From an optimization exercise on the open Yosys and OpenROAD flow, aimed at small area; shortcuts taken in it are not production practice. Only simulation tests tie the RTL to the original design; equivalence was not proved. Not every run is shown, and edits may drop behaviour that the tests do not exercise. Power and IR drop assume default switching activity.

==> flow/config.mk <==
export PLATFORM = sky130hd
export DESIGN_NAME = WSG_8CH
export DESIGN_NICKNAME = WSG_8CH
export VERILOG_FILES = /design/flow/design.v
export SDC_FILE = /design/flow/constraint.sdc
export NUM_CORES = 8
export LEC_CHECK = 0
export CAP_MARGIN = 20
export CORE_MARGIN = 2
export CORE_UTILIZATION = 40
export SLEW_MARGIN = 20
==> flow/constraint.sdc <==
create_clock -name core_clock -period 10.0 [get_ports {CLK24M}]
set_input_delay 2.0000 -clock core_clock [delete_from_list [all_inputs] [get_ports {CLK24M}]]
set_output_delay 2.0000 -clock core_clock [all_outputs]
set_load 0.01 [all_outputs]
==> flow/design.v <==
module WSG_8CH
(
	input			 CLK24M,
	input			 RESET,
	input	 [5:0] ADDR,
	input  [7:0] DATA,
	input			 WE,
	input			 SND_ENABLE,
	output [7:0] WAVE_AD,
	input  [3:0] WAVE_DT,
	output reg [7:0] SOUT
);
reg	[9:0] clk24k_cnt;
wire  STEP_WSGx8 = (clk24k_cnt[6:0] == 7'h7F);		 
wire	STEP_WSG   = (clk24k_cnt[9:0] == 10'h1FF);	 
reg	 [7:0] fl [0:7];
reg	 [7:0] fm [0:7];
reg	 [3:0] fh [0:7];
reg	 [2:0] fv [0:7];
reg	 [3:0]  v [0:7];
wire	 [2:0] ra = ADDR[5:3];
integer i;
always @( posedge CLK24M ) begin
	if ( RESET ) begin
		for ( i = 0; i < 8; i = i + 1 ) begin
			v[i]  <= 4'h0;
			fl[i] <= 8'h0;
			fm[i] <= 8'h0;
			fh[i] <= 4'h0;
			fv[i] <= 3'h0;
		end
	end
	else if ( WE ) begin
		case ( ADDR[2:0] )
		3'h3:  v[ra] <= DATA[3:0];
		3'h4: fl[ra] <= DATA;
		3'h5: fm[ra] <= DATA;
		3'h6: begin
				fh[ra] <= DATA[3:0];
				fv[ra] <= DATA[6:4];
				end
		default: ;
		endcase
	end
	clk24k_cnt <= RESET ? 10'h0 : clk24k_cnt+1;
end
reg	[2:0]	phase;
reg	[7:0] o, ot;
reg  [19:0] c [0:7];
reg   [7:0] wa;
reg   [3:0] wm;
reg			en;
wire  [7:0] va = WAVE_DT * wm;
wire [19:0] cx = c[phase];
wire [19:0] fq = { fh[phase], fm[phase], fl[phase] };
assign WAVE_AD  = wa;
always @ ( posedge CLK24M ) begin
	if ( RESET ) begin
		for ( i = 0; i < 8; i = i + 1 )
			c[i] <= 20'h0;
		o     <= 8'h0;
		ot    <= 8'h0;
		en    <= 1'b0;
		wm    <= 4'h0;
		wa    <= 8'h0;
		phase <= 3'h0;
	end
	else if ( STEP_WSGx8 ) begin
		if ( phase ) begin
			ot <= ot + (en ? { 4'h0, va[7:4] } : 0);
		end
		else begin
			o  <= ot;
			ot <= (en ? { 4'h0, va[7:4] } : 0);
		end
		c[phase] <= cx + fq;
		en       <= (fq!=0);
		wm       <= v[phase];
		wa       <= { fv[phase], cx[19:15] };
		phase    <= phase + 1;
	end
end
wire [6:0] wsgmix = ( o[6:0] | {7{o[7]}} );
always @ ( posedge CLK24M ) begin
	if ( RESET )
		SOUT <= 8'h0;
	else if ( STEP_WSG )
		SOUT <= SND_ENABLE ? { wsgmix, 1'b0 } : 0;
end
endmodule
==> flow/run.sh <==
#!/bin/bash
# synth_recipe.tcl (not shown) runs the flow's synth.tcl, then flattens the netlist and writes it again
# the make line also repeats each setting of config.mk as NAME=value (left out here)
make -C /OpenROAD-flow-scripts/flow DESIGN_CONFIG=/design/flow/config.mk WORK_HOME=/design/flow/orfs CLKGATE_MAP_FILE= SYNTH_SCRIPT=/design/flow/synth_recipe.tcl finish
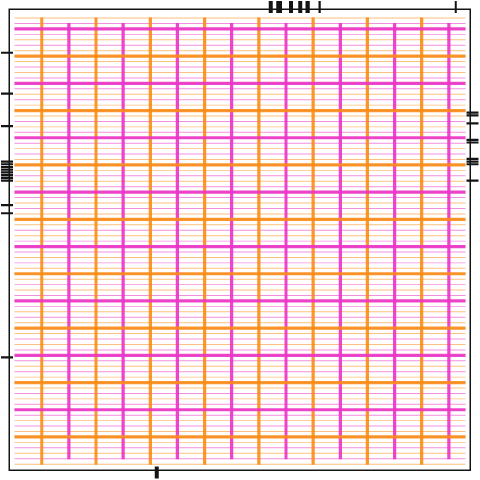
(run_1/power_grid.png)
(2 px per µm) Pins as bars on the die edge.
legend:
  VSS:
    colour: orange
  VDD:
    colour: magenta
met1 rails: 83
rows: 82
signal pins: 38
met5 straps: 16
met4 straps: 16

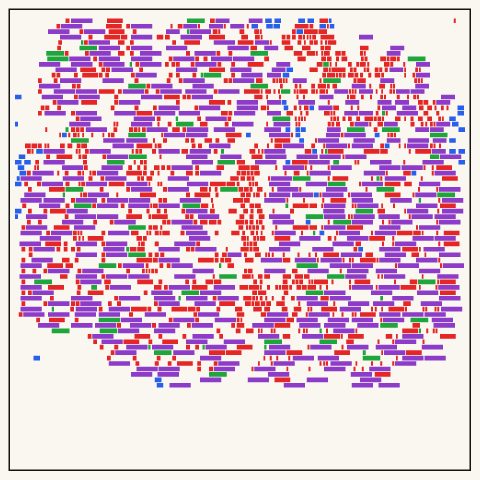
(run_1/placement_by_type.png)
(2 px per µm)
legend:
  combinational and other logic:
    colour: red
    cells: 1019
    share_of_their_area: 35%
  other buffers and delay cells:
    colour: blue
    cells: 56
    share_of_their_area: 2.2%
  flops:
    colour: purple
    cells: 428
    share_of_their_area: 56%
  clock drivers and dummy loads:
    colour: green
    cells: 81
    share_of_their_area: 6.6%

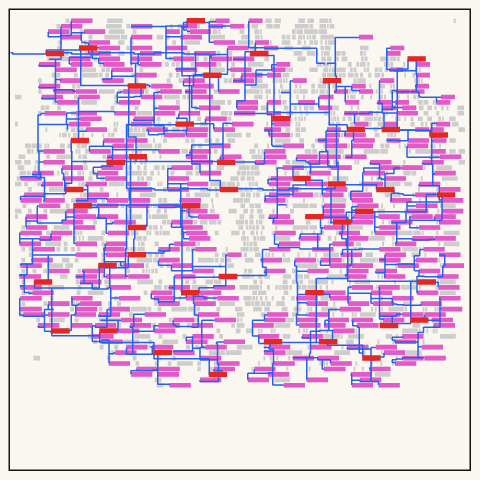
(run_1/clk_routes.png)
(2 px per µm)
legend:
  clock wires:
    colour: blue
    length: 5420 µm
  flip-flops:
    colour: magenta
    count: 428
  clock drivers:
    colour: red
    count: 45
routed clock nets: 46

==> flow_summary_export.csv, run 1 <==
group,metric,value,unit
critical_path,endpoint_kind,"register",
detailed_routing,num_vias,12100,
yosys,synth.most_common_cell,"edfxtp_1",
floorplan,coreArea,0.0503,mm²
critical_path,cp_max_fo,4,
detailed_routing,firstDrtPassIters,5,
run,max-cap-violations,0,
yosys,netlist_area,0.0204,mm²
global_route,grt_pass1_vias,12300,
yosys,synthArstFlopShare,0,%
final_layout,n_antenna_cell,0,
final_layout,drive_gt1_share,16.9,%
global_route,met1_usage,25.5,%
floorplan,die_h,230,µm
yosys,synthTopCellsByArea,"edfxtp_1 55%, mux4_2 9.9%, and2_1 7.0%",
yosys,yosysTopAreaCell,"edfxtp_1",
yosys,synth_edf_count,376,
placed_design,dp_hpwl,31100,µm
detailed_routing,postRouteAntennaNets,0,
critical_path,slowest_delay,0.53,ns
final_layout,seq_area,0.0123,mm²
yosys,synth.net_count,1601,
critical_path,cp_data_required_time,10.47,ns
clock_tree,cts_buffers,45,
global_route,grt_pass1_wl,74300,µm
yosys,synth-main-ff-cell,"edfxtp_1",
timing,worst_slew_pin_slew,1.06,ns
critical_path,crit_buf_inv,3,
detailed_routing,drc_errors,0,
clock_tree,holdBufCountCts,0,
yosys,ys_seq_area_share,60.5,%
clock_tree,clk_pin_slew,0.06,ns
global_route,overflow,0,
detailed_routing,routed_via_density,5.36,
yosys,yosysTopAreaCellShare,55.4,%
final_layout,nets,1613,
floorplan,ios,38,
final_layout,syn_to_final_growth,11.9,%
pwr,p_comb_share,5.7,%
pwr,p_sw,0.000868,W
pwr,peakVddDrop,110,µV
yosys,synth_top_family_by_area,"simple AND/OR/NAND/NOR gates",
yosys,yosysWarningCount,1,
pwr,power.internal,0.00304,W
clock_tree,clkSinkCount,428,
yosys,synthXorXnorAreaFrac,1.62,%
timing,rsz0062_at_grt,"no",
final_layout,n_fill_cell,4543,
critical_path,crit_top_cell,"fa_1",
global_route,grt_usage,18.3,%
placed_design,place_area,0.0214,mm²
timing,finalCriticalPeriod,5.62,ns
detailed_routing,drtIter0Drc,950,
clock_tree,clk_path_buf_depth,3,
yosys,synthAdderAreaFrac,2.70,%
timing,finalSetupTns,0,ns
critical_path,worstPathCellList,"clkdlybuf4s50_1, nand2_1, fa_1, inv_1, fa_1, ha_1, nand4_1, o21bai_1, xor2_1, and2_1, ha_1, inv_1, fa_1, nor2b_1, o21ai_0, a21oi_1, nand3_1, xor2_1, nor3_1",
status,status,"no timing/DRC/antenna violations",
detailed_routing,routed_wl,47900,µm
yosys,yosys-top-cells-count,"376 x edfxtp_1, 246 x nor2_1, 227 x and2_1",
yosys,synth_cells,1538,
critical_path,path_delay_family,"adder cells",
pwr,power_frac_seq,51.8,%
global_route,use_met3,2.70,%
pwr,leakage,7.86,nW
critical_path,cp_slowest_cell,"clkdlybuf4s50_1",
yosys,yosys-mux-area-fraction,12.9,%
floorplan,dieArea,0.0528,mm²
global_route,grt_util_met2,31.0,%
yosys,ys_seq_elements,428,
critical_path,crit_arrival,6.09,ns
timing,slew_violations,0,
yosys,synth-compound-area-share,3.75,%
yosys,synthSimpleGateAreaFrac,16.4,%
clock_tree,cts_root_buf,"clkbuf_16",
clock_tree,h-tree-depth,2,
global_route,grt_max_degree,62,
floorplan,start_util,40.6,%
pwr,p_sw_share,22.2,%
final_layout,multi_input_area,0.00762,mm²
clock_tree,clkLatencyLatePin,0.56,ns
global_route,top_usage_layer,"met2",
critical_path,critPathLaunchType,"input port",
clock_tree,cts_setup_buffers,0,
yosys,synthDistinctLibCells,54,
[run 1: power by group through the flow]
| stage | Clock, W | Combinational [W] | Sequential (W) |
|---|---|---|---|
| floorplan | 0 | 0.000146 | 0.00206 |
| global placement | 0 | 0.000222 | 0.00206 |
| detailed placement | 0 | 0.000224 | 0.00207 |
| CTS | 0.00168 | 0.000225 | 0.00203 |
| global route | 0.00176 | 0.000243 | 0.00203 |
| finish | 0.00166 | 0.000224 | 0.00203 |
[run 1: cells by family after synthesis]
family / after synthesis
simple gates: 657
flops: 428
mux: 145
compound gates: 122
buf+inv: 108
fa+ha+maj: 41
xor+xnor: 36
other cells: 1
[run 1: placed cells by master, fill, tap and decap left out, drive strengths merged, types with 3 or more instances in the layout]
cell type	n
inv	18
nand3b	6
ha	36
o21bai	4
nor4	4
and2	227
mux2i	14
a21oi	48
clkbuf	57
nand2b	13
mux2	41
o211ai	7
xnor2	20
bufinv	3
nor3	23
nor2	246
fa	5
dfxtp	52
clkdlybuf4s50	32
a31oi	4
buf	24
clkinv	20
or2	33
a21o	13
nor2b	10
o21ai	20
edfxtp	376
nand3	11
mux4	90
nand2	60
a211oi	14
or3	5
xor2	16
nand4	8
[run 1: tightest hold or removal path: cells and delay by family, from the launching register on]
family	cells	cell delay, ns
DFF	1	0.31
and+or+nand+nor	1	0.05
AOI/OAI and AO/OA	1	0.05
[run 1: cell type report]
cell class                 count  share of cell area (%)
sequential                   428                    54.1
tap                          672                    3.69
inverter                      17                   0.280
timing repair buffer          56                    2.15
clock inverter                24                   0.845
multi-input combinational   1002                    33.4
clock buffer                  57                    5.51
[run 1: path summary, 6_finish.rpt]
path / from / cells after the start / slack [ns] / endpoint
worst min register to register: SOUT[4] / 2 / 0.45 / SOUT[4]
worst max-delay path: WAVE_DT[1] / 19 / 4.38 / ot[6]
worst min-delay path: SOUT[4] / 2 / 0.45 / SOUT[4]
worst max register to register: register / 11 / 4.73 / c[0][15]
[run 1: registers in the layout, summed over array words and instances, names as in the netlist, 7 cells and up, named ones only]
| register | cells |
|---|---|
| ot | 8 |
| fh | 32 |
| clk24k_cnt | 10 |
| o | 8 |
| SOUT | 7 |
| fl | 64 |
| wa | 8 |
| fm | 64 |
| fv | 24 |
| c | 160 |
| v | 32 |
[run 1: routing by layer]
layer,vias to the layer above,share of wire (%),wire [µm]
li1,5606,-,-
met1,6102,44,21300
met2,329,49,23500
met3,55,5.4,2590
met4,0,1.3,624
met5,-,0,0
[run 1: through the flow]
step / cells / worst slack, ns / utilization [%] / hold WS, ns
6_report: 2256 / 4.38 / 45.4 / 0.451
5_1_grt: 2256 / 4.04 / 45.4 / 0.484
4_1_cts: 2256 / 4.41 / 45.4 / 0.453
3_5_place_dp: 2175 / 3.86 / 42.5 / 0.446
3_3_place_gp: 2175 / 3.89 / 42.5 / 0.444
2_1_floorplan: 1538 / 4.63 / - / 0.430
==> run 2, diff against run 1 <==
==> flow/design.v (replaced) <==
module WSG_8CH
(
	input			 CLK24M,
	input			 RESET,
	input	 [5:0] ADDR,
	input  [7:0] DATA,
	input			 WE,
	input			 SND_ENABLE,
	output [7:0] WAVE_AD,
	input  [3:0] WAVE_DT,
	output [7:0] SOUT
);
integer i;
reg	[6:0] cnt;
reg	[7:0] sel;		 
wire	step   = (cnt == 7'h7F);
wire	step_o = step & sel[3];
wire	[7:0] cc;
wire	[6:0] cnt_inc;
assign cc[0] = 1'b1;
genvar g;
generate for ( g = 0; g < 7; g = g + 1 ) begin : cinc
	assign cnt_inc[g] = cnt[g] ^ cc[g];
	assign cc[g+1]    = cnt[g] & cc[g];
end endgenerate
always @( posedge CLK24M ) begin
	cnt <= RESET ? 7'h0 : cnt_inc;
	sel <= RESET ? 8'h1 : step ? { sel[6:0], sel[7] } : sel;
end
wire	ld_s   = step & ~RESET;
wire	hold_s = ~step & ~RESET;
reg	 [7:0] fl [0:7];
reg	 [7:0] fm [0:7];
reg	 [3:0] fh [0:7];
reg	 [2:0] fv [0:7];
reg	 [3:0]  v [0:7];
wire	 [7:0] d = DATA & {8{~RESET}};
wire	 [7:0] vsel = 8'h1 << ADDR[5:3];
wire	 [7:0] w3, w4, w5, w6;
generate for ( g = 0; g < 8; g = g + 1 ) begin : chreg
	assign w3[g] = RESET | (WE & vsel[g] & (ADDR[2:0] == 3'h3));
	assign w4[g] = RESET | (WE & vsel[g] & (ADDR[2:0] == 3'h4));
	assign w5[g] = RESET | (WE & vsel[g] & (ADDR[2:0] == 3'h5));
	assign w6[g] = RESET | (WE & vsel[g] & (ADDR[2:0] == 3'h6));
	always @( posedge CLK24M ) begin
		v[g]  <= ({4{w3[g]}} & d[3:0]) | ({4{~w3[g]}} & v[g]);
		fl[g] <= ({8{w4[g]}} & d)      | ({8{~w4[g]}} & fl[g]);
		fm[g] <= ({8{w5[g]}} & d)      | ({8{~w5[g]}} & fm[g]);
		fh[g] <= ({4{w6[g]}} & d[3:0]) | ({4{~w6[g]}} & fh[g]);
		fv[g] <= ({3{w6[g]}} & d[6:4]) | ({3{~w6[g]}} & fv[g]);
	end
end endgenerate
reg [19:0] fq;
reg  [3:0] vq;
reg  [2:0] fvq;
always @* begin
	fq = 20'h0; vq = 4'h0; fvq = 3'h0;
	for ( i = 0; i < 8; i = i + 1 ) begin
		fq  = fq  | ({20{sel[i]}} & { fh[i], fm[i], fl[i] });
		vq  = vq  | ({4{sel[i]}} & v[i]);
		fvq = fvq | ({3{sel[i]}} & fv[i]);
	end
end
reg  [19:0] ring [0:6];
reg  [19:0] R;
reg         first;		 
wire [19:0] sum;
wire [20:0] sc;
assign sc[0] = 1'b0;
generate for ( g = 0; g < 20; g = g + 1 ) begin : radd
	assign sum[g]  = R[g] ^ fq[g] ^ sc[g];
	assign sc[g+1] = (R[g] & fq[g]) | (sc[g] & (R[g] ^ fq[g]));
end endgenerate
always @( posedge CLK24M ) begin
	ring[0] <= step ? sum : ring[6];
	for ( i = 1; i < 7; i = i + 1 )
		ring[i] <= ring[i-1];
end
wire ld_r = ld_s & ~first;
always @( posedge CLK24M ) begin
	R     <= ({20{ld_r}} & ring[6]) | ({20{hold_s}} & R);
	first <= RESET | (first & ~(step & sel[6]));
end
reg   [7:0] wa;
reg   [3:0] wm;		 
reg   [6:0] o, ot;
reg   [6:0] so;
wire  [7:0] va = WAVE_DT * wm;
wire  [6:0] add = { 3'h0, va[7:4] };
wire        p0 = sel[0];
wire  [6:0] ot_n = (p0 ? 7'h0 : ot) + add;
wire        ld_o = ld_s & p0;
wire        hold_o = ~RESET & ~(step & p0);
wire  [3:0] wm_n = (fq != 20'h0) ? vq : 4'h0;
wire        ld_so = step_o & ~RESET;
wire        hold_so = ~step_o & ~RESET;
assign WAVE_AD = wa;
assign SOUT    = { so, 1'b0 };
always @( posedge CLK24M ) begin
	ot <= ({7{ld_s}} & ot_n) | ({7{hold_s}} & ot);
	o  <= ({7{ld_o}} & ot) | ({7{hold_o}} & o);
	wm <= ({4{ld_s}} & wm_n) | ({4{hold_s}} & wm);
	wa <= ({8{ld_s}} & { fvq, R[19:15] }) | ({8{hold_s}} & wa);
	so <= ({7{ld_so & SND_ENABLE}} & o) | ({7{hold_so}} & so);
end
endmodule
--- a/flow/config.mk
+++ b/flow/config.mk
@@ -9,3 +9,5 @@
 export CORE_MARGIN = 2
 export CORE_UTILIZATION = 40
+export CTS_BUF_LIST = sky130_fd_sc_hd__clkbuf_8
+export CTS_CLUSTER_SIZE = 30
 export SLEW_MARGIN = 20
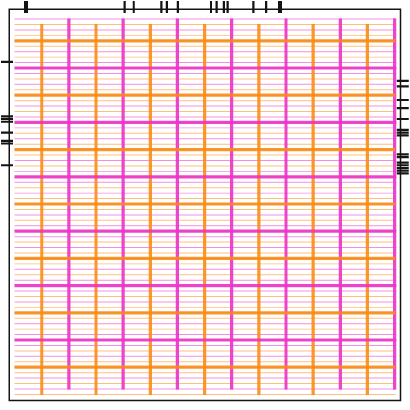
(run_2/power_grid.png)
(2 px per µm) Pins as bars on the die edge.
legend:
  VSS:
    colour: orange
  VDD:
    colour: magenta
rows: 69
met5 straps: 13

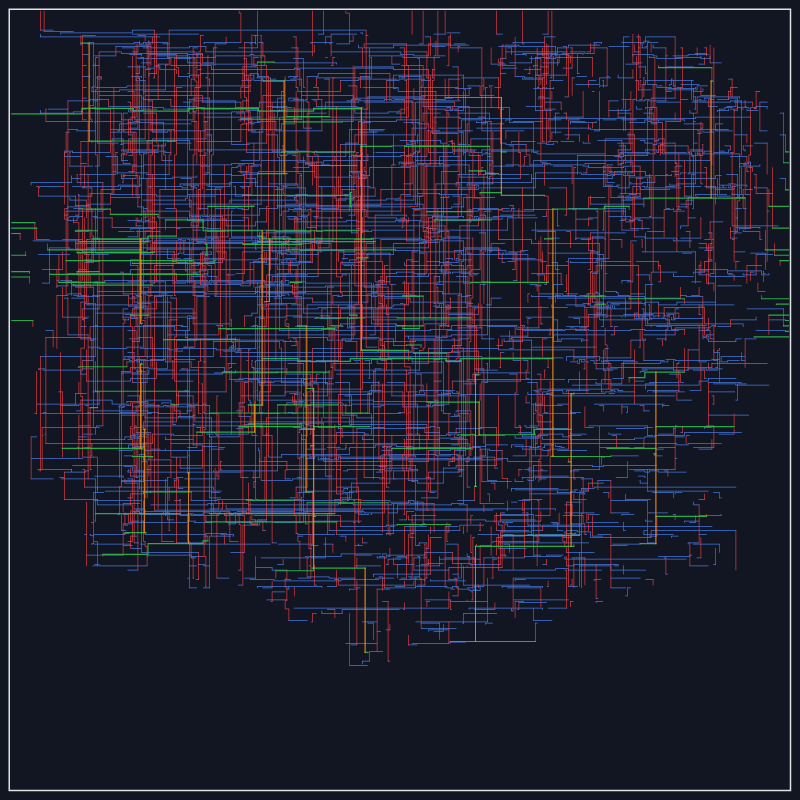
(run_2/wires.png)
(4 px per µm)
legend:
  metal 2:
    colour: red
    wire_length: 13200 µm
  metal 3:
    colour: green
    wire_length: 1740 µm
  metal 4:
    colour: orange
    wire_length: 623 µm
  metal 1:
    colour: blue
    wire_length: 14300 µm

==> run 2 against run 1 <==
  * Routed wire length decreased by 38%
  * Combinational power is 56% lower
  * Total power shrank 10%
  * Critical path type is now register to register
  * Highest routed layer unchanged
  * Register-to-register slack got worse by 3.7 ns
  * Clock skew fell by 0.0023 ns
  * Sequential cell count is 3 lower
==> flow_summary_export.csv, run 2 <==
group,metric,value,unit
critical_path,cp_max_fo,3,
yosys,netlist_area,0.0146,mm²
timing,holdWs,0.309,ns
yosys,synthDistinctLibCells,47,
critical_path,rr_startpoint,"sel[3]",
timing,worst_slew_pin_slew,1.03,ns
final_layout,nets,1132,
placed_design,placed_cells,1461,
clock_tree,h-tree-depth,3,
yosys,avgSynthCellArea,14.7,µm²
clock_tree,holdBufCountCts,0,
detailed_routing,routed_wl,29800,µm
critical_path,cp_slowest_cell,"fa_1",
final_layout,drive_gt1_share,11.4,%
final_layout,layout_common_cells,"216 x edfxtp_1, 209 x dfxtp_1, 97 x nand2_1",
floorplan,die_h,195,µm
critical_path,crit_top_cell,"fa_1",
timing,hold_violations,0,
timing,max_freq,111,MHz
critical_path,path_class,"register to register",
final_layout,syn_to_final_growth,15.0,%
critical_path,cp.depth,28,
detailed_routing,routed_via_density,5.17,
detailed_routing,firstDrtPassIters,7,
detailed_routing,wl_per_cell,18.9,µm
detailed_routing,drc_errors,0,
run,max-cap-violations,0,
yosys,synthArstFlopShare,0,%
hold_path,min_path_cells,0,
critical_path,cp_data_required_time,10.42,ns
timing,skew,0.0214,ns
pwr,peakVddDrop,90.6,µV
yosys,yosysTopAreaCellShare,44.5,%
global_route,grt_pass1_wl,46300,µm
timing,finalCriticalPeriod,8.98,ns
critical_path,slowest_delay,0.46,ns
timing,rsz0062_at_grt,"no",
yosys,yosys-top-cells-count,"216 x edfxtp_1, 209 x dfxtp_1, 97 x nand2_1",
global_route,antenna_found_initial,0,
timing,fin_crit_sh,89.8,%
critical_path,crit_arrival,9.40,ns
critical_path,crit_start,"sel[3]",
pwr,p_clk_share,42.2,%
global_route,grt_max_degree,68,
yosys,synth_edf_count,216,
pwr,p_sw,0.000723,W
pwr,p_comb_share,2.8,%
clock_tree,cts_root_buf,"clkbuf_8",
clock_tree,clkSinkCount,425,
critical_path,endpoint_kind,"register",
clock_tree,clk_path_buf_depth,3,
pwr,power_frac_seq,55.0,%
detailed_routing,drtIter0Drc,574,
critical_path,critPathLaunchType,"register",
floorplan,row_count,69,
yosys,synthTopCellsByArea,"edfxtp_1 44%, dfxtp_1 29%, a22oi_1 4.4%",
yosys,ys_seq_elements,425,
detailed_routing,postRouteAntennaNets,0,
status,status,"no timing/DRC/antenna violations",
floorplan,dieArea,0.0380,mm²
yosys,ys_seq_area_share,73.2,%
placed_design,dp_hpwl,17900,µm
final_layout,final_cells,1575,
clock_tree,clk_pin_slew,0.06,ns
timing,timing.slew.headroom,31.3,%
critical_path,crit_buf_inv,4,
floorplan,ios,38,
pwr,power.internal,0.00279,W
yosys,yosysTopAreaCell,"edfxtp_1",
timing,setup_viol,0,
yosys,synth-main-ff-cell,"edfxtp_1",
critical_path,path_delay_family,"adder cells",
pwr,p_sw_share,20.6,%
global_route,grt_pass1_vias,8028,
critical_path,ff2ff_path_depth,28,
yosys,synth.most_common_cell,"edfxtp_1",
placed_design,place.gp.congestion,0.773,
pwr,leakage,5.93,nW
clock_tree,cts-resized-gates,0,
detailed_routing,num_vias,8145,
global_route,grt_usage,15.9,%
timing,slew_violations,0,
final_layout,final_common_cell,"edfxtp_1",
floorplan,dieWidth,195,µm
global_route,overflow,0,
final_layout,n_antenna_cell,0,
clock_tree,cts_buffers,66,
clock_tree,cts_setup_buffers,0,
yosys,synth_cells,995,
clock_tree,cts_tree,"done",
floorplan,start_util,40.8,%
timing,finalSetupTns,0,ns
clock_tree,clkLatencyLatePin,0.57,ns
hold_path,worstHoldStart,"ring[2][6]",
placed_design,io_buffers,36,
floorplan,coreArea,0.0357,mm²
yosys,synth.net_count,1059,
yosys,yosysWarningCount,7,
## run 2: changes by cell type in the layout (fill, tap and decap cells not counted), sizes merged, moves of 34 or more
cell,delta
a22oi,+89
and2,-219
dfxtp,+157
edfxtp,-160
inv,+34
mux2,-41
mux4,-90
nand2,+37
nor2,-235
## run 2: cells by family (layout without fill, tap and decap cells)
group / Yosys count / after routing / share of synthesized area [%]
AO/OA/AOI/OAI: 240 / 240 / 11.8
other: 1 / 1 / 0.0257
adder cells (fa/ha/maj): 42 / 42 / 4.74
buffers and inverters: 87 / 206 / 2.93
XOR/XNOR: 9 / 9 / 0.541
multiplexers: 1 / 1 / 0.0686
AND/OR/NAND/NOR: 190 / 190 / 6.76
flip-flops: 425 / 425 / 73.2
## run 2: final timing paths
kind                               endpoint  slack [ns]
worst min-delay path             ring[3][6]        0.31
worst max register to register  ring[0][19]        1.02
worst max-delay path            ring[0][19]        1.02
worst min register to register   ring[3][6]        0.31
## run 2: final cells by class
class / count / area [µm²]
clock buffer: 80 / 1100
clock inverter: 34 / 268
fill: 3171 / 19000
inverter: 35 / 131
multi-input combinational: 483 / 3510
sequential: 425 / 10700
tap: 461 / 577
timing repair buffer: 57 / 513
## run 2: power groups by stage
stage | sequential, W | combinational, W | clock, W
finish | 0.00193 | 0.0000981 | 0.00148
global route | 0.00194 | 0.000106 | 0.00160
CTS | 0.00193 | 0.0000988 | 0.00152
detailed placement | 0.00197 | 0.0000985 | 0
global placement | 0.00197 | 0.0000979 | 0
floorplan | 0.00196 | 0.0000524 | 0
## run 2: metal layers
metal | vias to the layer above | wire (µm) | part of all wire [%] | track usage, %
li1 | 3820 | - | - | -
met1 | 4018 | 14300 | 48 | 23.0
met2 | 251 | 13200 | 44 | 23.8
met3 | 56 | 1740 | 5.8 | 3.28
met4 | 0 | 622 | 2.1 | 5.29
met5 | - | 0 | 0 | 0
## run 2: through the flow
stage	instance area (µm²)	total power (W)	worst slack [ns]	util, %
6_report	16800	0.00352	1.02	46.9
5_1_grt	16800	0.00364	0.579	46.9
4_1_cts	16800	0.00355	0.930	46.9
3_5_place_dp	15400	0.00207	0.965	43.1
3_3_place_gp	15400	0.00207	0.980	43.1
2_1_floorplan	14600	0.00202	1.18	-
==> run 3, diff against run 2 <==
--- a/flow/config.mk
+++ b/flow/config.mk
@@ -9,5 +9,3 @@
 export CORE_MARGIN = 2
 export CORE_UTILIZATION = 40
-export CTS_BUF_LIST = sky130_fd_sc_hd__clkbuf_8
-export CTS_CLUSTER_SIZE = 30
 export SLEW_MARGIN = 20
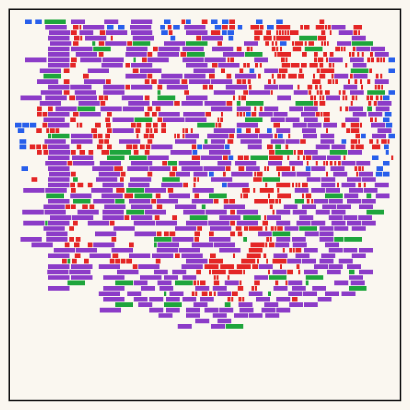
(run_3/placement_by_type.png)
(2 px per µm)
legend:
  flops:
    colour: purple
    cells: 425
    share_of_their_area: 65%
  clock drivers and dummy loads:
    colour: green
    cells: 75
    share_of_their_area: 9.0%
  other buffers and delay cells:
    colour: blue
    cells: 57
    share_of_their_area: 3.1%
  combinational and other logic:
    colour: red
    cells: 518
    share_of_their_area: 22%

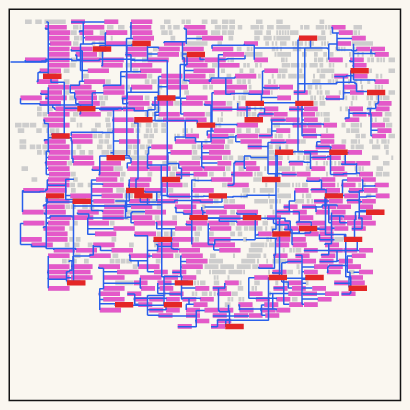
(run_3/clk_routes.png)
(2 px per µm)
legend:
  clock drivers:
    colour: red
    count: 41
  flip-flops:
    colour: magenta
    count: 425
  clock wires:
    colour: blue
    length: 4480 µm
routed clock nets: 42

==> run 3 against run 2 <==
  * Synthesized cell count unchanged
  * First-iteration DRC count is 23% higher
  * Critical endpoint unchanged
  * Area after synthesis stayed put
  * Critical path type unchanged
  * Die area did not move
  * Sequential power is essentially flat
==> flow_summary_export.csv, run 3 <==
group,metric,value,unit
status,status,"no timing/DRC/antenna violations",
detailed_routing,drc_errors,0,
yosys,synth_edf_count,216,
critical_path,ff2ff_path_depth,28,
timing,max_freq,111,MHz
critical_path,crit_arrival,9.37,ns
clock_tree,clk_pin_slew,0.06,ns
detailed_routing,postRouteAntennaNets,0,
global_route,grt_max_degree,68,
final_layout,nets,1107,
final_layout,final_common_cell,"edfxtp_1",
clock_tree,h-tree-depth,2,
timing,finalCriticalPeriod,9.00,ns
critical_path,cp_slowest_cell,"fa_1",
floorplan,dieArea,0.0380,mm²
critical_path,path_class,"register to register",
critical_path,crit_top_cell,"fa_1",
global_route,grt_pass1_wl,45900,µm
yosys,avgSynthCellArea,14.7,µm²
yosys,synthTopCellsByArea,"edfxtp_1 44%, dfxtp_1 29%, a22oi_1 4.4%",
floorplan,dieWidth,195,µm
placed_design,place.gp.congestion,0.773,
clock_tree,clk_path_buf_depth,3,
global_route,grt_usage,15.6,%
yosys,synth-main-ff-cell,"edfxtp_1",
global_route,antenna_found_initial,0,
yosys,yosys-top-cells-count,"216 x edfxtp_1, 209 x dfxtp_1, 97 x nand2_1",
timing,timing.slew.headroom,30.5,%
global_route,grt_pass1_vias,7821,
detailed_routing,routed_via_density,5.20,
critical_path,path_delay_family,"adder cells",
clock_tree,cts_root_buf,"clkbuf_16",
critical_path,cp_data_required_time,10.37,ns
critical_path,reg2reg_to,"ring[0][19]",
critical_path,endpoint_kind,"register",
critical_path,cp.depth,28,
floorplan,start_util,40.8,%
pwr,peakVddDrop,140,µV
yosys,ys_seq_elements,425,
yosys,synthDistinctLibCells,47,
timing,finalSetupTns,0,ns
floorplan,coreArea,0.0357,mm²
run,max-cap-violations,0,
final_layout,drive_gt1_share,10.2,%
critical_path,cp_max_fo,3,
timing,slew_violations,0,
timing,rsz0062_at_grt,"no",
placed_design,dp_hpwl,17900,µm
timing,skew,0.0276,ns
pwr,leakage,5.90,nW
detailed_routing,firstDrtPassIters,5,
yosys,yosysWarningCount,7,
floorplan,row_count,69,
critical_path,rr_startpoint,"sel[3]",
final_layout,n_antenna_cell,0,
yosys,synth.net_count,1059,
clock_tree,cts_buffers,41,
detailed_routing,num_vias,7992,
timing,worst_slew_pin_slew,1.04,ns
detailed_routing,routed_wl,29700,µm
clock_tree,clkLatencyLatePin,0.54,ns
critical_path,critPathLaunchType,"register",
yosys,yosysTopAreaCellShare,44.5,%
yosys,ys_seq_area_share,73.2,%
pwr,fin_total_pwr,0.00367,W
yosys,synthArstFlopShare,0,%
pwr,pwr_density_cell,217,mW/mm²
timing,hold_violations,0,
yosys,synth.most_common_cell,"edfxtp_1",
critical_path,slowest_delay,0.47,ns
clock_tree,cts-resized-gates,0,
critical_path,endpoint,"ring[0][19]",
final_layout,syn_to_final_growth,15.7,%
timing,setup_viol,0,
critical_path,crit_start,"sel[3]",
placed_design,io_buffers,36,
final_layout,layout_common_cells,"216 x edfxtp_1, 209 x dfxtp_1, 97 x nand2_1",
critical_path,r2r_setup_slack,1.0,ns
yosys,yosysTopAreaCell,"edfxtp_1",
detailed_routing,wl_per_cell,19.3,µm
yosys,synth_cells,995,
hold_path,hold_path.class,"register to register",
global_route,overflow,0,
floorplan,ios,38,
yosys,netlist_area,0.0146,mm²
detailed_routing,drtIter0Drc,708,
floorplan,die_h,195,µm
clock_tree,cts_setup_buffers,0,
critical_path,crit_buf_inv,4,
timing,fin_crit_sh,90.0,%
clock_tree,clkSinkCount,425,
clock_tree,cts_tree,"done",
clock_tree,holdBufCountCts,0,
run 3: power by group:
part	internal (W)	switching (W)	leakage [nW]	total, W
sequential	0.00191	0.0000208	3.77	0.00193
clock	0.000987	0.000648	0.732	0.00164
combinational	0.0000296	0.0000691	1.40	0.0000986
run 3: metrics by stage:
stage                     setup slack (ns)  utilization (%)  cells  cell area (µm²)  hold WS, ns
final                                0.999             47.2   1536            16900        0.317
after global routing                 0.559             47.2   1536            16900        0.324
after CTS                            0.910             47.2   1536            16900        0.318
after detailed placement             0.965             43.1   1461            15400        0.312
after global placement               0.980             43.1   1461            15400        0.310
after floorplan                       1.18                -    995            14600        0.310
run 3: cells by family (layout without fill, tap and decap cells):
kind of cell | count (synthesis) | after routing | synth area share [%]
and+or+nand+nor | 190 | 190 | 6.76
adders and majority gates | 42 | 42 | 4.74
AOI/OAI and AO/OA | 240 | 240 | 11.8
xor gates and xnor gates | 9 | 9 | 0.541
DFF | 425 | 425 | 73.2
buffers and inverters | 87 | 167 | 2.93
muxes | 1 | 1 | 0.0686
other | 1 | 1 | 0.0257
run 3: worst reg2reg max path: cells and delay by family (launching register included):
kind / cells / cell delay [ns]
buffers and inverters: 4 / 0.24
XOR/XNOR: 2 / 0.30
flip-flops: 1 / 0.36
AND/OR/NAND/NOR: 1 / 0.21
AO/OA/AOI/OAI: 2 / 0.19
adder cells (fa/ha/maj): 19 / 7.50
run 3: cell type report:
type | instances | area, µm²
fill | 3139 | 18900
sequential | 425 | 10700
multi-input combinational | 483 | 3520
clock buffer | 53 | 1240
tap | 461 | 577
timing repair buffer | 57 | 513
clock inverter | 22 | 228
inverter | 35 | 131
run 3: how the worst min path moves through the flow:
stage / startpoint / to / slack, ns / cells after the start
after CTS: ring[3][0] / ring[4][0] / 0.32 / 0
after global routing: ring[3][13] / ring[4][13] / 0.32 / 0
after global placement: ring[3][6] / ring[4][6] / 0.31 / 0
after detailed placement: ring[1][16] / ring[2][16] / 0.31 / 0
final: ring[3][0] / ring[4][0] / 0.32 / 0
after floorplan: ring[0][0] / ring[1][0] / 0.31 / 0
run 3: per-layer routing:
metal	global-route usage [%]	wire length [µm]	vias to the layer above
met1	22.9	14300	3951
met3	2.48	1660	45
met4	4.41	617	0
met2	24.1	13100	235
li1	-	-	3761
met5	0	0	-
==> run 4, diff against run 3 <==
--- a/flow/design.v
+++ b/flow/design.v
@@ -84,13 +84,15 @@
 reg   [7:0] wa;
 reg   [3:0] wm;		 
-reg   [6:0] o, ot;
+reg   [3:0] f;
+reg   [6:0] ot, o;
 reg   [6:0] so;
-wire  [7:0] va = WAVE_DT * wm;
-wire  [6:0] add = { 3'h0, va[7:4] };
-wire        p0 = sel[0];
-wire  [6:0] ot_n = (p0 ? 7'h0 : ot) + add;
-wire        ld_o = ld_s & p0;
-wire        hold_o = ~RESET & ~(step & p0);
+wire        it = (wm != 4'h0);
+wire  [4:0] fs = { 1'b0, f } + { 1'b0, WAVE_DT };
+wire  [6:0] ot_inc = ot + { 6'h0, it & fs[4] };
+wire  [3:0] wm_dec = wm - { 3'h0, it };
 wire  [3:0] wm_n = (fq != 20'h0) ? vq : 4'h0;
+wire        p7 = step & sel[7];
+wire        ld_o = p7 & ~RESET;
+wire        hold_o = ~p7 & ~RESET;
 wire        ld_so = step_o & ~RESET;
 wire        hold_so = ~step_o & ~RESET;
@@ -98,7 +100,8 @@
 assign SOUT    = { so, 1'b0 };
 always @( posedge CLK24M ) begin
-	ot <= ({7{ld_s}} & ot_n) | ({7{hold_s}} & ot);
+	f  <= {4{it}} & fs[3:0];
+	ot <= {7{hold_o}} & ot_inc;
 	o  <= ({7{ld_o}} & ot) | ({7{hold_o}} & o);
-	wm <= ({4{ld_s}} & wm_n) | ({4{hold_s}} & wm);
+	wm <= ({4{ld_s}} & wm_n) | ({4{hold_s}} & wm_dec);
 	wa <= ({8{ld_s}} & { fvq, R[19:15] }) | ({8{hold_s}} & wa);
 	so <= ({7{ld_so & SND_ENABLE}} & o) | ({7{hold_so}} & so);
--- a/flow/config.mk
+++ b/flow/config.mk
@@ -9,3 +9,6 @@
 export CORE_MARGIN = 2
 export CORE_UTILIZATION = 40
+export CTS_BUF_LIST = sky130_fd_sc_hd__clkbuf_8
+export CTS_CLUSTER_DIAMETER = 100
+export CTS_CLUSTER_SIZE = 15
 export SLEW_MARGIN = 20
==> run 4 against run 3 <==
  * Largest cell class unchanged
  * First-iteration DRC count grew 3.2%
  * Register-to-register slack got worse by 0.16 ns
  * Area after synthesis fell by 1.8%
  * Still clean
  * Synthesized cell count fell by 3.9%
  * Sequential share of layout area rose by 5.0 points
  * Routed wire length down 3.1%
  * Critical path type unchanged
  * Cell count shrank 4.1%
  * Fmax fell by 1.7%
  * Combinational power rose by 78%
  * Sequential power grew 2%
  * Clock-buffer cell count is 16 lower
==> flow_summary_export.csv, run 4 <==
group,metric,value,unit
critical_path,endpoint_kind,"register",
detailed_routing,routed_wl,28800,µm
pwr,peakVddDrop,104,µV
clock_tree,cts_root_buf,"clkbuf_8",
floorplan,row_count,69,
critical_path,critPathLaunchType,"register",
yosys,synth_edf_count,216,
yosys,synthArstFlopShare,0,%
final_layout,final_cells,1473,
yosys,synth-compound-area-share,11.0,%
detailed_routing,num_vias,7645,
critical_path,crit_arrival,9.55,ns
run,max-cap-violations,0,
detailed_routing,wl_per_cell,19.5,µm
final_layout,final_common_cell,"edfxtp_1",
detailed_routing,routed_via_density,5.19,
yosys,yosys-top-cells-count,"216 x edfxtp_1, 213 x dfxtp_1, 95 x a22oi_1",
yosys,synth.most_common_cell,"edfxtp_1",
yosys,ys_seq_area_share,75.0,%
timing,setup_viol,0,
global_route,grt_pass1_wl,44900,µm
yosys,yosysTopAreaCellShare,45.3,%
critical_path,endpoint,"ring[0][19]",
floorplan,ios,38,
yosys,synth_cells,956,
pwr,power_frac_seq,65.6,%
detailed_routing,firstDrtPassIters,5,
global_route,grt_max_degree,64,
pwr,p_comb_share,5.9,%
yosys,synth_top_family_by_area,"compound AO/OA/AOI/OAI gates",
floorplan,start_util,40.5,%
yosys,yosysTopAreaCell,"edfxtp_1",
yosys,synthAdderAreaFrac,3.88,%
critical_path,rr_startpoint,"sel[0]",
clock_tree,cts_buffers,34,
status,status,"no timing/DRC/antenna violations",
global_route,grt_pass1_vias,7711,
timing,hold_violations,0,
floorplan,coreArea,0.0354,mm²
critical_path,path_class,"register to register",
final_layout,drive_gt1_share,7.21,%
pwr,leakage,5.38,nW
yosys,synthTopCellsByArea,"edfxtp_1 45%, dfxtp_1 30%, a22oi_1 5.0%",
floorplan,die_h,193,µm
clock_tree,clkSinkCount,429,
critical_path,crit_start,"sel[0]",
yosys,avgSynthCellArea,15.0,µm²
clock_tree,clk_path_buf_depth,3,
final_layout,syn_to_final_growth,9.93,%
yosys,netlist_area,0.0143,mm²
pwr,power.internal,0.00235,W
clock_tree,cts_setup_buffers,0,
timing,max_freq,109,MHz
hold_path,worstHoldStart,"ring[3][1]",
clock_tree,clkLatencyLatePin,0.55,ns
critical_path,reg2reg_to,"ring[0][19]",
timing,fin_crit_sh,91.6,%
yosys,synth-main-ff-cell,"edfxtp_1",
timing,skew,0.0234,ns
timing,worst_slew_pin_slew,1.02,ns
timing,setup_slack,0.842,ns
final_layout,layout_common_cells,"216 x edfxtp_1, 213 x dfxtp_1, 95 x a22oi_1",
pwr,fin_total_pwr,0.00301,W
detailed_routing,postRouteAntennaNets,0,
critical_path,ff2ff_path_depth,26,
clock_tree,holdBufCountCts,0,
global_route,antenna_found_initial,0,
timing,finalCriticalPeriod,9.16,ns
timing,rsz0062_at_grt,"no",
detailed_routing,drtIter0Drc,731,
floorplan,dieArea,0.0373,mm²
pwr,p_sw_share,21.9,%
final_layout,fin_util,44.5,%
clock_tree,cts_tree,"done",
floorplan,dieWidth,193,µm
yosys,synthDistinctLibCells,44,
final_layout,nets,1053,
timing,timing.slew.headroom,32.0,%
critical_path,r2r_setup_slack,0.84,ns
yosys,yosys-mux-area-fraction,0.210,%
pwr,pwr_density_cell,191,mW/mm²
placed_design,dp_hpwl,17600,µm
run 4: cell count changes in the layout (fill, tap and decap cells not counted), moves of 9 or more:
cell       before  now
a22oi_1        85   95
clkbuf_8        4   37
nor2_1         11   22
nand2_1        97   72
inv_1          35   44
a21oi_1        37   25
clkbuf_16      47    0
run 4: power by group through the flow:
| stage | clock network, W | logic (W) | registers [W] |
|---|---|---|---|
| final | 0.000859 | 0.000176 | 0.00197 |
| after global routing | 0.000953 | 0.000203 | 0.00198 |
| after CTS | 0.000891 | 0.000179 | 0.00197 |
| after detailed placement | 0 | 0.000177 | 0.00201 |
| after global placement | 0 | 0.000174 | 0.00201 |
| after floorplan | 0 | 0.000117 | 0.00200 |
run 4: how the worst min path moves through the flow:
stage / endpoint / depth (start not counted)
detailed placement: ring[1][13] / 0
global route: ring[4][7] / 0
CTS: ring[4][1] / 0
finish: ring[4][1] / 0
floorplan: ring[1][0] / 0
global placement: ring[3][16] / 0
run 4: routing by layer:
metal / vias to the layer above / share of wire (%) / track usage (%)
li1: 3600 / - / -
met3: 42 / 5.4 / 2.32
met1: 3806 / 48 / 22.6
met4: 0 / 1.6 / 3.99
met5: - / 0 / 0
met2: 197 / 45 / 24.1
run 4: worst max-delay path, stage by stage, from the launching register on:
cell and delay [ns]:
dfxtp_1 0.34, buf_4 0.37, a22oi_1 0.16, and4_1 0.23
fa_1 0.39, fa_1 0.43, fa_1 0.43, fa_1 0.43
fa_1 0.44, fa_1 0.43, fa_1 0.42, fa_1 0.42
fa_1 0.42, fa_1 0.43, fa_1 0.46, fa_1 0.44
fa_1 0.42, fa_1 0.44, fa_1 0.41, inv_1 0.08
fa_1 0.16, inv_1 0.05, fa_1 0.41, fa_1 0.41
xnor2_1 0.18, xnor2_1 0.13, o21ai_0 0.08
run 4: metrics by stage:
step           instance area [µm²]  hold WS [ns]
3_5_place_dp                 15200         0.312
3_3_place_gp                 15200         0.310
4_1_cts                      15700         0.315
2_1_floorplan                14300         0.310
6_report                     15700         0.322
5_1_grt                      15700         0.333
run 4: cell type report:
| type | instances | area (µm²) |
|---|---|---|
| clock buffer | 37 | 509 |
| timing repair buffer | 55 | 498 |
| sequential | 429 | 10800 |
| fill | 3165 | 19600 |
| clock inverter | 13 | 53.8 |
| inverter | 32 | 120 |
| tap | 461 | 577 |
| multi-input combinational | 446 | 3240 |
run 4: logic make-up after synthesis:
group           count (synthesis)
mux                             3
buf+inv                        81
other cells                     1
simple gates                  180
compound gates                218
fa+ha+maj                      33
flops                         429
xor+xnor                       11
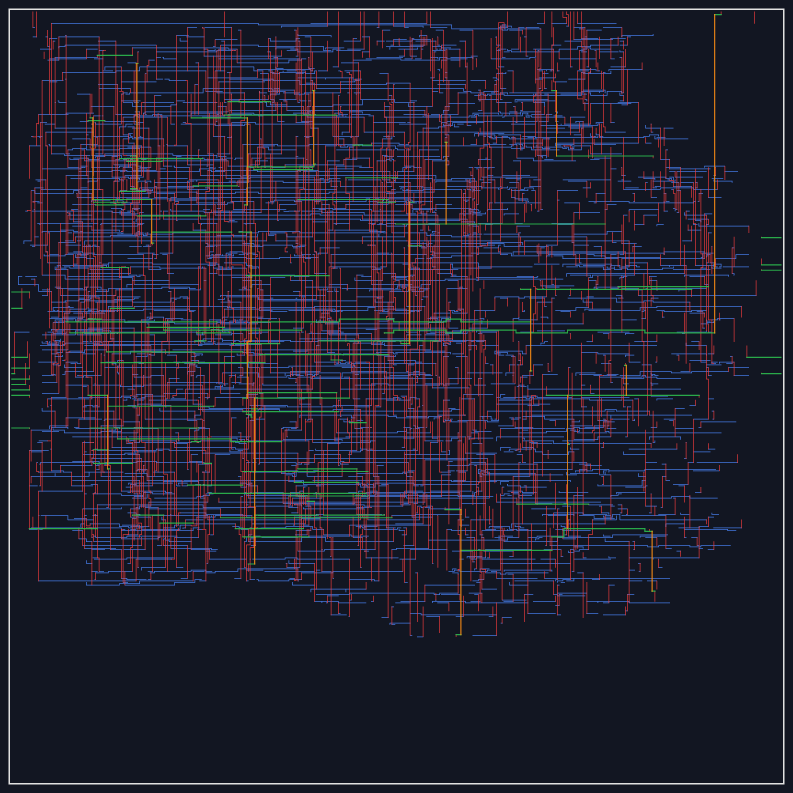
(run_4/wires.png)
(4 px per µm)
legend:
  metal 3:
    colour: green
    wire_length: 1540 µm
  metal 2:
    colour: red
    wire_length: 13000 µm
  metal 4:
    colour: orange
    wire_length: 464 µm
  metal 1:
    colour: blue
    wire_length: 13800 µm

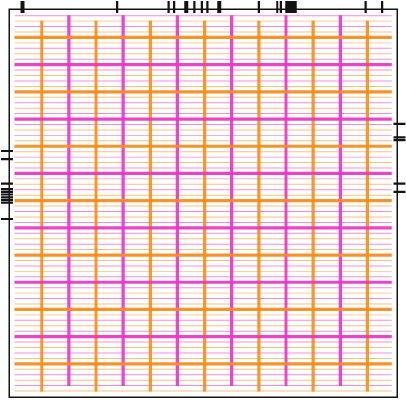
(run_4/power_grid.png)
(2 px per µm) Pins as bars on the die edge.
legend:
  VDD:
    colour: magenta
  VSS:
    colour: orange
met4 straps: 13
met1 rails: 70

==> run_4/placement_by_type.png <==
(2 px per µm)
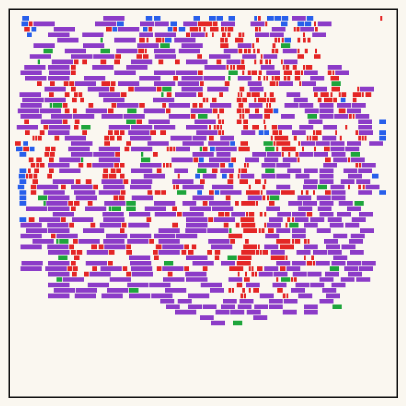

==> run 5, diff against run 4 <==
==> flow/flow/run.sh (new file) <==
#!/bin/bash
# Layout flow: the standard ORFS flow (standard.sh), unchanged synthesis,
# with a smaller clock tree (larger sink clusters, no dummy loads) and
# minimum-size buffers on the input and output ports.
set -euo pipefail
CTS="-sink_clustering_enable -repair_clock_nets -dont_use_dummy_load -buf_list sky130_fd_sc_hd__clkbuf_8 -sink_clustering_size 15 -sink_clustering_max_diameter 100"
BP="-inputs -outputs -buffer_cell sky130_fd_sc_hd__buf_1"
bash standard.sh synth > synth.log 2>&1
bash standard.sh "CTS_ARGS=$CTS" "BUFFER_PORTS_ARGS=$BP" finish > layout.log 2>&1
==> flow/standard.sh (new file) <==
#!/bin/bash
# synth_recipe.tcl (not shown) runs the flow's synth.tcl, then flattens the netlist and writes it again
# the make line also repeats each setting of config.mk as NAME=value (left out here)
make -C /OpenROAD-flow-scripts/flow DESIGN_CONFIG=/design/flow/config.mk WORK_HOME=/design/flow/orfs CLKGATE_MAP_FILE= SYNTH_SCRIPT=/design/flow/synth_recipe.tcl "${@:-finish}"
--- a/flow/config.mk
+++ b/flow/config.mk
@@ -9,6 +9,3 @@
 export CORE_MARGIN = 2
 export CORE_UTILIZATION = 40
-export CTS_BUF_LIST = sky130_fd_sc_hd__clkbuf_8
-export CTS_CLUSTER_DIAMETER = 100
-export CTS_CLUSTER_SIZE = 15
 export SLEW_MARGIN = 20
removed: flow/run.sh
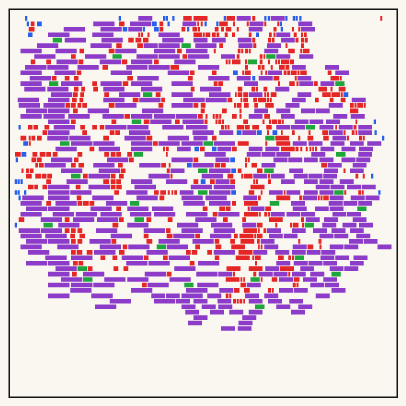
(run_5/placement_by_type.png)
(2 px per µm)
legend:
  flops:
    colour: purple
    cells: 429
    share_of_their_area: 72%
  other buffers and delay cells:
    colour: blue
    cells: 56
    share_of_their_area: 1.9%
  clock drivers:
    colour: green
    cells: 34
    share_of_their_area: 3.2%
  combinational and other logic:
    colour: red
    cells: 478
    share_of_their_area: 23%

==> run 5 against run 4 <==
  * Largest cell class unchanged
  * Clock-buffer cell count is 3 lower
  * Critical path type unchanged
  * Cell count down 1.0%
  * Synthesized cell count unchanged
  * Sequential cell count unchanged
  * Still clean
  * Sequential power hardly changed
  * First-iteration DRC count grew 0.96%
  * Register-to-register slack better by 0.06 ns
  * Combinational power about the same
  * Global-route usage increased by 0.15 points
  * Setup slack better by 0.061 ns
  * Clock power fell by 5.7%
==> flow_summary_export.csv, run 5 <==
group,metric,value,unit
status,status,"no timing/DRC/antenna violations",
final_layout,n_antenna_cell,0,
yosys,avgSynthCellArea,15.0,µm²
yosys,synthXorXnorAreaFrac,0.673,%
critical_path,r2r_setup_slack,0.90,ns
clock_tree,cts_buffers,34,
run,max-cap-violations,0,
detailed_routing,wl_per_cell,19.8,µm
timing,finalSetupTns,0,ns
final_layout,layout_common_cells,"216 x edfxtp_1, 213 x dfxtp_1, 95 x a22oi_1",
floorplan,ios,38,
global_route,grt_max_degree,56,
yosys,synthDistinctLibCells,44,
critical_path,cp_data_required_time,10.35,ns
critical_path,crit_top_cell,"fa_1",
timing,setup_viol,0,
critical_path,cp_slowest_cell,"fa_1",
timing,skew,0.0561,ns
floorplan,dieWidth,193,µm
timing,fin_crit_sh,91.0,%
clock_tree,holdBufCountCts,0,
floorplan,die_h,193,µm
yosys,synthTopCellsByArea,"edfxtp_1 45%, dfxtp_1 30%, a22oi_1 5.0%",
final_layout,seq_area,0.0108,mm²
critical_path,cp.depth,28,
pwr,leakage,5.20,nW
critical_path,reg2reg_to,"ring[0][19]",
yosys,yosysTopAreaCellShare,45.3,%
critical_path,endpoint,"ring[0][19]",
placed_design,placed_cells,1423,
detailed_routing,firstDrtPassIters,5,
yosys,synth-main-ff-cell,"edfxtp_1",
clock_tree,clk_path_buf_depth,3,
timing,hold_violations,0,
critical_path,crit_arrival,9.45,ns
yosys,netlist_area,0.0143,mm²
yosys,synth_cells,956,
placed_design,place.gp.congestion,0.775,
placed_design,dp_hpwl,17500,µm
yosys,synthSimpleGateAreaFrac,6.59,%
yosys,synth.net_count,1011,
clock_tree,clkLatencyLatePin,0.55,ns
clock_tree,h-tree-depth,2,
floorplan,dieArea,0.0373,mm²
hold_path,hold_path.class,"register to register",
yosys,yosysTopAreaCell,"edfxtp_1",
clock_tree,clk_pin_slew,0.10,ns
global_route,grt_pass1_wl,45300,µm
critical_path,endpoint_kind,"register",
global_route,grt_pass1_vias,7613,
timing,timing.slew.headroom,28.7,%
final_layout,final_cells,1458,
critical_path,critPathLaunchType,"register",
timing,rsz0062_at_grt,"no",
global_route,overflow,0,
placed_design,io_buffers,36,
timing,finalCriticalPeriod,9.10,ns
yosys,yosys-top-cells-count,"216 x edfxtp_1, 213 x dfxtp_1, 95 x a22oi_1",
final_layout,fin_util,43.6,%
critical_path,path_class,"register to register",
final_layout,final_common_cell,"edfxtp_1",
clock_tree,clkSinkCount,429,
detailed_routing,drc_errors,0,
final_layout,drive_gt1_share,6.82,%
detailed_routing,num_vias,7663,
timing,slew_violations,0,
detailed_routing,routed_wl,28800,µm
detailed_routing,postRouteAntennaNets,0,
pwr,peakVddDrop,86.2,µV
critical_path,crit_start,"sel[1]",
critical_path,rr_startpoint,"sel[1]",
yosys,ys_seq_elements,429,
timing,worst_slew_pin_slew,1.07,ns
yosys,yosys-mux-area-fraction,0.210,%
final_layout,n_fill_cell,3138,
global_route,grt_usage,15.6,%
detailed_routing,routed_via_density,5.26,
timing,max_freq,110,MHz
critical_path,slowest_delay,0.45,ns
critical_path,path_delay_family,"adder cells",
final_layout,syn_to_final_growth,7.70,%
clock_tree,cts-resized-gates,0,
critical_path,crit_buf_inv,4,
final_layout,multi_input_area,0.00323,mm²
clock_tree,cts_root_buf,"clkbuf_8",
critical_path,ff2ff_path_depth,28,
floorplan,row_count,69,
yosys,synth_edf_count,216,
clock_tree,cts_setup_buffers,0,
yosys,synth_top_family_by_area,"compound AO/OA/AOI/OAI gates",
yosys,ys_seq_area_share,75.0,%
critical_path,cp_max_fo,3,
yosys,yosysWarningCount,7,
floorplan,coreArea,0.0354,mm²
pwr,pwr_density_cell,192,mW/mm²
detailed_routing,drtIter0Drc,738,
yosys,synth.most_common_cell,"edfxtp_1",
floorplan,start_util,40.5,%
clock_tree,cts_tree,"done",
yosys,synthAdderAreaFrac,3.88,%
final_layout,nets,1054,
global_route,antenna_found_initial,0,
yosys,synth-compound-area-share,11.0,%
yosys,synthArstFlopShare,0,%
pwr,fin_total_pwr,0.00296,W
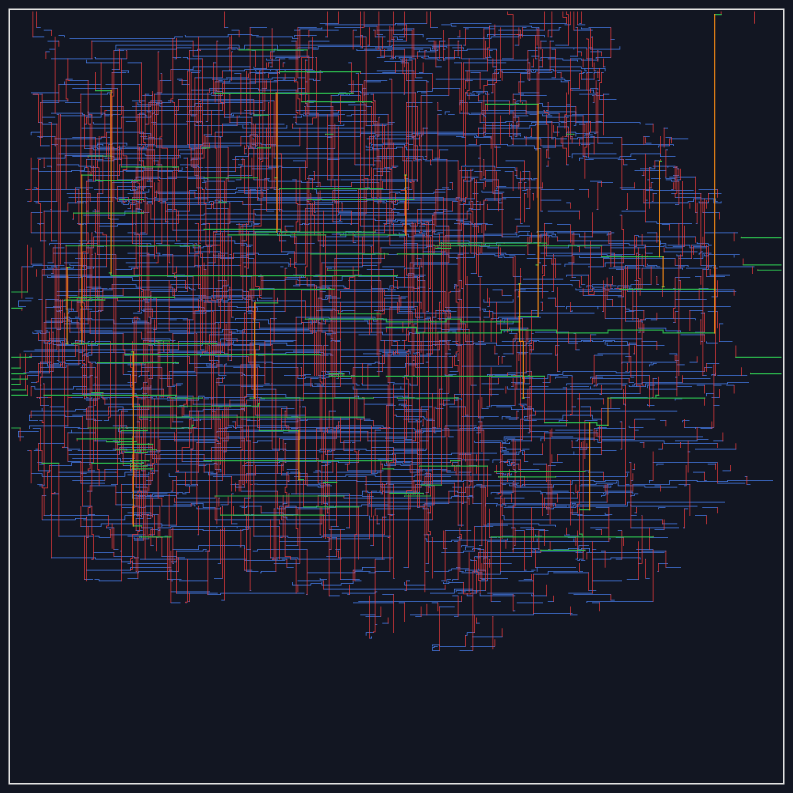
(run_5/wires.png)
(4 px per µm)
legend:
  metal 3:
    colour: green
    wire_length: 1660 µm
  metal 4:
    colour: orange
    wire_length: 458 µm
  metal 1:
    colour: blue
    wire_length: 13700 µm
  metal 2:
    colour: red
    wire_length: 13000 µm

-- run 5: cell types whose count changed in the layout (fill, tap and decap cells not counted), sizes merged --
cell,delta
buf,+35
clkdlybuf4s50,-35
inv,-12
clkbuf,-2
clkinv,-1
-- run 5: metal layers --
| metal | GRT usage (%) | up-vias | part of all wire (%) |
|---|---|---|---|
| met5 | 0 | - | 0 |
| met4 | 3.53 | 0 | 1.6 |
| li1 | - | 3582 | - |
| met3 | 2.32 | 37 | 5.7 |
| met2 | 24.0 | 218 | 45 |
| met1 | 23.3 | 3826 | 48 |
-- run 5: final cells by class --
cell class | instances | area share [%]
tap | 461 | 3.74
sequential | 429 | 69.7
clock buffer | 34 | 3.03
timing repair buffer | 56 | 1.84
inverter | 32 | 0.779
multi-input combinational | 446 | 20.9
-- run 5: power breakdown --
part / leakage, nW / switching [W] / internal, W
clock: 0.244 / 0.000504 / 0.000307
sequential: 3.80 / 0.0000301 / 0.00194
combinational: 1.16 / 0.000108 / 0.0000644
-- run 5: cells by family after synthesis --
family / count (synthesis)
AND/OR/NAND/NOR: 180
adder cells (fa/ha/maj): 33
XOR/XNOR: 11
other: 1
AO/OA/AOI/OAI: 218
multiplexers: 3
buffers and inverters: 81
flip-flops: 429
-- run 5: stage by stage --
stage	hold WS, ns	area [µm²]	setup slack [ns]
after global routing	0.312	15400	0.475
after global placement	0.310	15000	0.963
after detailed placement	0.312	15000	0.883
after floorplan	0.310	14300	1.06
after CTS	0.309	15400	0.807
final	0.314	15400	0.904
-- run 5: worst register-to-register path: cells and delay by family (launching register included) --
kind,cells,cell delay [ns]
AOI/OAI and AO/OA,2,0.17
and+or+nand+nor,1,0.21
adders and majority gates,19,7.57
DFF,1,0.37
xor gates and xnor gates,2,0.33
buffers and inverters,4,0.25
-- run 5: how the worst min path moves through the flow --
stage                start           to  slack, ns  cells past startpoint
4_1_cts         ring[0][2]   ring[1][2]       0.31                      0
6_report       ring[4][10]  ring[5][10]       0.31                      0
3_5_place_dp   ring[0][10]  ring[1][10]       0.31                      0
2_1_floorplan   ring[0][0]   ring[1][0]       0.31                      0
5_1_grt        ring[4][10]  ring[5][10]       0.31                      0
3_3_place_gp    ring[3][4]   ring[4][4]       0.31                      0
## Run 6: files that changed since run 5, shown whole
==> flow/design.v <==
module WSG_8CH
(
	input			 CLK24M,
	input			 RESET,
	input	 [5:0] ADDR,
	input  [7:0] DATA,
	input			 WE,
	input			 SND_ENABLE,
	output [7:0] WAVE_AD,
	input  [3:0] WAVE_DT,
	output [7:0] SOUT
);
integer i;
genvar  g;
reg	[9:0] cnt;
reg	[2:0] m1;			 
wire	step   = (cnt[6:0] == 7'h7F);
wire	[2:0] phase = cnt[9:7];
wire	step_o = step & (phase == 3'd3);
always @( posedge CLK24M ) begin
	cnt <= RESET ? 10'h0 : cnt + 10'h1;
	m1  <= (RESET | step) ? 3'd1 : (m1 == 3'd6) ? 3'd0 : m1 + 3'd1;
end
wire	ld_s   = step & ~RESET;
wire	hold_s = ~step & ~RESET;
wire	[2:0] k   = phase + ~ADDR[5:3];		 
wire	      isq = &k;
wire	[3:0] x   = { 1'b0, m1 } + { 1'b0, k[1:0], k[2] };	 
wire	[2:0] sm  = x[2:0] + { 2'b0, x[3] };			 
wire	      s0  = (sm == 3'd0) | (sm == 3'd7);
reg	[7:0] dest;
always @* begin
	dest = 8'h0;
	if ( isq )
		dest[step ? 0 : 7] = 1'b1;
	else if ( s0 )
		dest[step ? 7 : 0] = 1'b1;
	else
		dest[sm] = 1'b1;
end
wire	[3:0] fsel = { ADDR[2:0] == 3'h6, ADDR[2:0] == 3'h5, ADDR[2:0] == 3'h4, ADDR[2:0] == 3'h3 };
wire	[7:0] d = DATA;
wire	      we_n = WE & ~RESET;
wire	[26:0] wd = { d[6:4], d[3:0], d, d, d[3:0] };
reg	[26:0] wen [0:7];
reg	[26:0] hld [0:7];
always @* begin
	for ( i = 0; i < 8; i = i + 1 ) begin
		wen[i] = { {7{fsel[3]}}, {8{fsel[2]}}, {8{fsel[1]}}, {4{fsel[0]}} } & {27{we_n & dest[i]}};
		hld[i] = ~wen[i] & {27{~RESET}};
	end
end
reg  [26:0] rg [0:6];		 
reg  [19:0] ac [0:6];		 
reg  [26:0] Rg;
reg  [19:0] Ra;
reg         first;		 
wire [19:0] fq = Rg[23:4];
wire [3:0]  vq = Rg[3:0];
wire [2:0]  fvq = Rg[26:24];
wire [26:0] rg_d [0:6];
wire [26:0] Rg_d;
wsg_sel3 #(27) u_rg0 ( .a(wen[0]), .x(wd), .b(hld[0] & {27{step}}), .y(Rg),
                       .c(hld[0] & {27{~step}}), .z(rg[6]), .o(rg_d[0]) );
generate for ( g = 1; g < 7; g = g + 1 ) begin : rgs
	wsg_sel2 #(27) u_rg ( .a(wen[g]), .x(wd), .b(hld[g]), .y(rg[g-1]), .o(rg_d[g]) );
end endgenerate
wsg_sel3 #(27) u_rgR ( .a(wen[7]), .x(wd), .b(hld[7] & {27{step}}), .y(rg[6]),
                       .c(hld[7] & {27{~step}}), .z(Rg), .o(Rg_d) );
always @( posedge CLK24M ) begin
	for ( i = 0; i < 7; i = i + 1 )
		rg[i] <= rg_d[i];
	Rg <= Rg_d;
end
wire [19:0] sum;
wire [20:0] sc;
assign sc[0] = 1'b0;
generate for ( g = 0; g < 20; g = g + 1 ) begin : radd
	assign sum[g]  = Ra[g] ^ fq[g] ^ sc[g];
	assign sc[g+1] = (Ra[g] & fq[g]) | (sc[g] & (Ra[g] ^ fq[g]));
end endgenerate
wire        ld_r = ld_s & ~first;
wire [19:0] ac0_d, Ra_d;
wsg_sel2 #(20) u_ac0 ( .a({20{step}}), .x(sum), .b({20{~step}}), .y(ac[6]), .o(ac0_d) );
wsg_sel2 #(20) u_Ra  ( .a({20{ld_r}}), .x(ac[6]), .b({20{hold_s}}), .y(Ra), .o(Ra_d) );
always @( posedge CLK24M ) begin
	ac[0] <= ac0_d;
	for ( i = 1; i < 7; i = i + 1 )
		ac[i] <= ac[i-1];
	Ra    <= Ra_d;
	first <= RESET | (first & ~(step & (phase == 3'd6)));
end
reg   [7:0] wa;
reg   [3:0] wm;		 
reg   [3:0] f;
reg   [6:0] ot, o;
reg   [6:0] so;
wire        it = (wm != 4'h0);
wire  [4:0] fs = { 1'b0, f } + { 1'b0, WAVE_DT };
wire  [6:0] ot_inc = ot + { 6'h0, it & fs[4] };
wire  [3:0] wm_dec = wm - { 3'h0, it };
wire  [3:0] wm_n = (fq != 20'h0) ? vq : 4'h0;
wire        p7 = step & (phase == 3'd7);
wire        ld_o = p7 & ~RESET;
wire        hold_o = ~p7 & ~RESET;
wire        ld_so = step_o & ~RESET;
wire        hold_so = ~step_o & ~RESET;
wire  [7:0] wa_d;
wire  [3:0] wm_d;
wire  [6:0] o_d, so_d;
wsg_sel2 #(8) u_wa ( .a({8{ld_s}}), .x({ fvq, Ra[19:15] }), .b({8{hold_s}}), .y(wa), .o(wa_d) );
wsg_sel2 #(4) u_wm ( .a({4{ld_s}}), .x(wm_n), .b({4{hold_s}}), .y(wm_dec), .o(wm_d) );
wsg_sel2 #(7) u_o  ( .a({7{ld_o}}), .x(ot), .b({7{hold_o}}), .y(o), .o(o_d) );
wsg_sel2 #(7) u_so ( .a({7{ld_so & SND_ENABLE}}), .x(o), .b({7{hold_so}}), .y(so), .o(so_d) );
assign WAVE_AD = wa;
assign SOUT    = { so, 1'b0 };
always @( posedge CLK24M ) begin
	f  <= {4{it}} & fs[3:0];
	ot <= {7{hold_o}} & ot_inc;
	o  <= o_d;
	wm <= wm_d;
	wa <= wa_d;
	so <= so_d;
end
endmodule
module wsg_sel2 #( parameter W = 1 )
(
	input  [W-1:0] a, x, b, y,
	output [W-1:0] o
);
assign o = (a & x) | (b & y);
endmodule
module wsg_sel3 #( parameter W = 1 )
(
	input  [W-1:0] a, x, b, y, c, z,
	output [W-1:0] o
);
assign o = (a & x) | (b & y) | (c & z);
endmodule
==> flow/config.mk <==
export PLATFORM = sky130hd
export DESIGN_NAME = WSG_8CH
export DESIGN_NICKNAME = WSG_8CH
export VERILOG_FILES = /design/flow/design.v
export SDC_FILE = /design/flow/constraint.sdc
export NUM_CORES = 8
export LEC_CHECK = 0
export CAP_MARGIN = 20
export CORE_MARGIN = 2
export CORE_UTILIZATION = 40
export SLEW_MARGIN = 20
export SYNTH_HIERARCHICAL = 1
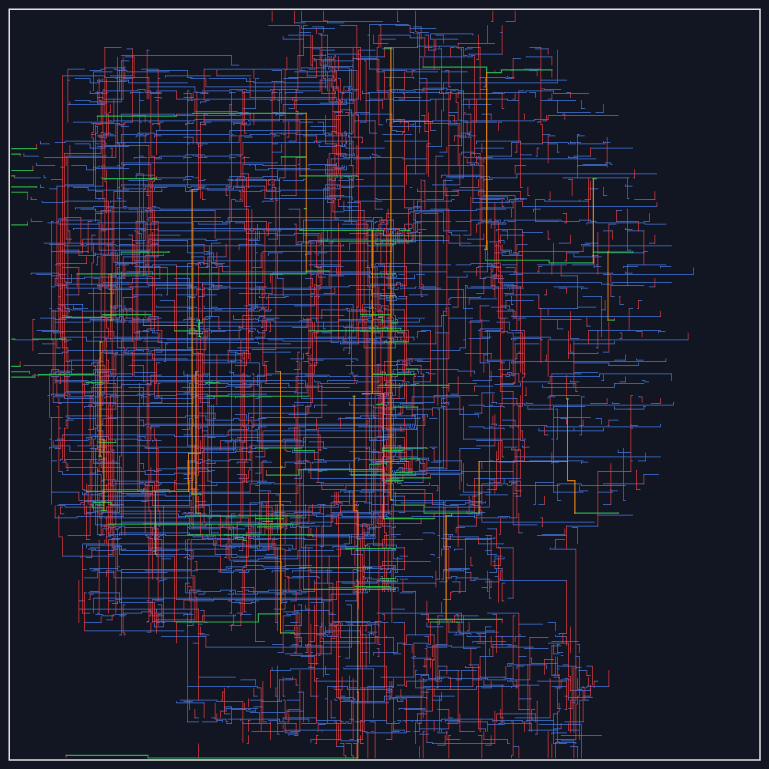
(run_6/wires.png)
(4 px per µm)
legend:
  metal 3:
    colour: green
    wire_length: 1120 µm
  metal 1:
    colour: blue
    wire_length: 13700 µm
  metal 4:
    colour: orange
    wire_length: 731 µm
  metal 2:
    colour: red
    wire_length: 11400 µm

==> run 6 against run 5 <==
  * Still clean
  * Register-to-register slack gained 0.92 ns
  * Core utilization grew 0.41 points
  * Critical path depth shrank 6
  * Routed wire length shrank 6.6%
  * Hold slack lost 0.00050 ns
  * Cell count grew 8.2%
  * Synthesized cell count grew 11%
  * Sequential cell count shrank 2
  * Global-route usage shrank 0.23 points
  * Fmax grew 11%
  * Largest cell class unchanged
  * Largest power group unchanged
==> flow_summary_export.csv, run 6 <==
group,metric,value,unit
floorplan,row_count,67,
final_layout,final_common_cell,"dfxtp_1",
floorplan,start_util,40.4,%
critical_path,cp_data_required_time,10.45,ns
global_route,grt_usage,15.3,%
hold_path,hold_path.class,"register to register",
final_layout,nets,1195,
detailed_routing,num_vias,8139,
critical_path,critPathLaunchType,"register",
timing,timing.slew.headroom,30.9,%
yosys,synth.net_count,1126,
critical_path,crit_arrival,8.62,ns
detailed_routing,routed-wl-met2,11400,µm
detailed_routing,routed_via_density,5.16,
yosys,synth.most_common_cell,"dfxtp_1",
yosys,yosysTopAreaCellShare,63.6,%
clock_tree,cts-resized-gates,0,
status,status,"no timing/DRC/antenna violations",
floorplan,coreArea,0.0333,mm²
placed_design,io_buffers,36,
yosys,ys_seq_elements,427,
global_route,grt_pass1_vias,7755,
final_layout,drive_gt1_share,6.11,%
detailed_routing,met1_length,13700,µm
critical_path,path_class,"register to register",
placed_design,place.gp.congestion,0.806,
clock_tree,cts_buffers,34,
timing,finalCriticalPeriod,8.18,ns
clock_tree,clkSinkCount,427,
yosys,avgSynthCellArea,12.6,µm²
yosys,synthSimpleGateAreaFrac,5.85,%
pwr,pwr_density_cell,191,mW/mm²
clock_tree,cts_setup_buffers,0,
timing,setup_viol,0,
floorplan,die_h,187,µm
timing,finalSetupTns,0,ns
clock_tree,cts_root_buf,"clkbuf_8",
global_route,grt_max_degree,45,
detailed_routing,top_layer,"met4",
yosys,ys_seq_area_share,63.6,%
yosys,yosys-top-cells-count,"427 x dfxtp_1, 228 x a22o_1, 74 x inv_1",
global_route,grt_pass1_wl,43000,µm
yosys,synth_top_family_by_area,"compound AO/OA/AOI/OAI gates",
detailed_routing,dr_wl_met3,1120,µm
final_layout,syn_to_final_growth,8.91,%
yosys,yosysTopAreaCell,"dfxtp_1",
yosys,synthDistinctLibCells,55,
yosys,yosys-mux-area-fraction,0.372,%
final_layout,layout_common_cells,"427 x dfxtp_1, 228 x a22o_1, 74 x inv_1",
run,max-cap-violations,0,
critical_path,endpoint_kind,"register",
pwr,leakage,6.10,nW
clock_tree,cts_tree,"done",
floorplan,dieArea,0.0351,mm²
yosys,synth-compound-area-share,21.2,%
yosys,synth-main-ff-cell,"dfxtp_1",
detailed_routing,firstDrtPassIters,10,
yosys,yosysWarningCount,15,
global_route,overflow,0,
floorplan,ios,38,
yosys,synthTopCellsByArea,"dfxtp_1 64%, a22o_1 15%, a222oi_1 4.0%",
timing,rsz0062_at_grt,"no",
clock_tree,clk_path_buf_depth,3,
timing,slew_violations,0,
critical_path,cp_max_fo,4,
timing,setup_slack,1.82,ns
global_route,antenna_found_initial,0,
timing,skew,0.0318,ns
detailed_routing,drtIter0Drc,779,
floorplan,dieWidth,187,µm
clock_tree,h-tree-depth,2,
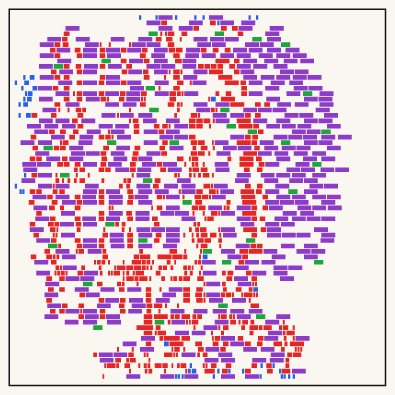
(run_6/placement_by_type.png)
(2 px per µm)
legend:
  combinational and other logic:
    colour: red
    cells: 621
    share_of_their_area: 34%
  clock drivers:
    colour: green
    cells: 34
    share_of_their_area: 3.3%
  other buffers and delay cells:
    colour: blue
    cells: 48
    share_of_their_area: 1.6%
  flops:
    colour: purple
    cells: 427
    share_of_their_area: 61%

[run 6: changes by cell type in the layout (fill, tap and decap cells not counted), moves of 14 or more]
cell	change
o21ai_0	-17
and4_1	-14
a22o_1	+202
nand2_1	-58
inv_1	+42
a22oi_1	-95
edfxtp_1	-216
a222oi_1	+54
nor2_1	+34
o21bai_1	-16
a21o_1	-15
dfxtp_1	+214
[run 6: worst max-delay path: stages, from the launching register on]
cell     delay [ns]
dfxtp_1        0.36
ha_1           0.22
fa_1           0.38
fa_1           0.40
fa_1           0.39
fa_1           0.39
fa_1           0.39
fa_1           0.40
fa_1           0.39
fa_1           0.39
fa_1           0.39
fa_1           0.40
fa_1           0.39
fa_1           0.39
fa_1           0.39
fa_1           0.40
fa_1           0.39
fa_1           0.39
fa_1           0.39
fa_1           0.38
xnor2_1        0.19
xnor2_1        0.09
a22o_1         0.21
[run 6: metal layers]
metal	GRT usage (%)	vias to the layer above
met5	0	-
met1	22.9	3826
li1	-	4070
met3	2.16	47
met2	22.8	196
met4	5.10	0
[run 6: area by class of cell]
cell class	instances	area, µm²
Inverter	75	282
Clock buffer	34	468
Fill cell	3144	18600
Tap cell	448	561
Sequential cell	427	8550
Multi-Input combinational cell	546	4560
Timing Repair Buffer	48	226
[run 6: final timing paths]
path                               start   endpoint  slack [ns]  depth (start not counted)
worst max-delay path               Rg[4]  ac[0][19]        1.82                         22
worst min-delay path            ac[1][5]   ac[2][5]        0.31                          0
worst max register to register     Rg[4]  ac[0][19]        1.82                         22
worst min register to register  ac[1][5]   ac[2][5]        0.31                          0
[run 6: per-stage QoR]
stage | utilization (%) | cells | hold slack [ns] | power (W) | instance area, µm²
2_1_floorplan | - | 1063 | 0.310 | 0.00196 | 13400
3_3_place_gp | 42.6 | 1544 | 0.310 | 0.00203 | 14200
3_5_place_dp | 42.6 | 1544 | 0.312 | 0.00204 | 14200
4_1_cts | 44.0 | 1578 | 0.318 | 0.00284 | 14600
5_1_grt | 44.0 | 1578 | 0.329 | 0.00293 | 14600
6_report | 44.0 | 1578 | 0.313 | 0.00280 | 14600
[run 6: logic make-up after synthesis]
group / after synthesis
xor gates and xnor gates: 19
and+or+nand+nor: 149
other: 1
buffers and inverters: 90
adders and majority gates: 41
AOI/OAI and AO/OA: 332
DFF: 427
muxes: 4
[run 6: report_power, final]
group / switching, W / total [W] / internal (W) / leakage [nW]
Clock: 0.000495 / 0.000802 / 0.000307 / 0.244
Combinational: 0.000160 / 0.000255 / 0.0000948 / 2.41
Sequential: 0.0000163 / 0.00175 / 0.00173 / 3.44
Total: 0.000672 / 0.00280 / 0.00213 / 6.10
==> run 7, diff against run 6 <==
--- a/flow/design.v
+++ b/flow/design.v
@@ -13,13 +13,22 @@
 integer i;
 genvar  g;
-reg	[9:0] cnt;
-reg	[2:0] m1;			 
-wire	step   = (cnt[6:0] == 7'h7F);
-wire	[2:0] phase = cnt[9:7];
+reg	[4:0] cd;
+reg	[2:0] cr;
+reg	[2:0] phase;
+wire	step   = (cd == 5'd18) & (cr == 3'd2);
 wire	step_o = step & (phase == 3'd3);
+wire	cr_w   = (cr == 3'd6);
 always @( posedge CLK24M ) begin
-	cnt <= RESET ? 10'h0 : cnt + 10'h1;
-	m1  <= (RESET | step) ? 3'd1 : (m1 == 3'd6) ? 3'd0 : m1 + 3'd1;
+	if ( RESET | step ) begin
+		cd <= 5'd0;
+		cr <= 3'd1;
+	end
+	else begin
+		cd <= cd + { 4'h0, cr_w };
+		cr <= cr_w ? 3'd0 : cr + 3'd1;
+	end
+	phase <= RESET ? 3'd0 : phase + { 2'b0, step };
 end
+wire	[2:0] m1 = cr;
 wire	ld_s   = step & ~RESET;
 wire	hold_s = ~step & ~RESET;
==> flow/flow/run.sh (replaced) <==
#!/bin/bash
# Layout flow: the standard ORFS flow (standard.sh), unchanged synthesis,
# with a smaller clock tree (clkbuf_4 sink clusters of up to 10, no dummy
# loads) and minimum-size buffers on the input and output ports.
set -euo pipefail
CTS="-sink_clustering_enable -repair_clock_nets -dont_use_dummy_load -buf_list sky130_fd_sc_hd__clkbuf_4 -sink_clustering_size 10 -sink_clustering_max_diameter 60"
BP="-inputs -outputs -buffer_cell sky130_fd_sc_hd__buf_1"
bash standard.sh synth > synth.log 2>&1
bash standard.sh "CTS_ARGS=$CTS" "BUFFER_PORTS_ARGS=$BP" finish > layout.log 2>&1
--- a/flow/config.mk
+++ b/flow/config.mk
@@ -6,7 +6,7 @@
 export NUM_CORES = 8
 export LEC_CHECK = 0
-export CAP_MARGIN = 20
+export CAP_MARGIN = 0
 export CORE_MARGIN = 2
 export CORE_UTILIZATION = 40
-export SLEW_MARGIN = 20
+export SLEW_MARGIN = 0
 export SYNTH_HIERARCHICAL = 1
==> run 7 against run 6 <==
  * Register-to-register slack worse by 0.07 ns
  * Global-route usage increased by 0.51 points
  * Synthesized cell count fell by 1.4%
  * Largest cell class unchanged
  * Sequential cell count is 2 lower
  * Still clean
  * Sequential share of layout area is 0.41 points higher
  * Clock power decreased by 11%
  * Via count up 1.0%
  * Non-clock buffer count stayed put
  * Die area fell by 0.43%
  * Hold slack worse by 0.0040 ns
  * Largest power group unchanged
  * Total power decreased by 6.4%
  * Critical endpoint unchanged
==> flow_summary_export.csv, run 7 <==
group,metric,value,unit
status,status,"no timing/DRC/antenna violations",
timing,finalCriticalPeriod,8.25,ns
floorplan,coreArea,0.0328,mm²
yosys,synthArstFlopShare,0,%
yosys,synth_cells,1048,
clock_tree,holdBufCountCts,0,
final_layout,layout_common_cells,"425 x dfxtp_1, 229 x a22o_1, 79 x inv_1",
run,max-cap-violations,0,
final_layout,regMostFlops,"rg",
timing,hold_violations,0,
critical_path,path_delay_family,"adder cells",
hold_path,hold_path.class,"register to register",
critical_path,r2r_setup_slack,1.75,ns
detailed_routing,firstDrtPassIters,7,
clock_tree,cts_setup_buffers,0,
critical_path,crit_start,"Rg[4]",
final_layout,fin_util,44.1,%
detailed_routing,drc_errors,0,
yosys,yosysTopAreaCell,"dfxtp_1",
floorplan,ios,38,
clock_tree,clkLatencyLatePin,0.72,ns
detailed_routing,num_vias,8221,
placed_design,dp_slack,1.76,ns
pwr,fin_total_pwr,0.00262,W
placed_design,placed_cells,1527,
critical_path,cp_slowest_cell,"fa_1",
global_route,grt_pass1_vias,7835,
global_route,grt_max_degree,36,
critical_path,critPathLaunchType,"register",
final_layout,final_cells,1576,
detailed_routing,drtIter0Drc,729,
clock_tree,clk_path_buf_depth,3,
clock_tree,cts_buffers,48,
clock_tree,h-tree-depth,2,
floorplan,row_count,66,
detailed_routing,routed_via_density,5.22,
timing,slew_violations,0,
timing,skew,0.0869,ns
yosys,synthDistinctLibCells,49,
detailed_routing,postRouteAntennaNets,0,
final_layout,nets,1201,
yosys,synth.most_common_cell,"dfxtp_1",
critical_path,endpoint_kind,"register",
yosys,avgSynthCellArea,12.8,µm²
timing,rsz0062_at_grt,"no",
yosys,synth_edf_count,0,
yosys,ys_seq_elements,425,
critical_path,worstPathCellList,"ha_1, fa_1, fa_1, fa_1, fa_1, fa_1, fa_1, fa_1, fa_1, fa_1, fa_1, fa_1, fa_1, fa_1, fa_1, fa_1, fa_1, fa_1, fa_1, xnor2_1, xnor2_1, a22o_1",
yosys,yosys-top-cells-count,"425 x dfxtp_1, 229 x a22o_1, 79 x inv_1",
final_layout,largest_register_ffs,189,
global_route,antenna_found_initial,1,
final_layout,drive_gt1_share,6.53,%
yosys,synthTopCellsByArea,"dfxtp_1 64%, a22o_1 15%, a222oi_1 4.0%",
placed_design,io_buffers,36,
critical_path,crit_top_cell,"fa_1",
timing,finalSetupTns,0,ns
clock_tree,clkSinkCount,425,
final_layout,syn_to_final_growth,8.12,%
final_layout,n_fill_cell,3085,
critical_path,crit_buf_inv,0,
pwr,pwr_density_cell,181,mW/mm²
clock_tree,cts-resized-gates,0,
floorplan,dieWidth,187,µm
global_route,overflow,0,
yosys,ys_seq_area_share,63.6,%
critical_path,rr_startpoint,"Rg[4]",
global_route,grt_pass1_wl,44100,µm
timing,worst_slew_pin_slew,1.26,ns
timing,fin_crit_sh,82.5,%
yosys,yosysWarningCount,15,
clock_tree,cts_root_buf,"clkbuf_4",
timing,timing.slew.headroom,15.5,%
timing,setup_viol,0,
placed_design,dp_hpwl,18800,µm
yosys,netlist_area,0.0134,mm²
yosys,synth.net_count,1114,
placed_design,place.gp.congestion,0.811,
floorplan,start_util,40.8,%
yosys,yosysTopAreaCellShare,63.6,%
clock_tree,cts_tree,"done",
final_layout,largest_registers,"rg: 189 flops, ac: 140 flops, Rg: 27 flops",
detailed_routing,routed_wl,27700,µm
floorplan,dieArea,0.0349,mm²
clock_tree,clk_pin_slew,0.11,ns
floorplan,die_h,187,µm
pwr,leakage,6.04,nW
critical_path,crit_arrival,8.83,ns
critical_path,cp_data_required_time,10.58,ns
detailed_routing,wl_per_cell,17.6,µm
pwr,peakVddDrop,76.8,µV
timing,setup_slack,1.75,ns
timing,max_freq,121,MHz
global_route,grt_usage,15.8,%
hold_path,worstHoldStart,"ac[2][6]",
critical_path,cp_max_fo,4,
critical_path,slowest_delay,0.41,ns
critical_path,path_class,"register to register",
final_layout,multi_input_area,0.00452,mm²
yosys,synth-main-ff-cell,"dfxtp_1",
final_layout,seq_area,0.00851,mm²
final_layout,final_common_cell,"dfxtp_1",
run 7: cell types whose count changed after synthesis, sizes merged, moves of 3 or more:
| cell | previous run | this run |
|---|---|---|
| nor3 | 9 | 16 |
| inv | 74 | 80 |
| ha | 20 | 23 |
| clkbuf | 10 | 6 |
| nor2 | 61 | 37 |
| and3 | 6 | 2 |
| a41oi | 0 | 8 |
| a31oi | 6 | 13 |
| nor4 | 7 | 14 |
| nand2 | 14 | 8 |
| a21oi | 31 | 24 |
run 7: cells by family (layout without fill, tap and decap cells):
logic type	count (synthesis)	count (layout)	synth area share, %
AND/OR/NAND/NOR	125	125	5.03
buffers and inverters	91	176	2.65
adder cells (fa/ha/maj)	44	44	5.29
flip-flops	425	425	63.6
AO/OA/AOI/OAI	344	344	22.0
multiplexers	1	1	0.0841
other	1	2	0.0280
XOR/XNOR	17	17	1.33
run 7: path summary, 6_finish.rpt:
check	cells after the start	end
setup reg to reg	22	ac[0][19]
setup / recovery	22	ac[0][19]
hold reg to reg	0	ac[3][6]
hold / removal	0	ac[3][6]
run 7: layout make-up:
type	count	share of cell area, %
flip-flops and latches	425	58.8
multi-input cells	532	31.3
well taps	442	3.82
clock buffers	48	2.49
inverters	80	2.07
repair buffers	48	1.56
diodes	1	0.0173
run 7: stage by stage:
step                area, µm²  hold slack [ns]
floorplan               13400            0.310
global placement        14100            0.310
detailed placement      14100            0.312
CTS                     14500            0.312
global route            14500            0.301
finish                  14500            0.309
run 7: per-layer routing:
| metal | GRT usage, % | wire length (µm) | vias to the layer above |
|---|---|---|---|
| li1 | - | - | 4138 |
| met2 | 23.9 | 11800 | 196 |
| met1 | 23.3 | 14100 | 3852 |
| met4 | 4.09 | 527 | 0 |
| met3 | 3.06 | 1280 | 35 |
| met5 | 0 | 0 | - |
run 7: power by group:
part / leakage [nW] / internal [W] / switching (W) / total, W
sequential: 3.42 / 0.00170 / 0.00000719 / 0.00171
clock: 0.221 / 0.000221 / 0.000494 / 0.000716
combinational: 2.40 / 0.0000568 / 0.000141 / 0.000198
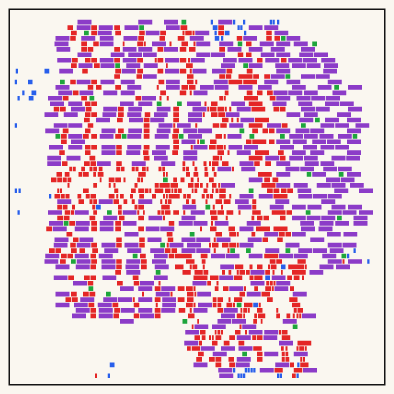
(run_7/placement_by_type.png)
(2 px per µm)
legend:
  combinational and other logic:
    colour: red
    cells: 612
    share_of_their_area: 35%
  flops:
    colour: purple
    cells: 425
    share_of_their_area: 61%
  clock drivers:
    colour: green
    cells: 48
    share_of_their_area: 2.6%
  other buffers and delay cells:
    colour: blue
    cells: 48
    share_of_their_area: 1.6%

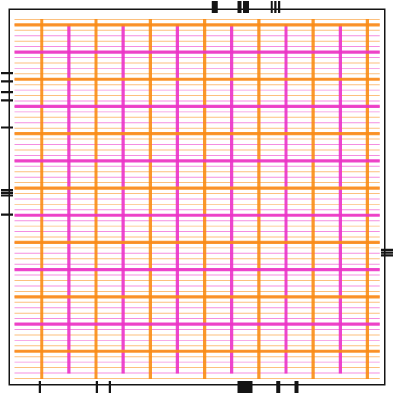
(run_7/power_grid.png)
(2 px per µm) Pins as bars on the die edge.
legend:
  VSS:
    colour: orange
  VDD:
    colour: magenta
rows: 66
met1 rails: 67

==> run 8, diff against run 7 <==
--- a/flow/design.v
+++ b/flow/design.v
@@ -52,10 +52,16 @@
 wire	      we_n = WE & ~RESET;
 wire	[26:0] wd = { d[6:4], d[3:0], d, d, d[3:0] };
+wire	[3:0] fw = fsel & {4{we_n}};
 reg	[26:0] wen [0:7];
 reg	[26:0] hld [0:7];
+wire	[3:0] wf [0:7];
+wire	[3:0] hf [0:7];
+generate for ( g = 0; g < 8; g = g + 1 ) begin : wctl
+	wsg_wctl u_wctl ( .sel(dest[g]), .fw(fw), .rst(RESET), .w(wf[g]), .h(hf[g]) );
+end endgenerate
 always @* begin
 	for ( i = 0; i < 8; i = i + 1 ) begin
-		wen[i] = { {7{fsel[3]}}, {8{fsel[2]}}, {8{fsel[1]}}, {4{fsel[0]}} } & {27{we_n & dest[i]}};
-		hld[i] = ~wen[i] & {27{~RESET}};
+		wen[i] = { {7{wf[i][3]}}, {8{wf[i][2]}}, {8{wf[i][1]}}, {4{wf[i][0]}} };
+		hld[i] = { {7{hf[i][3]}}, {8{hf[i][2]}}, {8{hf[i][1]}}, {4{hf[i][0]}} };
 	end
 end
@@ -147,2 +153,13 @@
 assign o = (a & x) | (b & y) | (c & z);
 endmodule
+module wsg_wctl
+(
+	input        sel,
+	input  [3:0] fw,
+	input        rst,
+	output [3:0] w,
+	output [3:0] h
+);
+assign w = fw & {4{sel}};
+assign h = ~(w | {4{rst}});
+endmodule
==> run 8 against run 7 <==
  * Combinational power decreased by about 10%
  * Largest cell class unchanged
  * Global-route usage increased by 1.1 points
  * Critical path depth unchanged
  * Register-to-register slack got worse by 0.05 ns
  * Cell area decreased by 0.25%
  * Fmax decreased by 0.61%
  * Core utilization increased by 0.22 points
==> flow_summary_export.csv, run 8 <==
group,metric,value,unit
status,status,"no timing/DRC/antenna violations",
critical_path,crit_arrival,8.89,ns
placed_design,io_buffers,36,
timing,setup_viol,0,
timing,worst_slew_pin_slew,0.959,ns
clock_tree,cts_setup_buffers,0,
final_layout,regMostFlops,"rg",
detailed_routing,wl_per_cell,18.4,µm
timing,holdWs,0.285,ns
timing,max_freq,121,MHz
clock_tree,holdBufCountCts,0,
critical_path,cp_data_required_time,10.59,ns
yosys,synth-main-ff-cell,"dfxtp_1",
detailed_routing,routed_via_density,5.36,
clock_tree,h-tree-depth,2,
yosys,ys_seq_elements,425,
global_route,grt_pass1_vias,8419,
timing,finalSetupTns,0,ns
yosys,synth.most_common_cell,"dfxtp_1",
global_route,overflow,0,
detailed_routing,drc_errors,0,
yosys,avgSynthCellArea,12.9,µm²
floorplan,start_util,40.7,%
global_route,grt_pass1_wl,45600,µm
clock_tree,cts_tree,"done",
global_route,grt_usage,16.9,%
yosys,synth_edf_count,0,
timing,fin_crit_sh,83.0,%
timing,timing.slew.headroom,35.8,%
final_layout,largest_registers,"rg: 189 flops, ac: 140 flops, Rg: 27 flops",
clock_tree,cts_root_buf,"clkbuf_4",
global_route,grt_util_met2,27.3,%
yosys,yosysWarningCount,15,
timing,setup_slack,1.70,ns
global_route,grt_max_degree,46,
yosys,yosysTopAreaCell,"dfxtp_1",
critical_path,path_class,"register to register",
final_layout,syn_to_final_growth,9.14,%
clock_tree,clk_pin_slew,0.11,ns
yosys,netlist_area,0.0132,mm²
yosys,synthDistinctLibCells,34,
hold_path,hold_path.class,"register to register",
critical_path,endpoint_kind,"register",
final_layout,fin_util,44.4,%
pwr,leakage,6.13,nW
critical_path,cp_max_fo,4,
floorplan,row_count,66,
critical_path,critPathLaunchType,"register",
final_layout,largest_register_ffs,189,
floorplan,dieArea,0.0345,mm²
detailed_routing,num_vias,8413,
placed_design,dp_hpwl,18200,µm
global_route,top_usage_layer,"met2",
placed_design,dp_slack,1.69,ns
final_layout,nets,1194,
final_layout,layout_common_cells,"425 x dfxtp_1, 228 x a22o_1, 73 x inv_1",
final_layout,final_common_cell,"dfxtp_1",
final_layout,drive_gt1_share,6.93,%
pwr,fin_total_pwr,0.00261,W
yosys,yosysTopAreaCellShare,64.3,%
yosys,synthArstFlopShare,0,%
floorplan,ios,38,
pwr,peakVddDrop,86.4,µV
detailed_routing,drtIter0Drc,948,
detailed_routing,firstDrtPassIters,7,
detailed_routing,postRouteAntennaNets,0,
clock_tree,cts_buffers,48,
timing,skew,0.0716,ns
timing,finalCriticalPeriod,8.30,ns
yosys,synth.net_count,1091,
global_route,antenna_found_initial,1,
yosys,synthTopCellsByArea,"dfxtp_1 64%, a22o_1 15%, a222oi_1 4.1%",
timing,rsz0062_at_grt,"no",
yosys,ys_seq_area_share,64.3,%
yosys,synth_cells,1025,
pwr,pwr_density_cell,181,mW/mm²
floorplan,coreArea,0.0325,mm²
run,max-cap-violations,0,
yosys,yosys-top-cells-count,"425 x dfxtp_1, 228 x a22o_1, 73 x inv_1",
floorplan,die_h,186,µm
clock_tree,clk_path_buf_depth,3,
placed_design,place.gp.congestion,0.782,
global_route,met1_usage,23.2,%
clock_tree,cts-resized-gates,0,
global_route,use_met3,2.74,%
detailed_routing,routed_wl,28800,µm
clock_tree,clkSinkCount,425,
floorplan,dieWidth,186,µm
clock_tree,clkLatencyLatePin,0.69,ns
timing,slew_violations,0,
timing,hold_violations,0,
run 8: changes by cell type in the layout (fill, tap and decap cells not counted), sizes merged, moves of 4 or more:
cell,change
buf,+8
a21oi,+13
nor2,-18
a41oi,-8
and2,+46
a31oi,-13
inv,-7
nor3,-5
nor4,-8
a211oi,-4
run 8: layer usage:
| layer | wire (µm) | share of wire (%) | vias to the layer above |
|---|---|---|---|
| li1 | - | - | 4025 |
| met1 | 13800 | 48 | 4109 |
| met2 | 13000 | 45 | 227 |
| met3 | 1440 | 5.0 | 52 |
| met4 | 588 | 2.0 | 0 |
| met5 | 0 | 0 | - |
run 8: power by group:
group          switching (W)  leakage (nW)  internal, W  total (W)
logic               0.000125          2.49    0.0000529   0.000178
clock network       0.000498         0.221     0.000221   0.000719
registers         0.00000766          3.42      0.00170    0.00171
run 8: logic make-up after synthesis:
group / count (synthesis) / synth area share (%)
flip-flops: 425 / 64.3
AO/OA/AOI/OAI: 329 / 21.1
adder cells (fa/ha/maj): 44 / 5.35
other: 1 / 0.0283
XOR/XNOR: 17 / 1.35
buffers and inverters: 77 / 2.21
multiplexers: 1 / 0.0757
AND/OR/NAND/NOR: 131 / 5.58
run 8: final cells by class:
| cell class | instances | area (µm²) |
|---|---|---|
| clock buffers | 48 | 360 |
| diodes | 2 | 5.00 |
| fillers | 3032 | 18100 |
| inverters | 73 | 274 |
| repair buffers | 57 | 294 |
| multi-input cells | 523 | 4440 |
| well taps | 442 | 553 |
| flip-flops and latches | 425 | 8510 |
run 8: critical path, cell delays in order, from the launching register on:
cell and delay, ns:
dfxtp_1 0.35, ha_1 0.22, fa_1 0.38, fa_1 0.39, fa_1 0.39, fa_1 0.40, fa_1 0.41, fa_1 0.40
fa_1 0.39, fa_1 0.40, fa_1 0.41, fa_1 0.40, fa_1 0.39, fa_1 0.43, fa_1 0.40, fa_1 0.43
fa_1 0.41, fa_1 0.39, fa_1 0.39, fa_1 0.38, xnor2_1 0.19, xnor2_1 0.09, a22o_1 0.21
run 8: through the flow:
stage | instance area, µm² | cells
after floorplan | 13200 | 1025
after global placement | 14100 | 1520
after detailed placement | 14100 | 1520
after CTS | 14400 | 1568
after global routing | 14400 | 1569
final | 14400 | 1570
run 8: final timing paths:
path	startpoint	end	slack, ns	cells after the start
worst max-delay path	Rg[4]	ac[0][19]	1.70	22
worst min register to register	ac[1][12]	ac[2][12]	0.28	0
worst min-delay path	ac[1][12]	ac[2][12]	0.28	0
worst max register to register	Rg[4]	ac[0][19]	1.70	22
run 8: per-module statistics from Yosys (local to each module, per instance), excerpt:
module    flip-flops and latches  times used
WSG_8CH                      425           1
wsg_wctl                       0           8
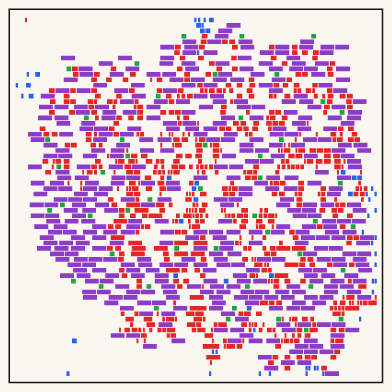
(run_8/placement_by_type.png)
(2 px per µm)
legend:
  combinational and other logic:
    colour: red
    cells: 596
    share_of_their_area: 34%
  clock drivers:
    colour: green
    cells: 48
    share_of_their_area: 2.6%
  other buffers and delay cells:
    colour: blue
    cells: 57
    share_of_their_area: 2.1%
  flops:
    colour: purple
    cells: 425
    share_of_their_area: 61%

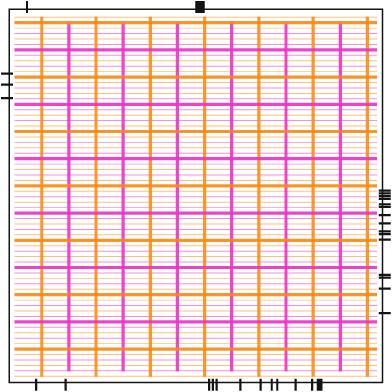
(run_8/power_grid.png)
(2 px per µm) Pins as bars on the die edge.
legend:
  VSS:
    colour: orange
  VDD:
    colour: magenta
met4 straps: 13
signal pins: 38
rows: 66
met5 straps: 13
met1 rails: 67

==> run 9, diff against run 8 <==
==> flow/run.sh (new file) <==
#!/bin/bash
# synth_recipe.tcl (not shown) runs the flow's synth.tcl, then flattens the netlist and writes it again
# the make line also repeats each setting of config.mk as NAME=value (left out here)
make -C /OpenROAD-flow-scripts/flow DESIGN_CONFIG=/design/flow/config.mk WORK_HOME=/design/flow/orfs CLKGATE_MAP_FILE= SYNTH_SCRIPT=/design/flow/synth_recipe.tcl finish
--- a/flow/config.mk
+++ b/flow/config.mk
@@ -9,4 +9,7 @@
 export CORE_MARGIN = 2
 export CORE_UTILIZATION = 40
+export CTS_BUF_LIST = sky130_fd_sc_hd__clkbuf_4
+export CTS_CLUSTER_DIAMETER = 60
+export CTS_CLUSTER_SIZE = 10
 export SLEW_MARGIN = 0
 export SYNTH_HIERARCHICAL = 1
removed: flow/flow/run.sh
removed: flow/standard.sh
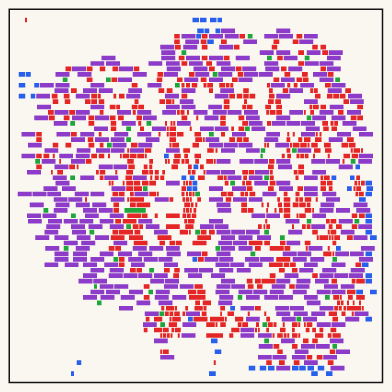
(run_9/placement_by_type.png)
(2 px per µm)
legend:
  combinational and other logic:
    colour: red
    cells: 596
    share_of_their_area: 33%
  clock drivers and dummy loads:
    colour: green
    cells: 54
    share_of_their_area: 3.0%
  other buffers and delay cells:
    colour: blue
    cells: 59
    share_of_their_area: 3.7%
  flops:
    colour: purple
    cells: 425
    share_of_their_area: 60%

==> run 9 against run 8 <==
  * Still clean on timing, DRC and antenna
  * Sequential share of layout area fell by 1.1 points
  * Critical path depth did not move
  * Routed wire length fell by 0.78%
  * First-iteration DRC count fell by 11%
  * Clock power rose by 5.8%
  * Die area did not move
  * Non-clock buffer count rose by 2
  * Critical path type unchanged
  * Critical endpoint unchanged
  * Highest routed layer unchanged
==> flow_summary_export.csv, run 9 <==
group,metric,value,unit
final_layout,regMostFlops,"rg",
critical_path,cp_data_required_time,10.60,ns
yosys,avgSynthCellArea,12.9,µm²
floorplan,die_h,186,µm
clock_tree,cts_buffers,48,
timing,timing.slew.headroom,34.1,%
yosys,synthArstFlopShare,0,%
detailed_routing,postRouteAntennaNets,0,
placed_design,dp_hpwl,18000,µm
yosys,synth_edf_count,0,
detailed_routing,top_layer,"met4",
final_layout,largest_registers,"rg: 189 flops, ac: 140 flops, Rg: 27 flops",
detailed_routing,routed-wl-met2,13100,µm
floorplan,dieArea,0.0345,mm²
clock_tree,cts_setup_buffers,0,
placed_design,place.gp.congestion,0.765,
timing,finalCriticalPeriod,8.34,ns
detailed_routing,wl_per_cell,18.1,µm
clock_tree,clkLatencyLatePin,0.70,ns
critical_path,crit_start,"Rg[4]",
critical_path,cp_max_fo,4,
hold_path,worstHoldStart,"ac[2][10]",
yosys,synth-main-ff-cell,"dfxtp_1",
global_route,grt_pass1_vias,8162,
timing,setup_viol,0,
placed_design,io_buffers,36,
clock_tree,cts-resized-gates,0,
detailed_routing,firstDrtPassIters,9,
yosys,synth.net_count,1091,
detailed_routing,num_vias,8508,
critical_path,rr_startpoint,"Rg[4]",
detailed_routing,routed_via_density,5.40,
yosys,ys_seq_elements,425,
final_layout,final_cell_area,0.0147,mm²
floorplan,dieWidth,186,µm
timing,skew,0.0451,ns
yosys,yosysTopAreaCell,"dfxtp_1",
placed_design,place_area,0.0143,mm²
timing,rsz0062_at_grt,"no",
final_layout,nets,1196,
hold_path,hold_path.class,"register to register",
timing,fin_crit_sh,83.4,%
clock_tree,clkSinkCount,425,
yosys,ys_seq_area_share,64.3,%
global_route,grt_usage,16.7,%
global_route,antenna_found_initial,1,
global_route,overflow,0,
timing,max_freq,120,MHz
yosys,yosys-top-cells-count,"425 x dfxtp_1, 228 x a22o_1, 73 x inv_1",
final_layout,drive_gt1_share,7.41,%
floorplan,row_count,66,
clock_tree,cts_tree,"done",
clock_tree,holdBufCountCts,0,
detailed_routing,met1_length,13500,µm
clock_tree,clk_path_buf_depth,3,
final_layout,final_common_cell,"dfxtp_1",
detailed_routing,dr_wl_met3,1540,µm
floorplan,coreArea,0.0325,mm²
final_layout,largest_register_ffs,189,
clock_tree,clk_pin_slew,0.11,ns
yosys,yosysTopAreaCellShare,64.3,%
pwr,leakage,6.26,nW
timing,slew_violations,0,
yosys,netlist_area,0.0132,mm²
pwr,pwr_density_cell,180,mW/mm²
detailed_routing,routed_wl,28600,µm
clock_tree,h-tree-depth,2,
critical_path,endpoint_kind,"register",
yosys,yosysWarningCount,15,
yosys,synthDistinctLibCells,34,
global_route,grt_pass1_wl,45200,µm
floorplan,start_util,40.7,%
final_layout,layout_common_cells,"425 x dfxtp_1, 228 x a22o_1, 73 x inv_1",
timing,worst_slew_pin_slew,0.985,ns
yosys,synth.most_common_cell,"dfxtp_1",
status,status,"no timing/DRC/antenna violations",
timing,finalSetupTns,0,ns
critical_path,crit_arrival,8.93,ns
timing,hold_violations,0,
yosys,synthTopCellsByArea,"dfxtp_1 64%, a22o_1 15%, a222oi_1 4.1%",
detailed_routing,drc_errors,0,
global_route,grt_max_degree,46,
floorplan,ios,38,
yosys,synth_cells,1025,
critical_path,path_class,"register to register",
final_layout,syn_to_final_growth,11.3,%
detailed_routing,drtIter0Drc,846,
critical_path,critPathLaunchType,"register",
clock_tree,cts_root_buf,"clkbuf_4",
run,max-cap-violations,0,
pwr,peakVddDrop,73.0,µV
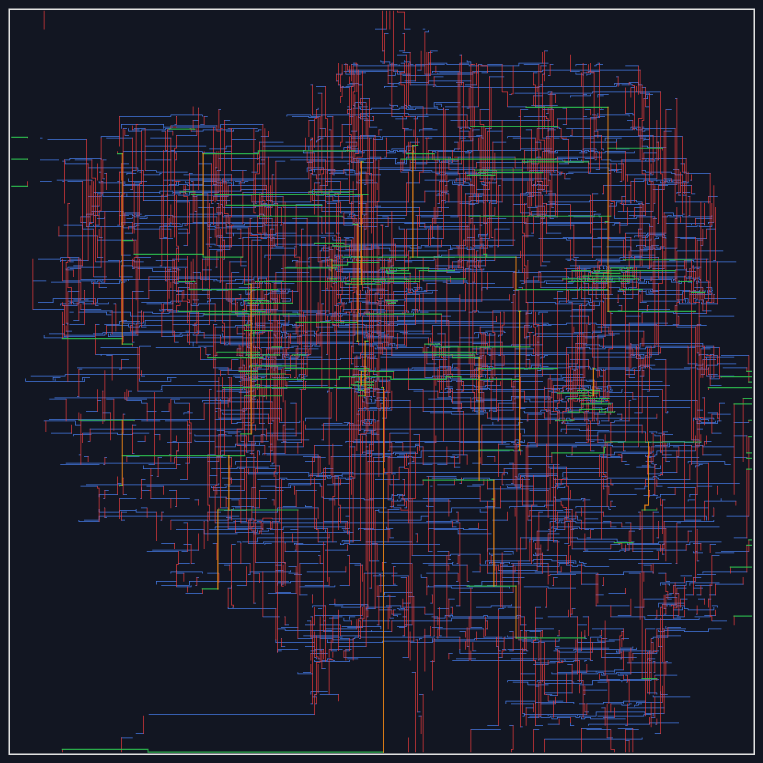
(run_9/wires.png)
(4 px per µm)
legend:
  metal 3:
    colour: green
    wire_length: 1540 µm
  metal 1:
    colour: blue
    wire_length: 13500 µm
  metal 4:
    colour: orange
    wire_length: 549 µm
  metal 2:
    colour: red
    wire_length: 13100 µm

[run 9: cell families (layout without fill, tap and decap cells)]
kind of cell    count (synthesis)  in the layout  synth area share [%]
compound gates                329            329                  21.1
fa+ha+maj                      44             44                  5.35
other cells                     1              2                0.0283
xor+xnor                       17             17                  1.35
buf+inv                        77            186                  2.21
flops                         425            425                  64.3
mux                             1              1                0.0757
simple gates                  131            131                  5.58
[run 9: worst max-delay path, cell delays in order (launching register included)]
cell and delay, ns:
dfxtp_1 0.36, ha_1 0.22, fa_1 0.38, fa_1 0.40, fa_1 0.39, fa_1 0.39, fa_1 0.39, fa_1 0.40
fa_1 0.40, fa_1 0.41, fa_1 0.40, fa_1 0.39, fa_1 0.43, fa_1 0.40, fa_1 0.42, fa_1 0.41
fa_1 0.40, fa_1 0.40, fa_1 0.40, fa_1 0.39, xnor2_1 0.20, xnor2_1 0.08, a22o_1 0.21
[run 9: final timing paths]
kind	slack (ns)	cells after the start	end
worst max-delay path	1.66	22	ac[0][19]
worst min-delay path	0.29	0	ac[3][10]
worst max register to register	1.66	22	ac[0][19]
worst min register to register	0.29	0	ac[3][10]
[run 9: power by group]
group	switching, W	internal, W	total, W
Clock	0.000502	0.000258	0.000761
Combinational	0.000124	0.0000599	0.000184
Sequential	0.00000765	0.00170	0.00171
Total	0.000634	0.00202	0.00266
[run 9: per-layer routing]
layer | track usage [%] | vias up
met1 | 23.6 | 4149
met3 | 2.52 | 52
li1 | - | 4042
met5 | 0 | -
met2 | 26.3 | 265
met4 | 5.13 | 0
[run 9: metrics by stage]
step	hold WS [ns]	total power (W)	setup slack, ns	cells	utilization [%]
global route	0.305	0.00278	1.37	1577	45.2
CTS	0.284	0.00269	1.70	1576	45.2
detailed placement	0.312	0.00193	1.71	1522	43.9
global placement	0.310	0.00193	1.76	1522	43.9
finish	0.293	0.00266	1.66	1577	45.2
floorplan	0.310	0.00184	2.10	1025	-
[run 9: final cells by class]
class / count / area (µm²)
clock buffer: 50 / 375
sequential: 425 / 8510
tap: 442 / 553
multi-input combinational: 523 / 4430
clock inverter: 4 / 46.3
inverter: 73 / 274
fill: 3054 / 17800
timing repair buffer: 59 / 528
antenna: 1 / 2.50
[run 9: Yosys stat by module, one instance, submodules excluded, a selection]
| module | flip-flops and latches | cell area, µm² | times used | cells inside |
|---|---|---|---|---|
| WSG_8CH | 425 | 10100 | 1 | 625 |
| wsg_wctl | 0 | 45.0 | 8 | 8 |

==> notes/layouts.md <==
Pictures saved along the way, in no particular order.

Clock distribution.
(2 px per µm)
shot_01.png
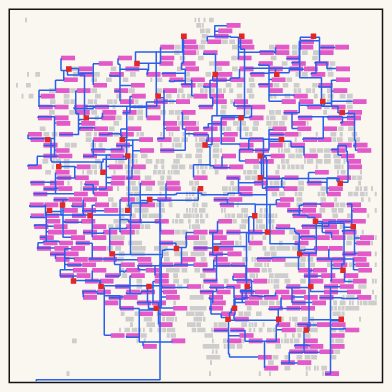
shot_02.png
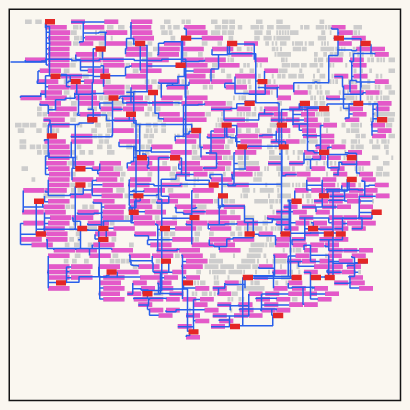
shot_03.png
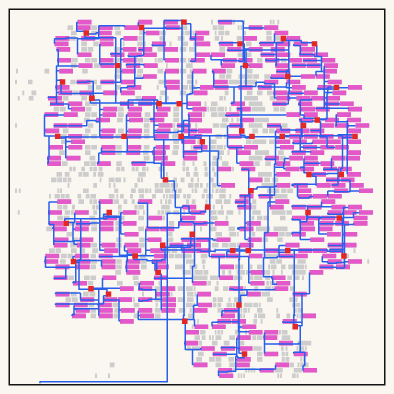
shot_04.png
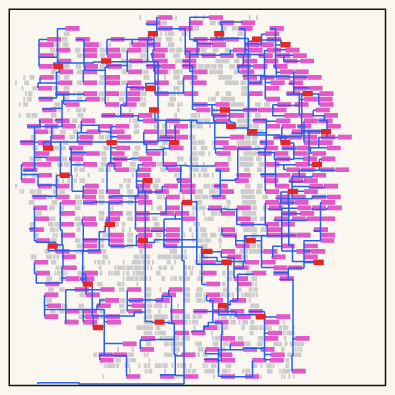
run 8 -> shot_01.png
run 6 -> shot_04.png
run 2 -> shot_02.png
run 7 -> shot_03.png


==> notes/layouts.md <==
Pictures saved along the way, in no particular order.

Wiring by layer.
(a)
(3 px per µm)
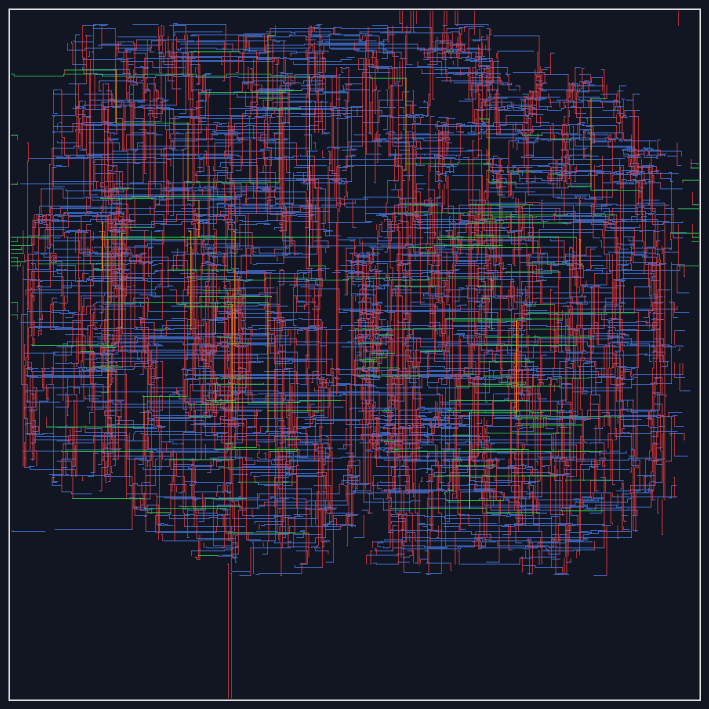
(b)
(4 px per µm)
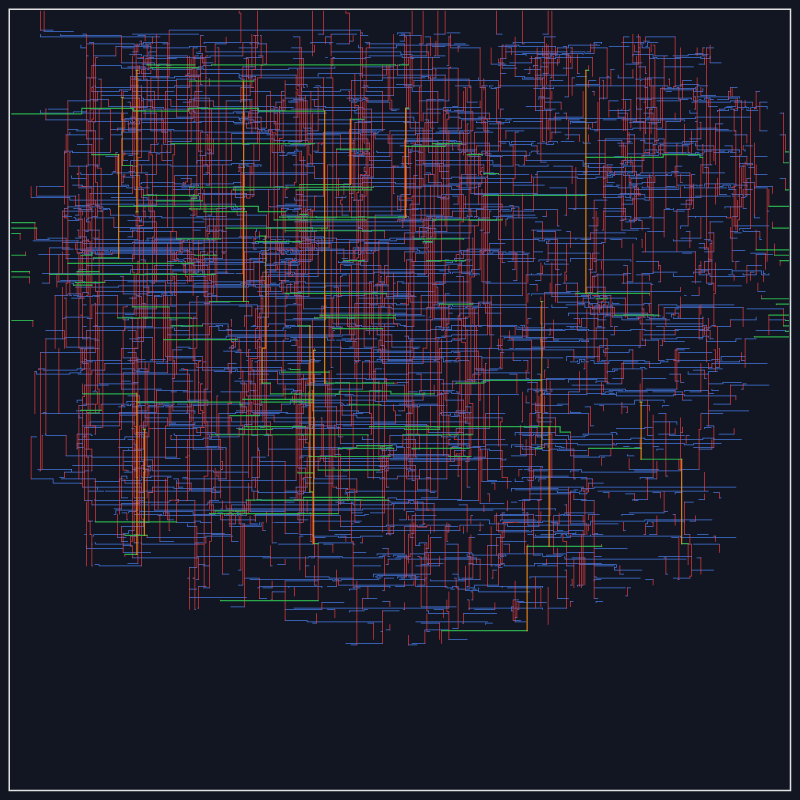
(c)
(4 px per µm)
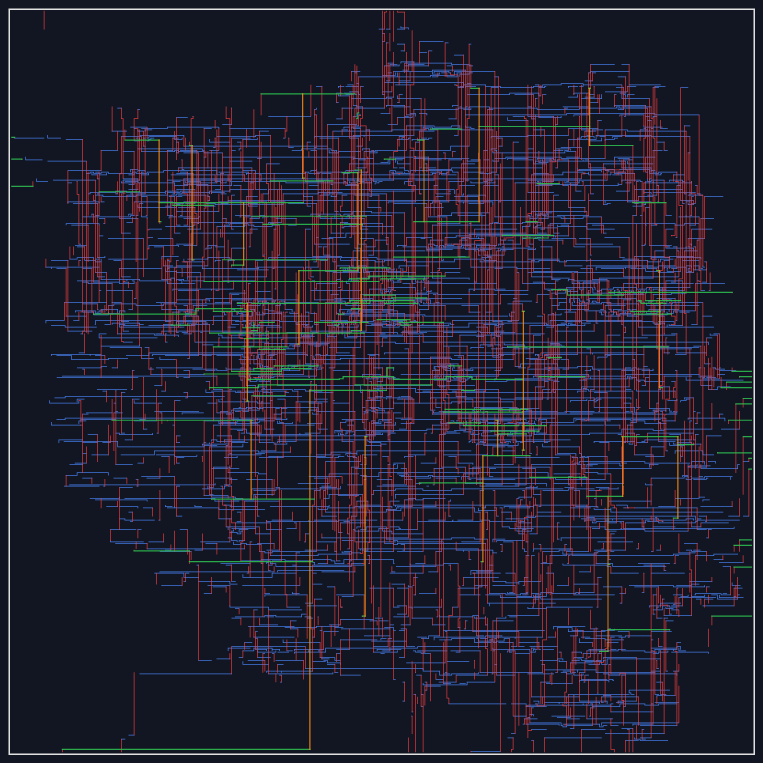
(d)
(4 px per µm)
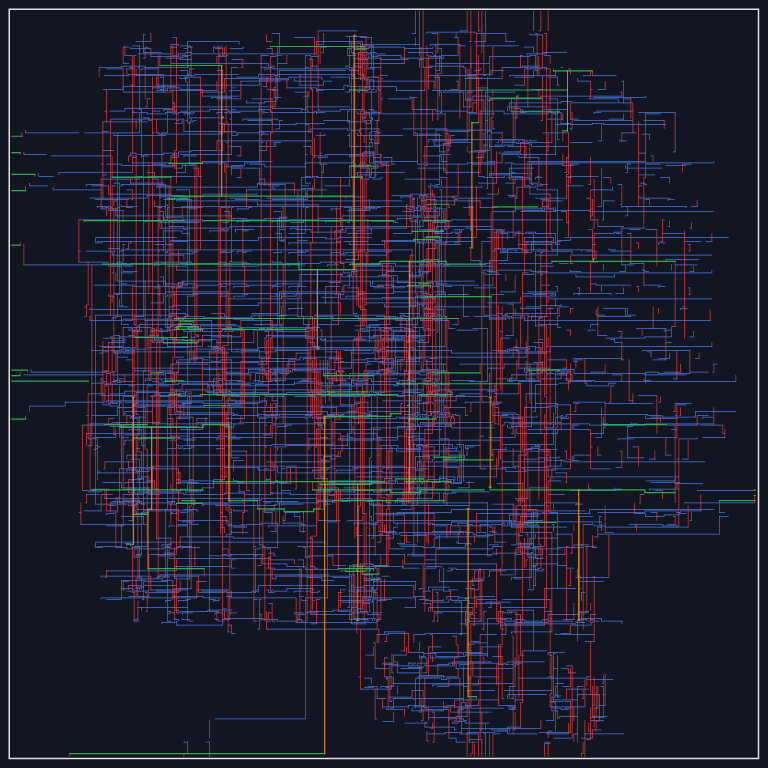
The one with the largest die is (a).
The one with the most wire is (a).
- run 3 = (b)
- run 8 = (c)
- run 1 = (a)
- run 7 = (d)

==> separate check: timing with driven ports <==
The flow's constraints put no driver on any port. The routed layouts listed below were extracted and timed again, unchanged, in two steps. Step 1, drivers: a clkbuf_16 drives CLK24M and a buf_2 each remaining input, both assumed. Step 2 times the ports against the registers' clock, not the clock port: input delays grow and output delays shrink by t, the midpoint of the rising clock arrivals with the driver on. Slacks: ideal / step 1 / step 2; pairs: ideal / step 1.
run	t (ns)	slack for setup (ns)	worst hold slack (ns)	clock arrival spread, ns	cell pins on the clock port's net
run 1	0.601	4.380 / 4.410 / 3.809	0.451 / 0.451 / 0.451	0.024 / 0.024	1
run 2	0.615	1.016 / 1.016 / 1.016	0.309 / 0.309 / 0.309	0.023 / 0.023	1
run 3	0.576	0.999 / 0.999 / 0.999	0.317 / 0.317 / 0.317	0.031 / 0.031	1
run 4	0.585	0.842 / 0.842 / 0.842	0.322 / 0.322 / 0.322	0.025 / 0.025	1
run 5	0.569	0.904 / 0.904 / 0.904	0.314 / 0.314 / 0.314	0.057 / 0.057	1
run 6	0.567	1.822 / 1.822 / 1.822	0.313 / 0.313 / 0.313	0.049 / 0.049	1
run 7	0.712	1.754 / 1.754 / 1.754	0.309 / 0.309 / 0.309	0.107 / 0.106	1
run 8	0.700	1.703 / 1.703 / 1.703	0.285 / 0.285 / 0.285	0.072 / 0.072	1
run 9	0.718	1.665 / 1.665 / 1.665	0.293 / 0.293 / 0.293	0.051 / 0.051	1
After both steps every run listed still meets setup and hold. The setup slack of run 1, which loses most, moves by +0.030 ns with the drivers and by -0.571 ns with both steps.
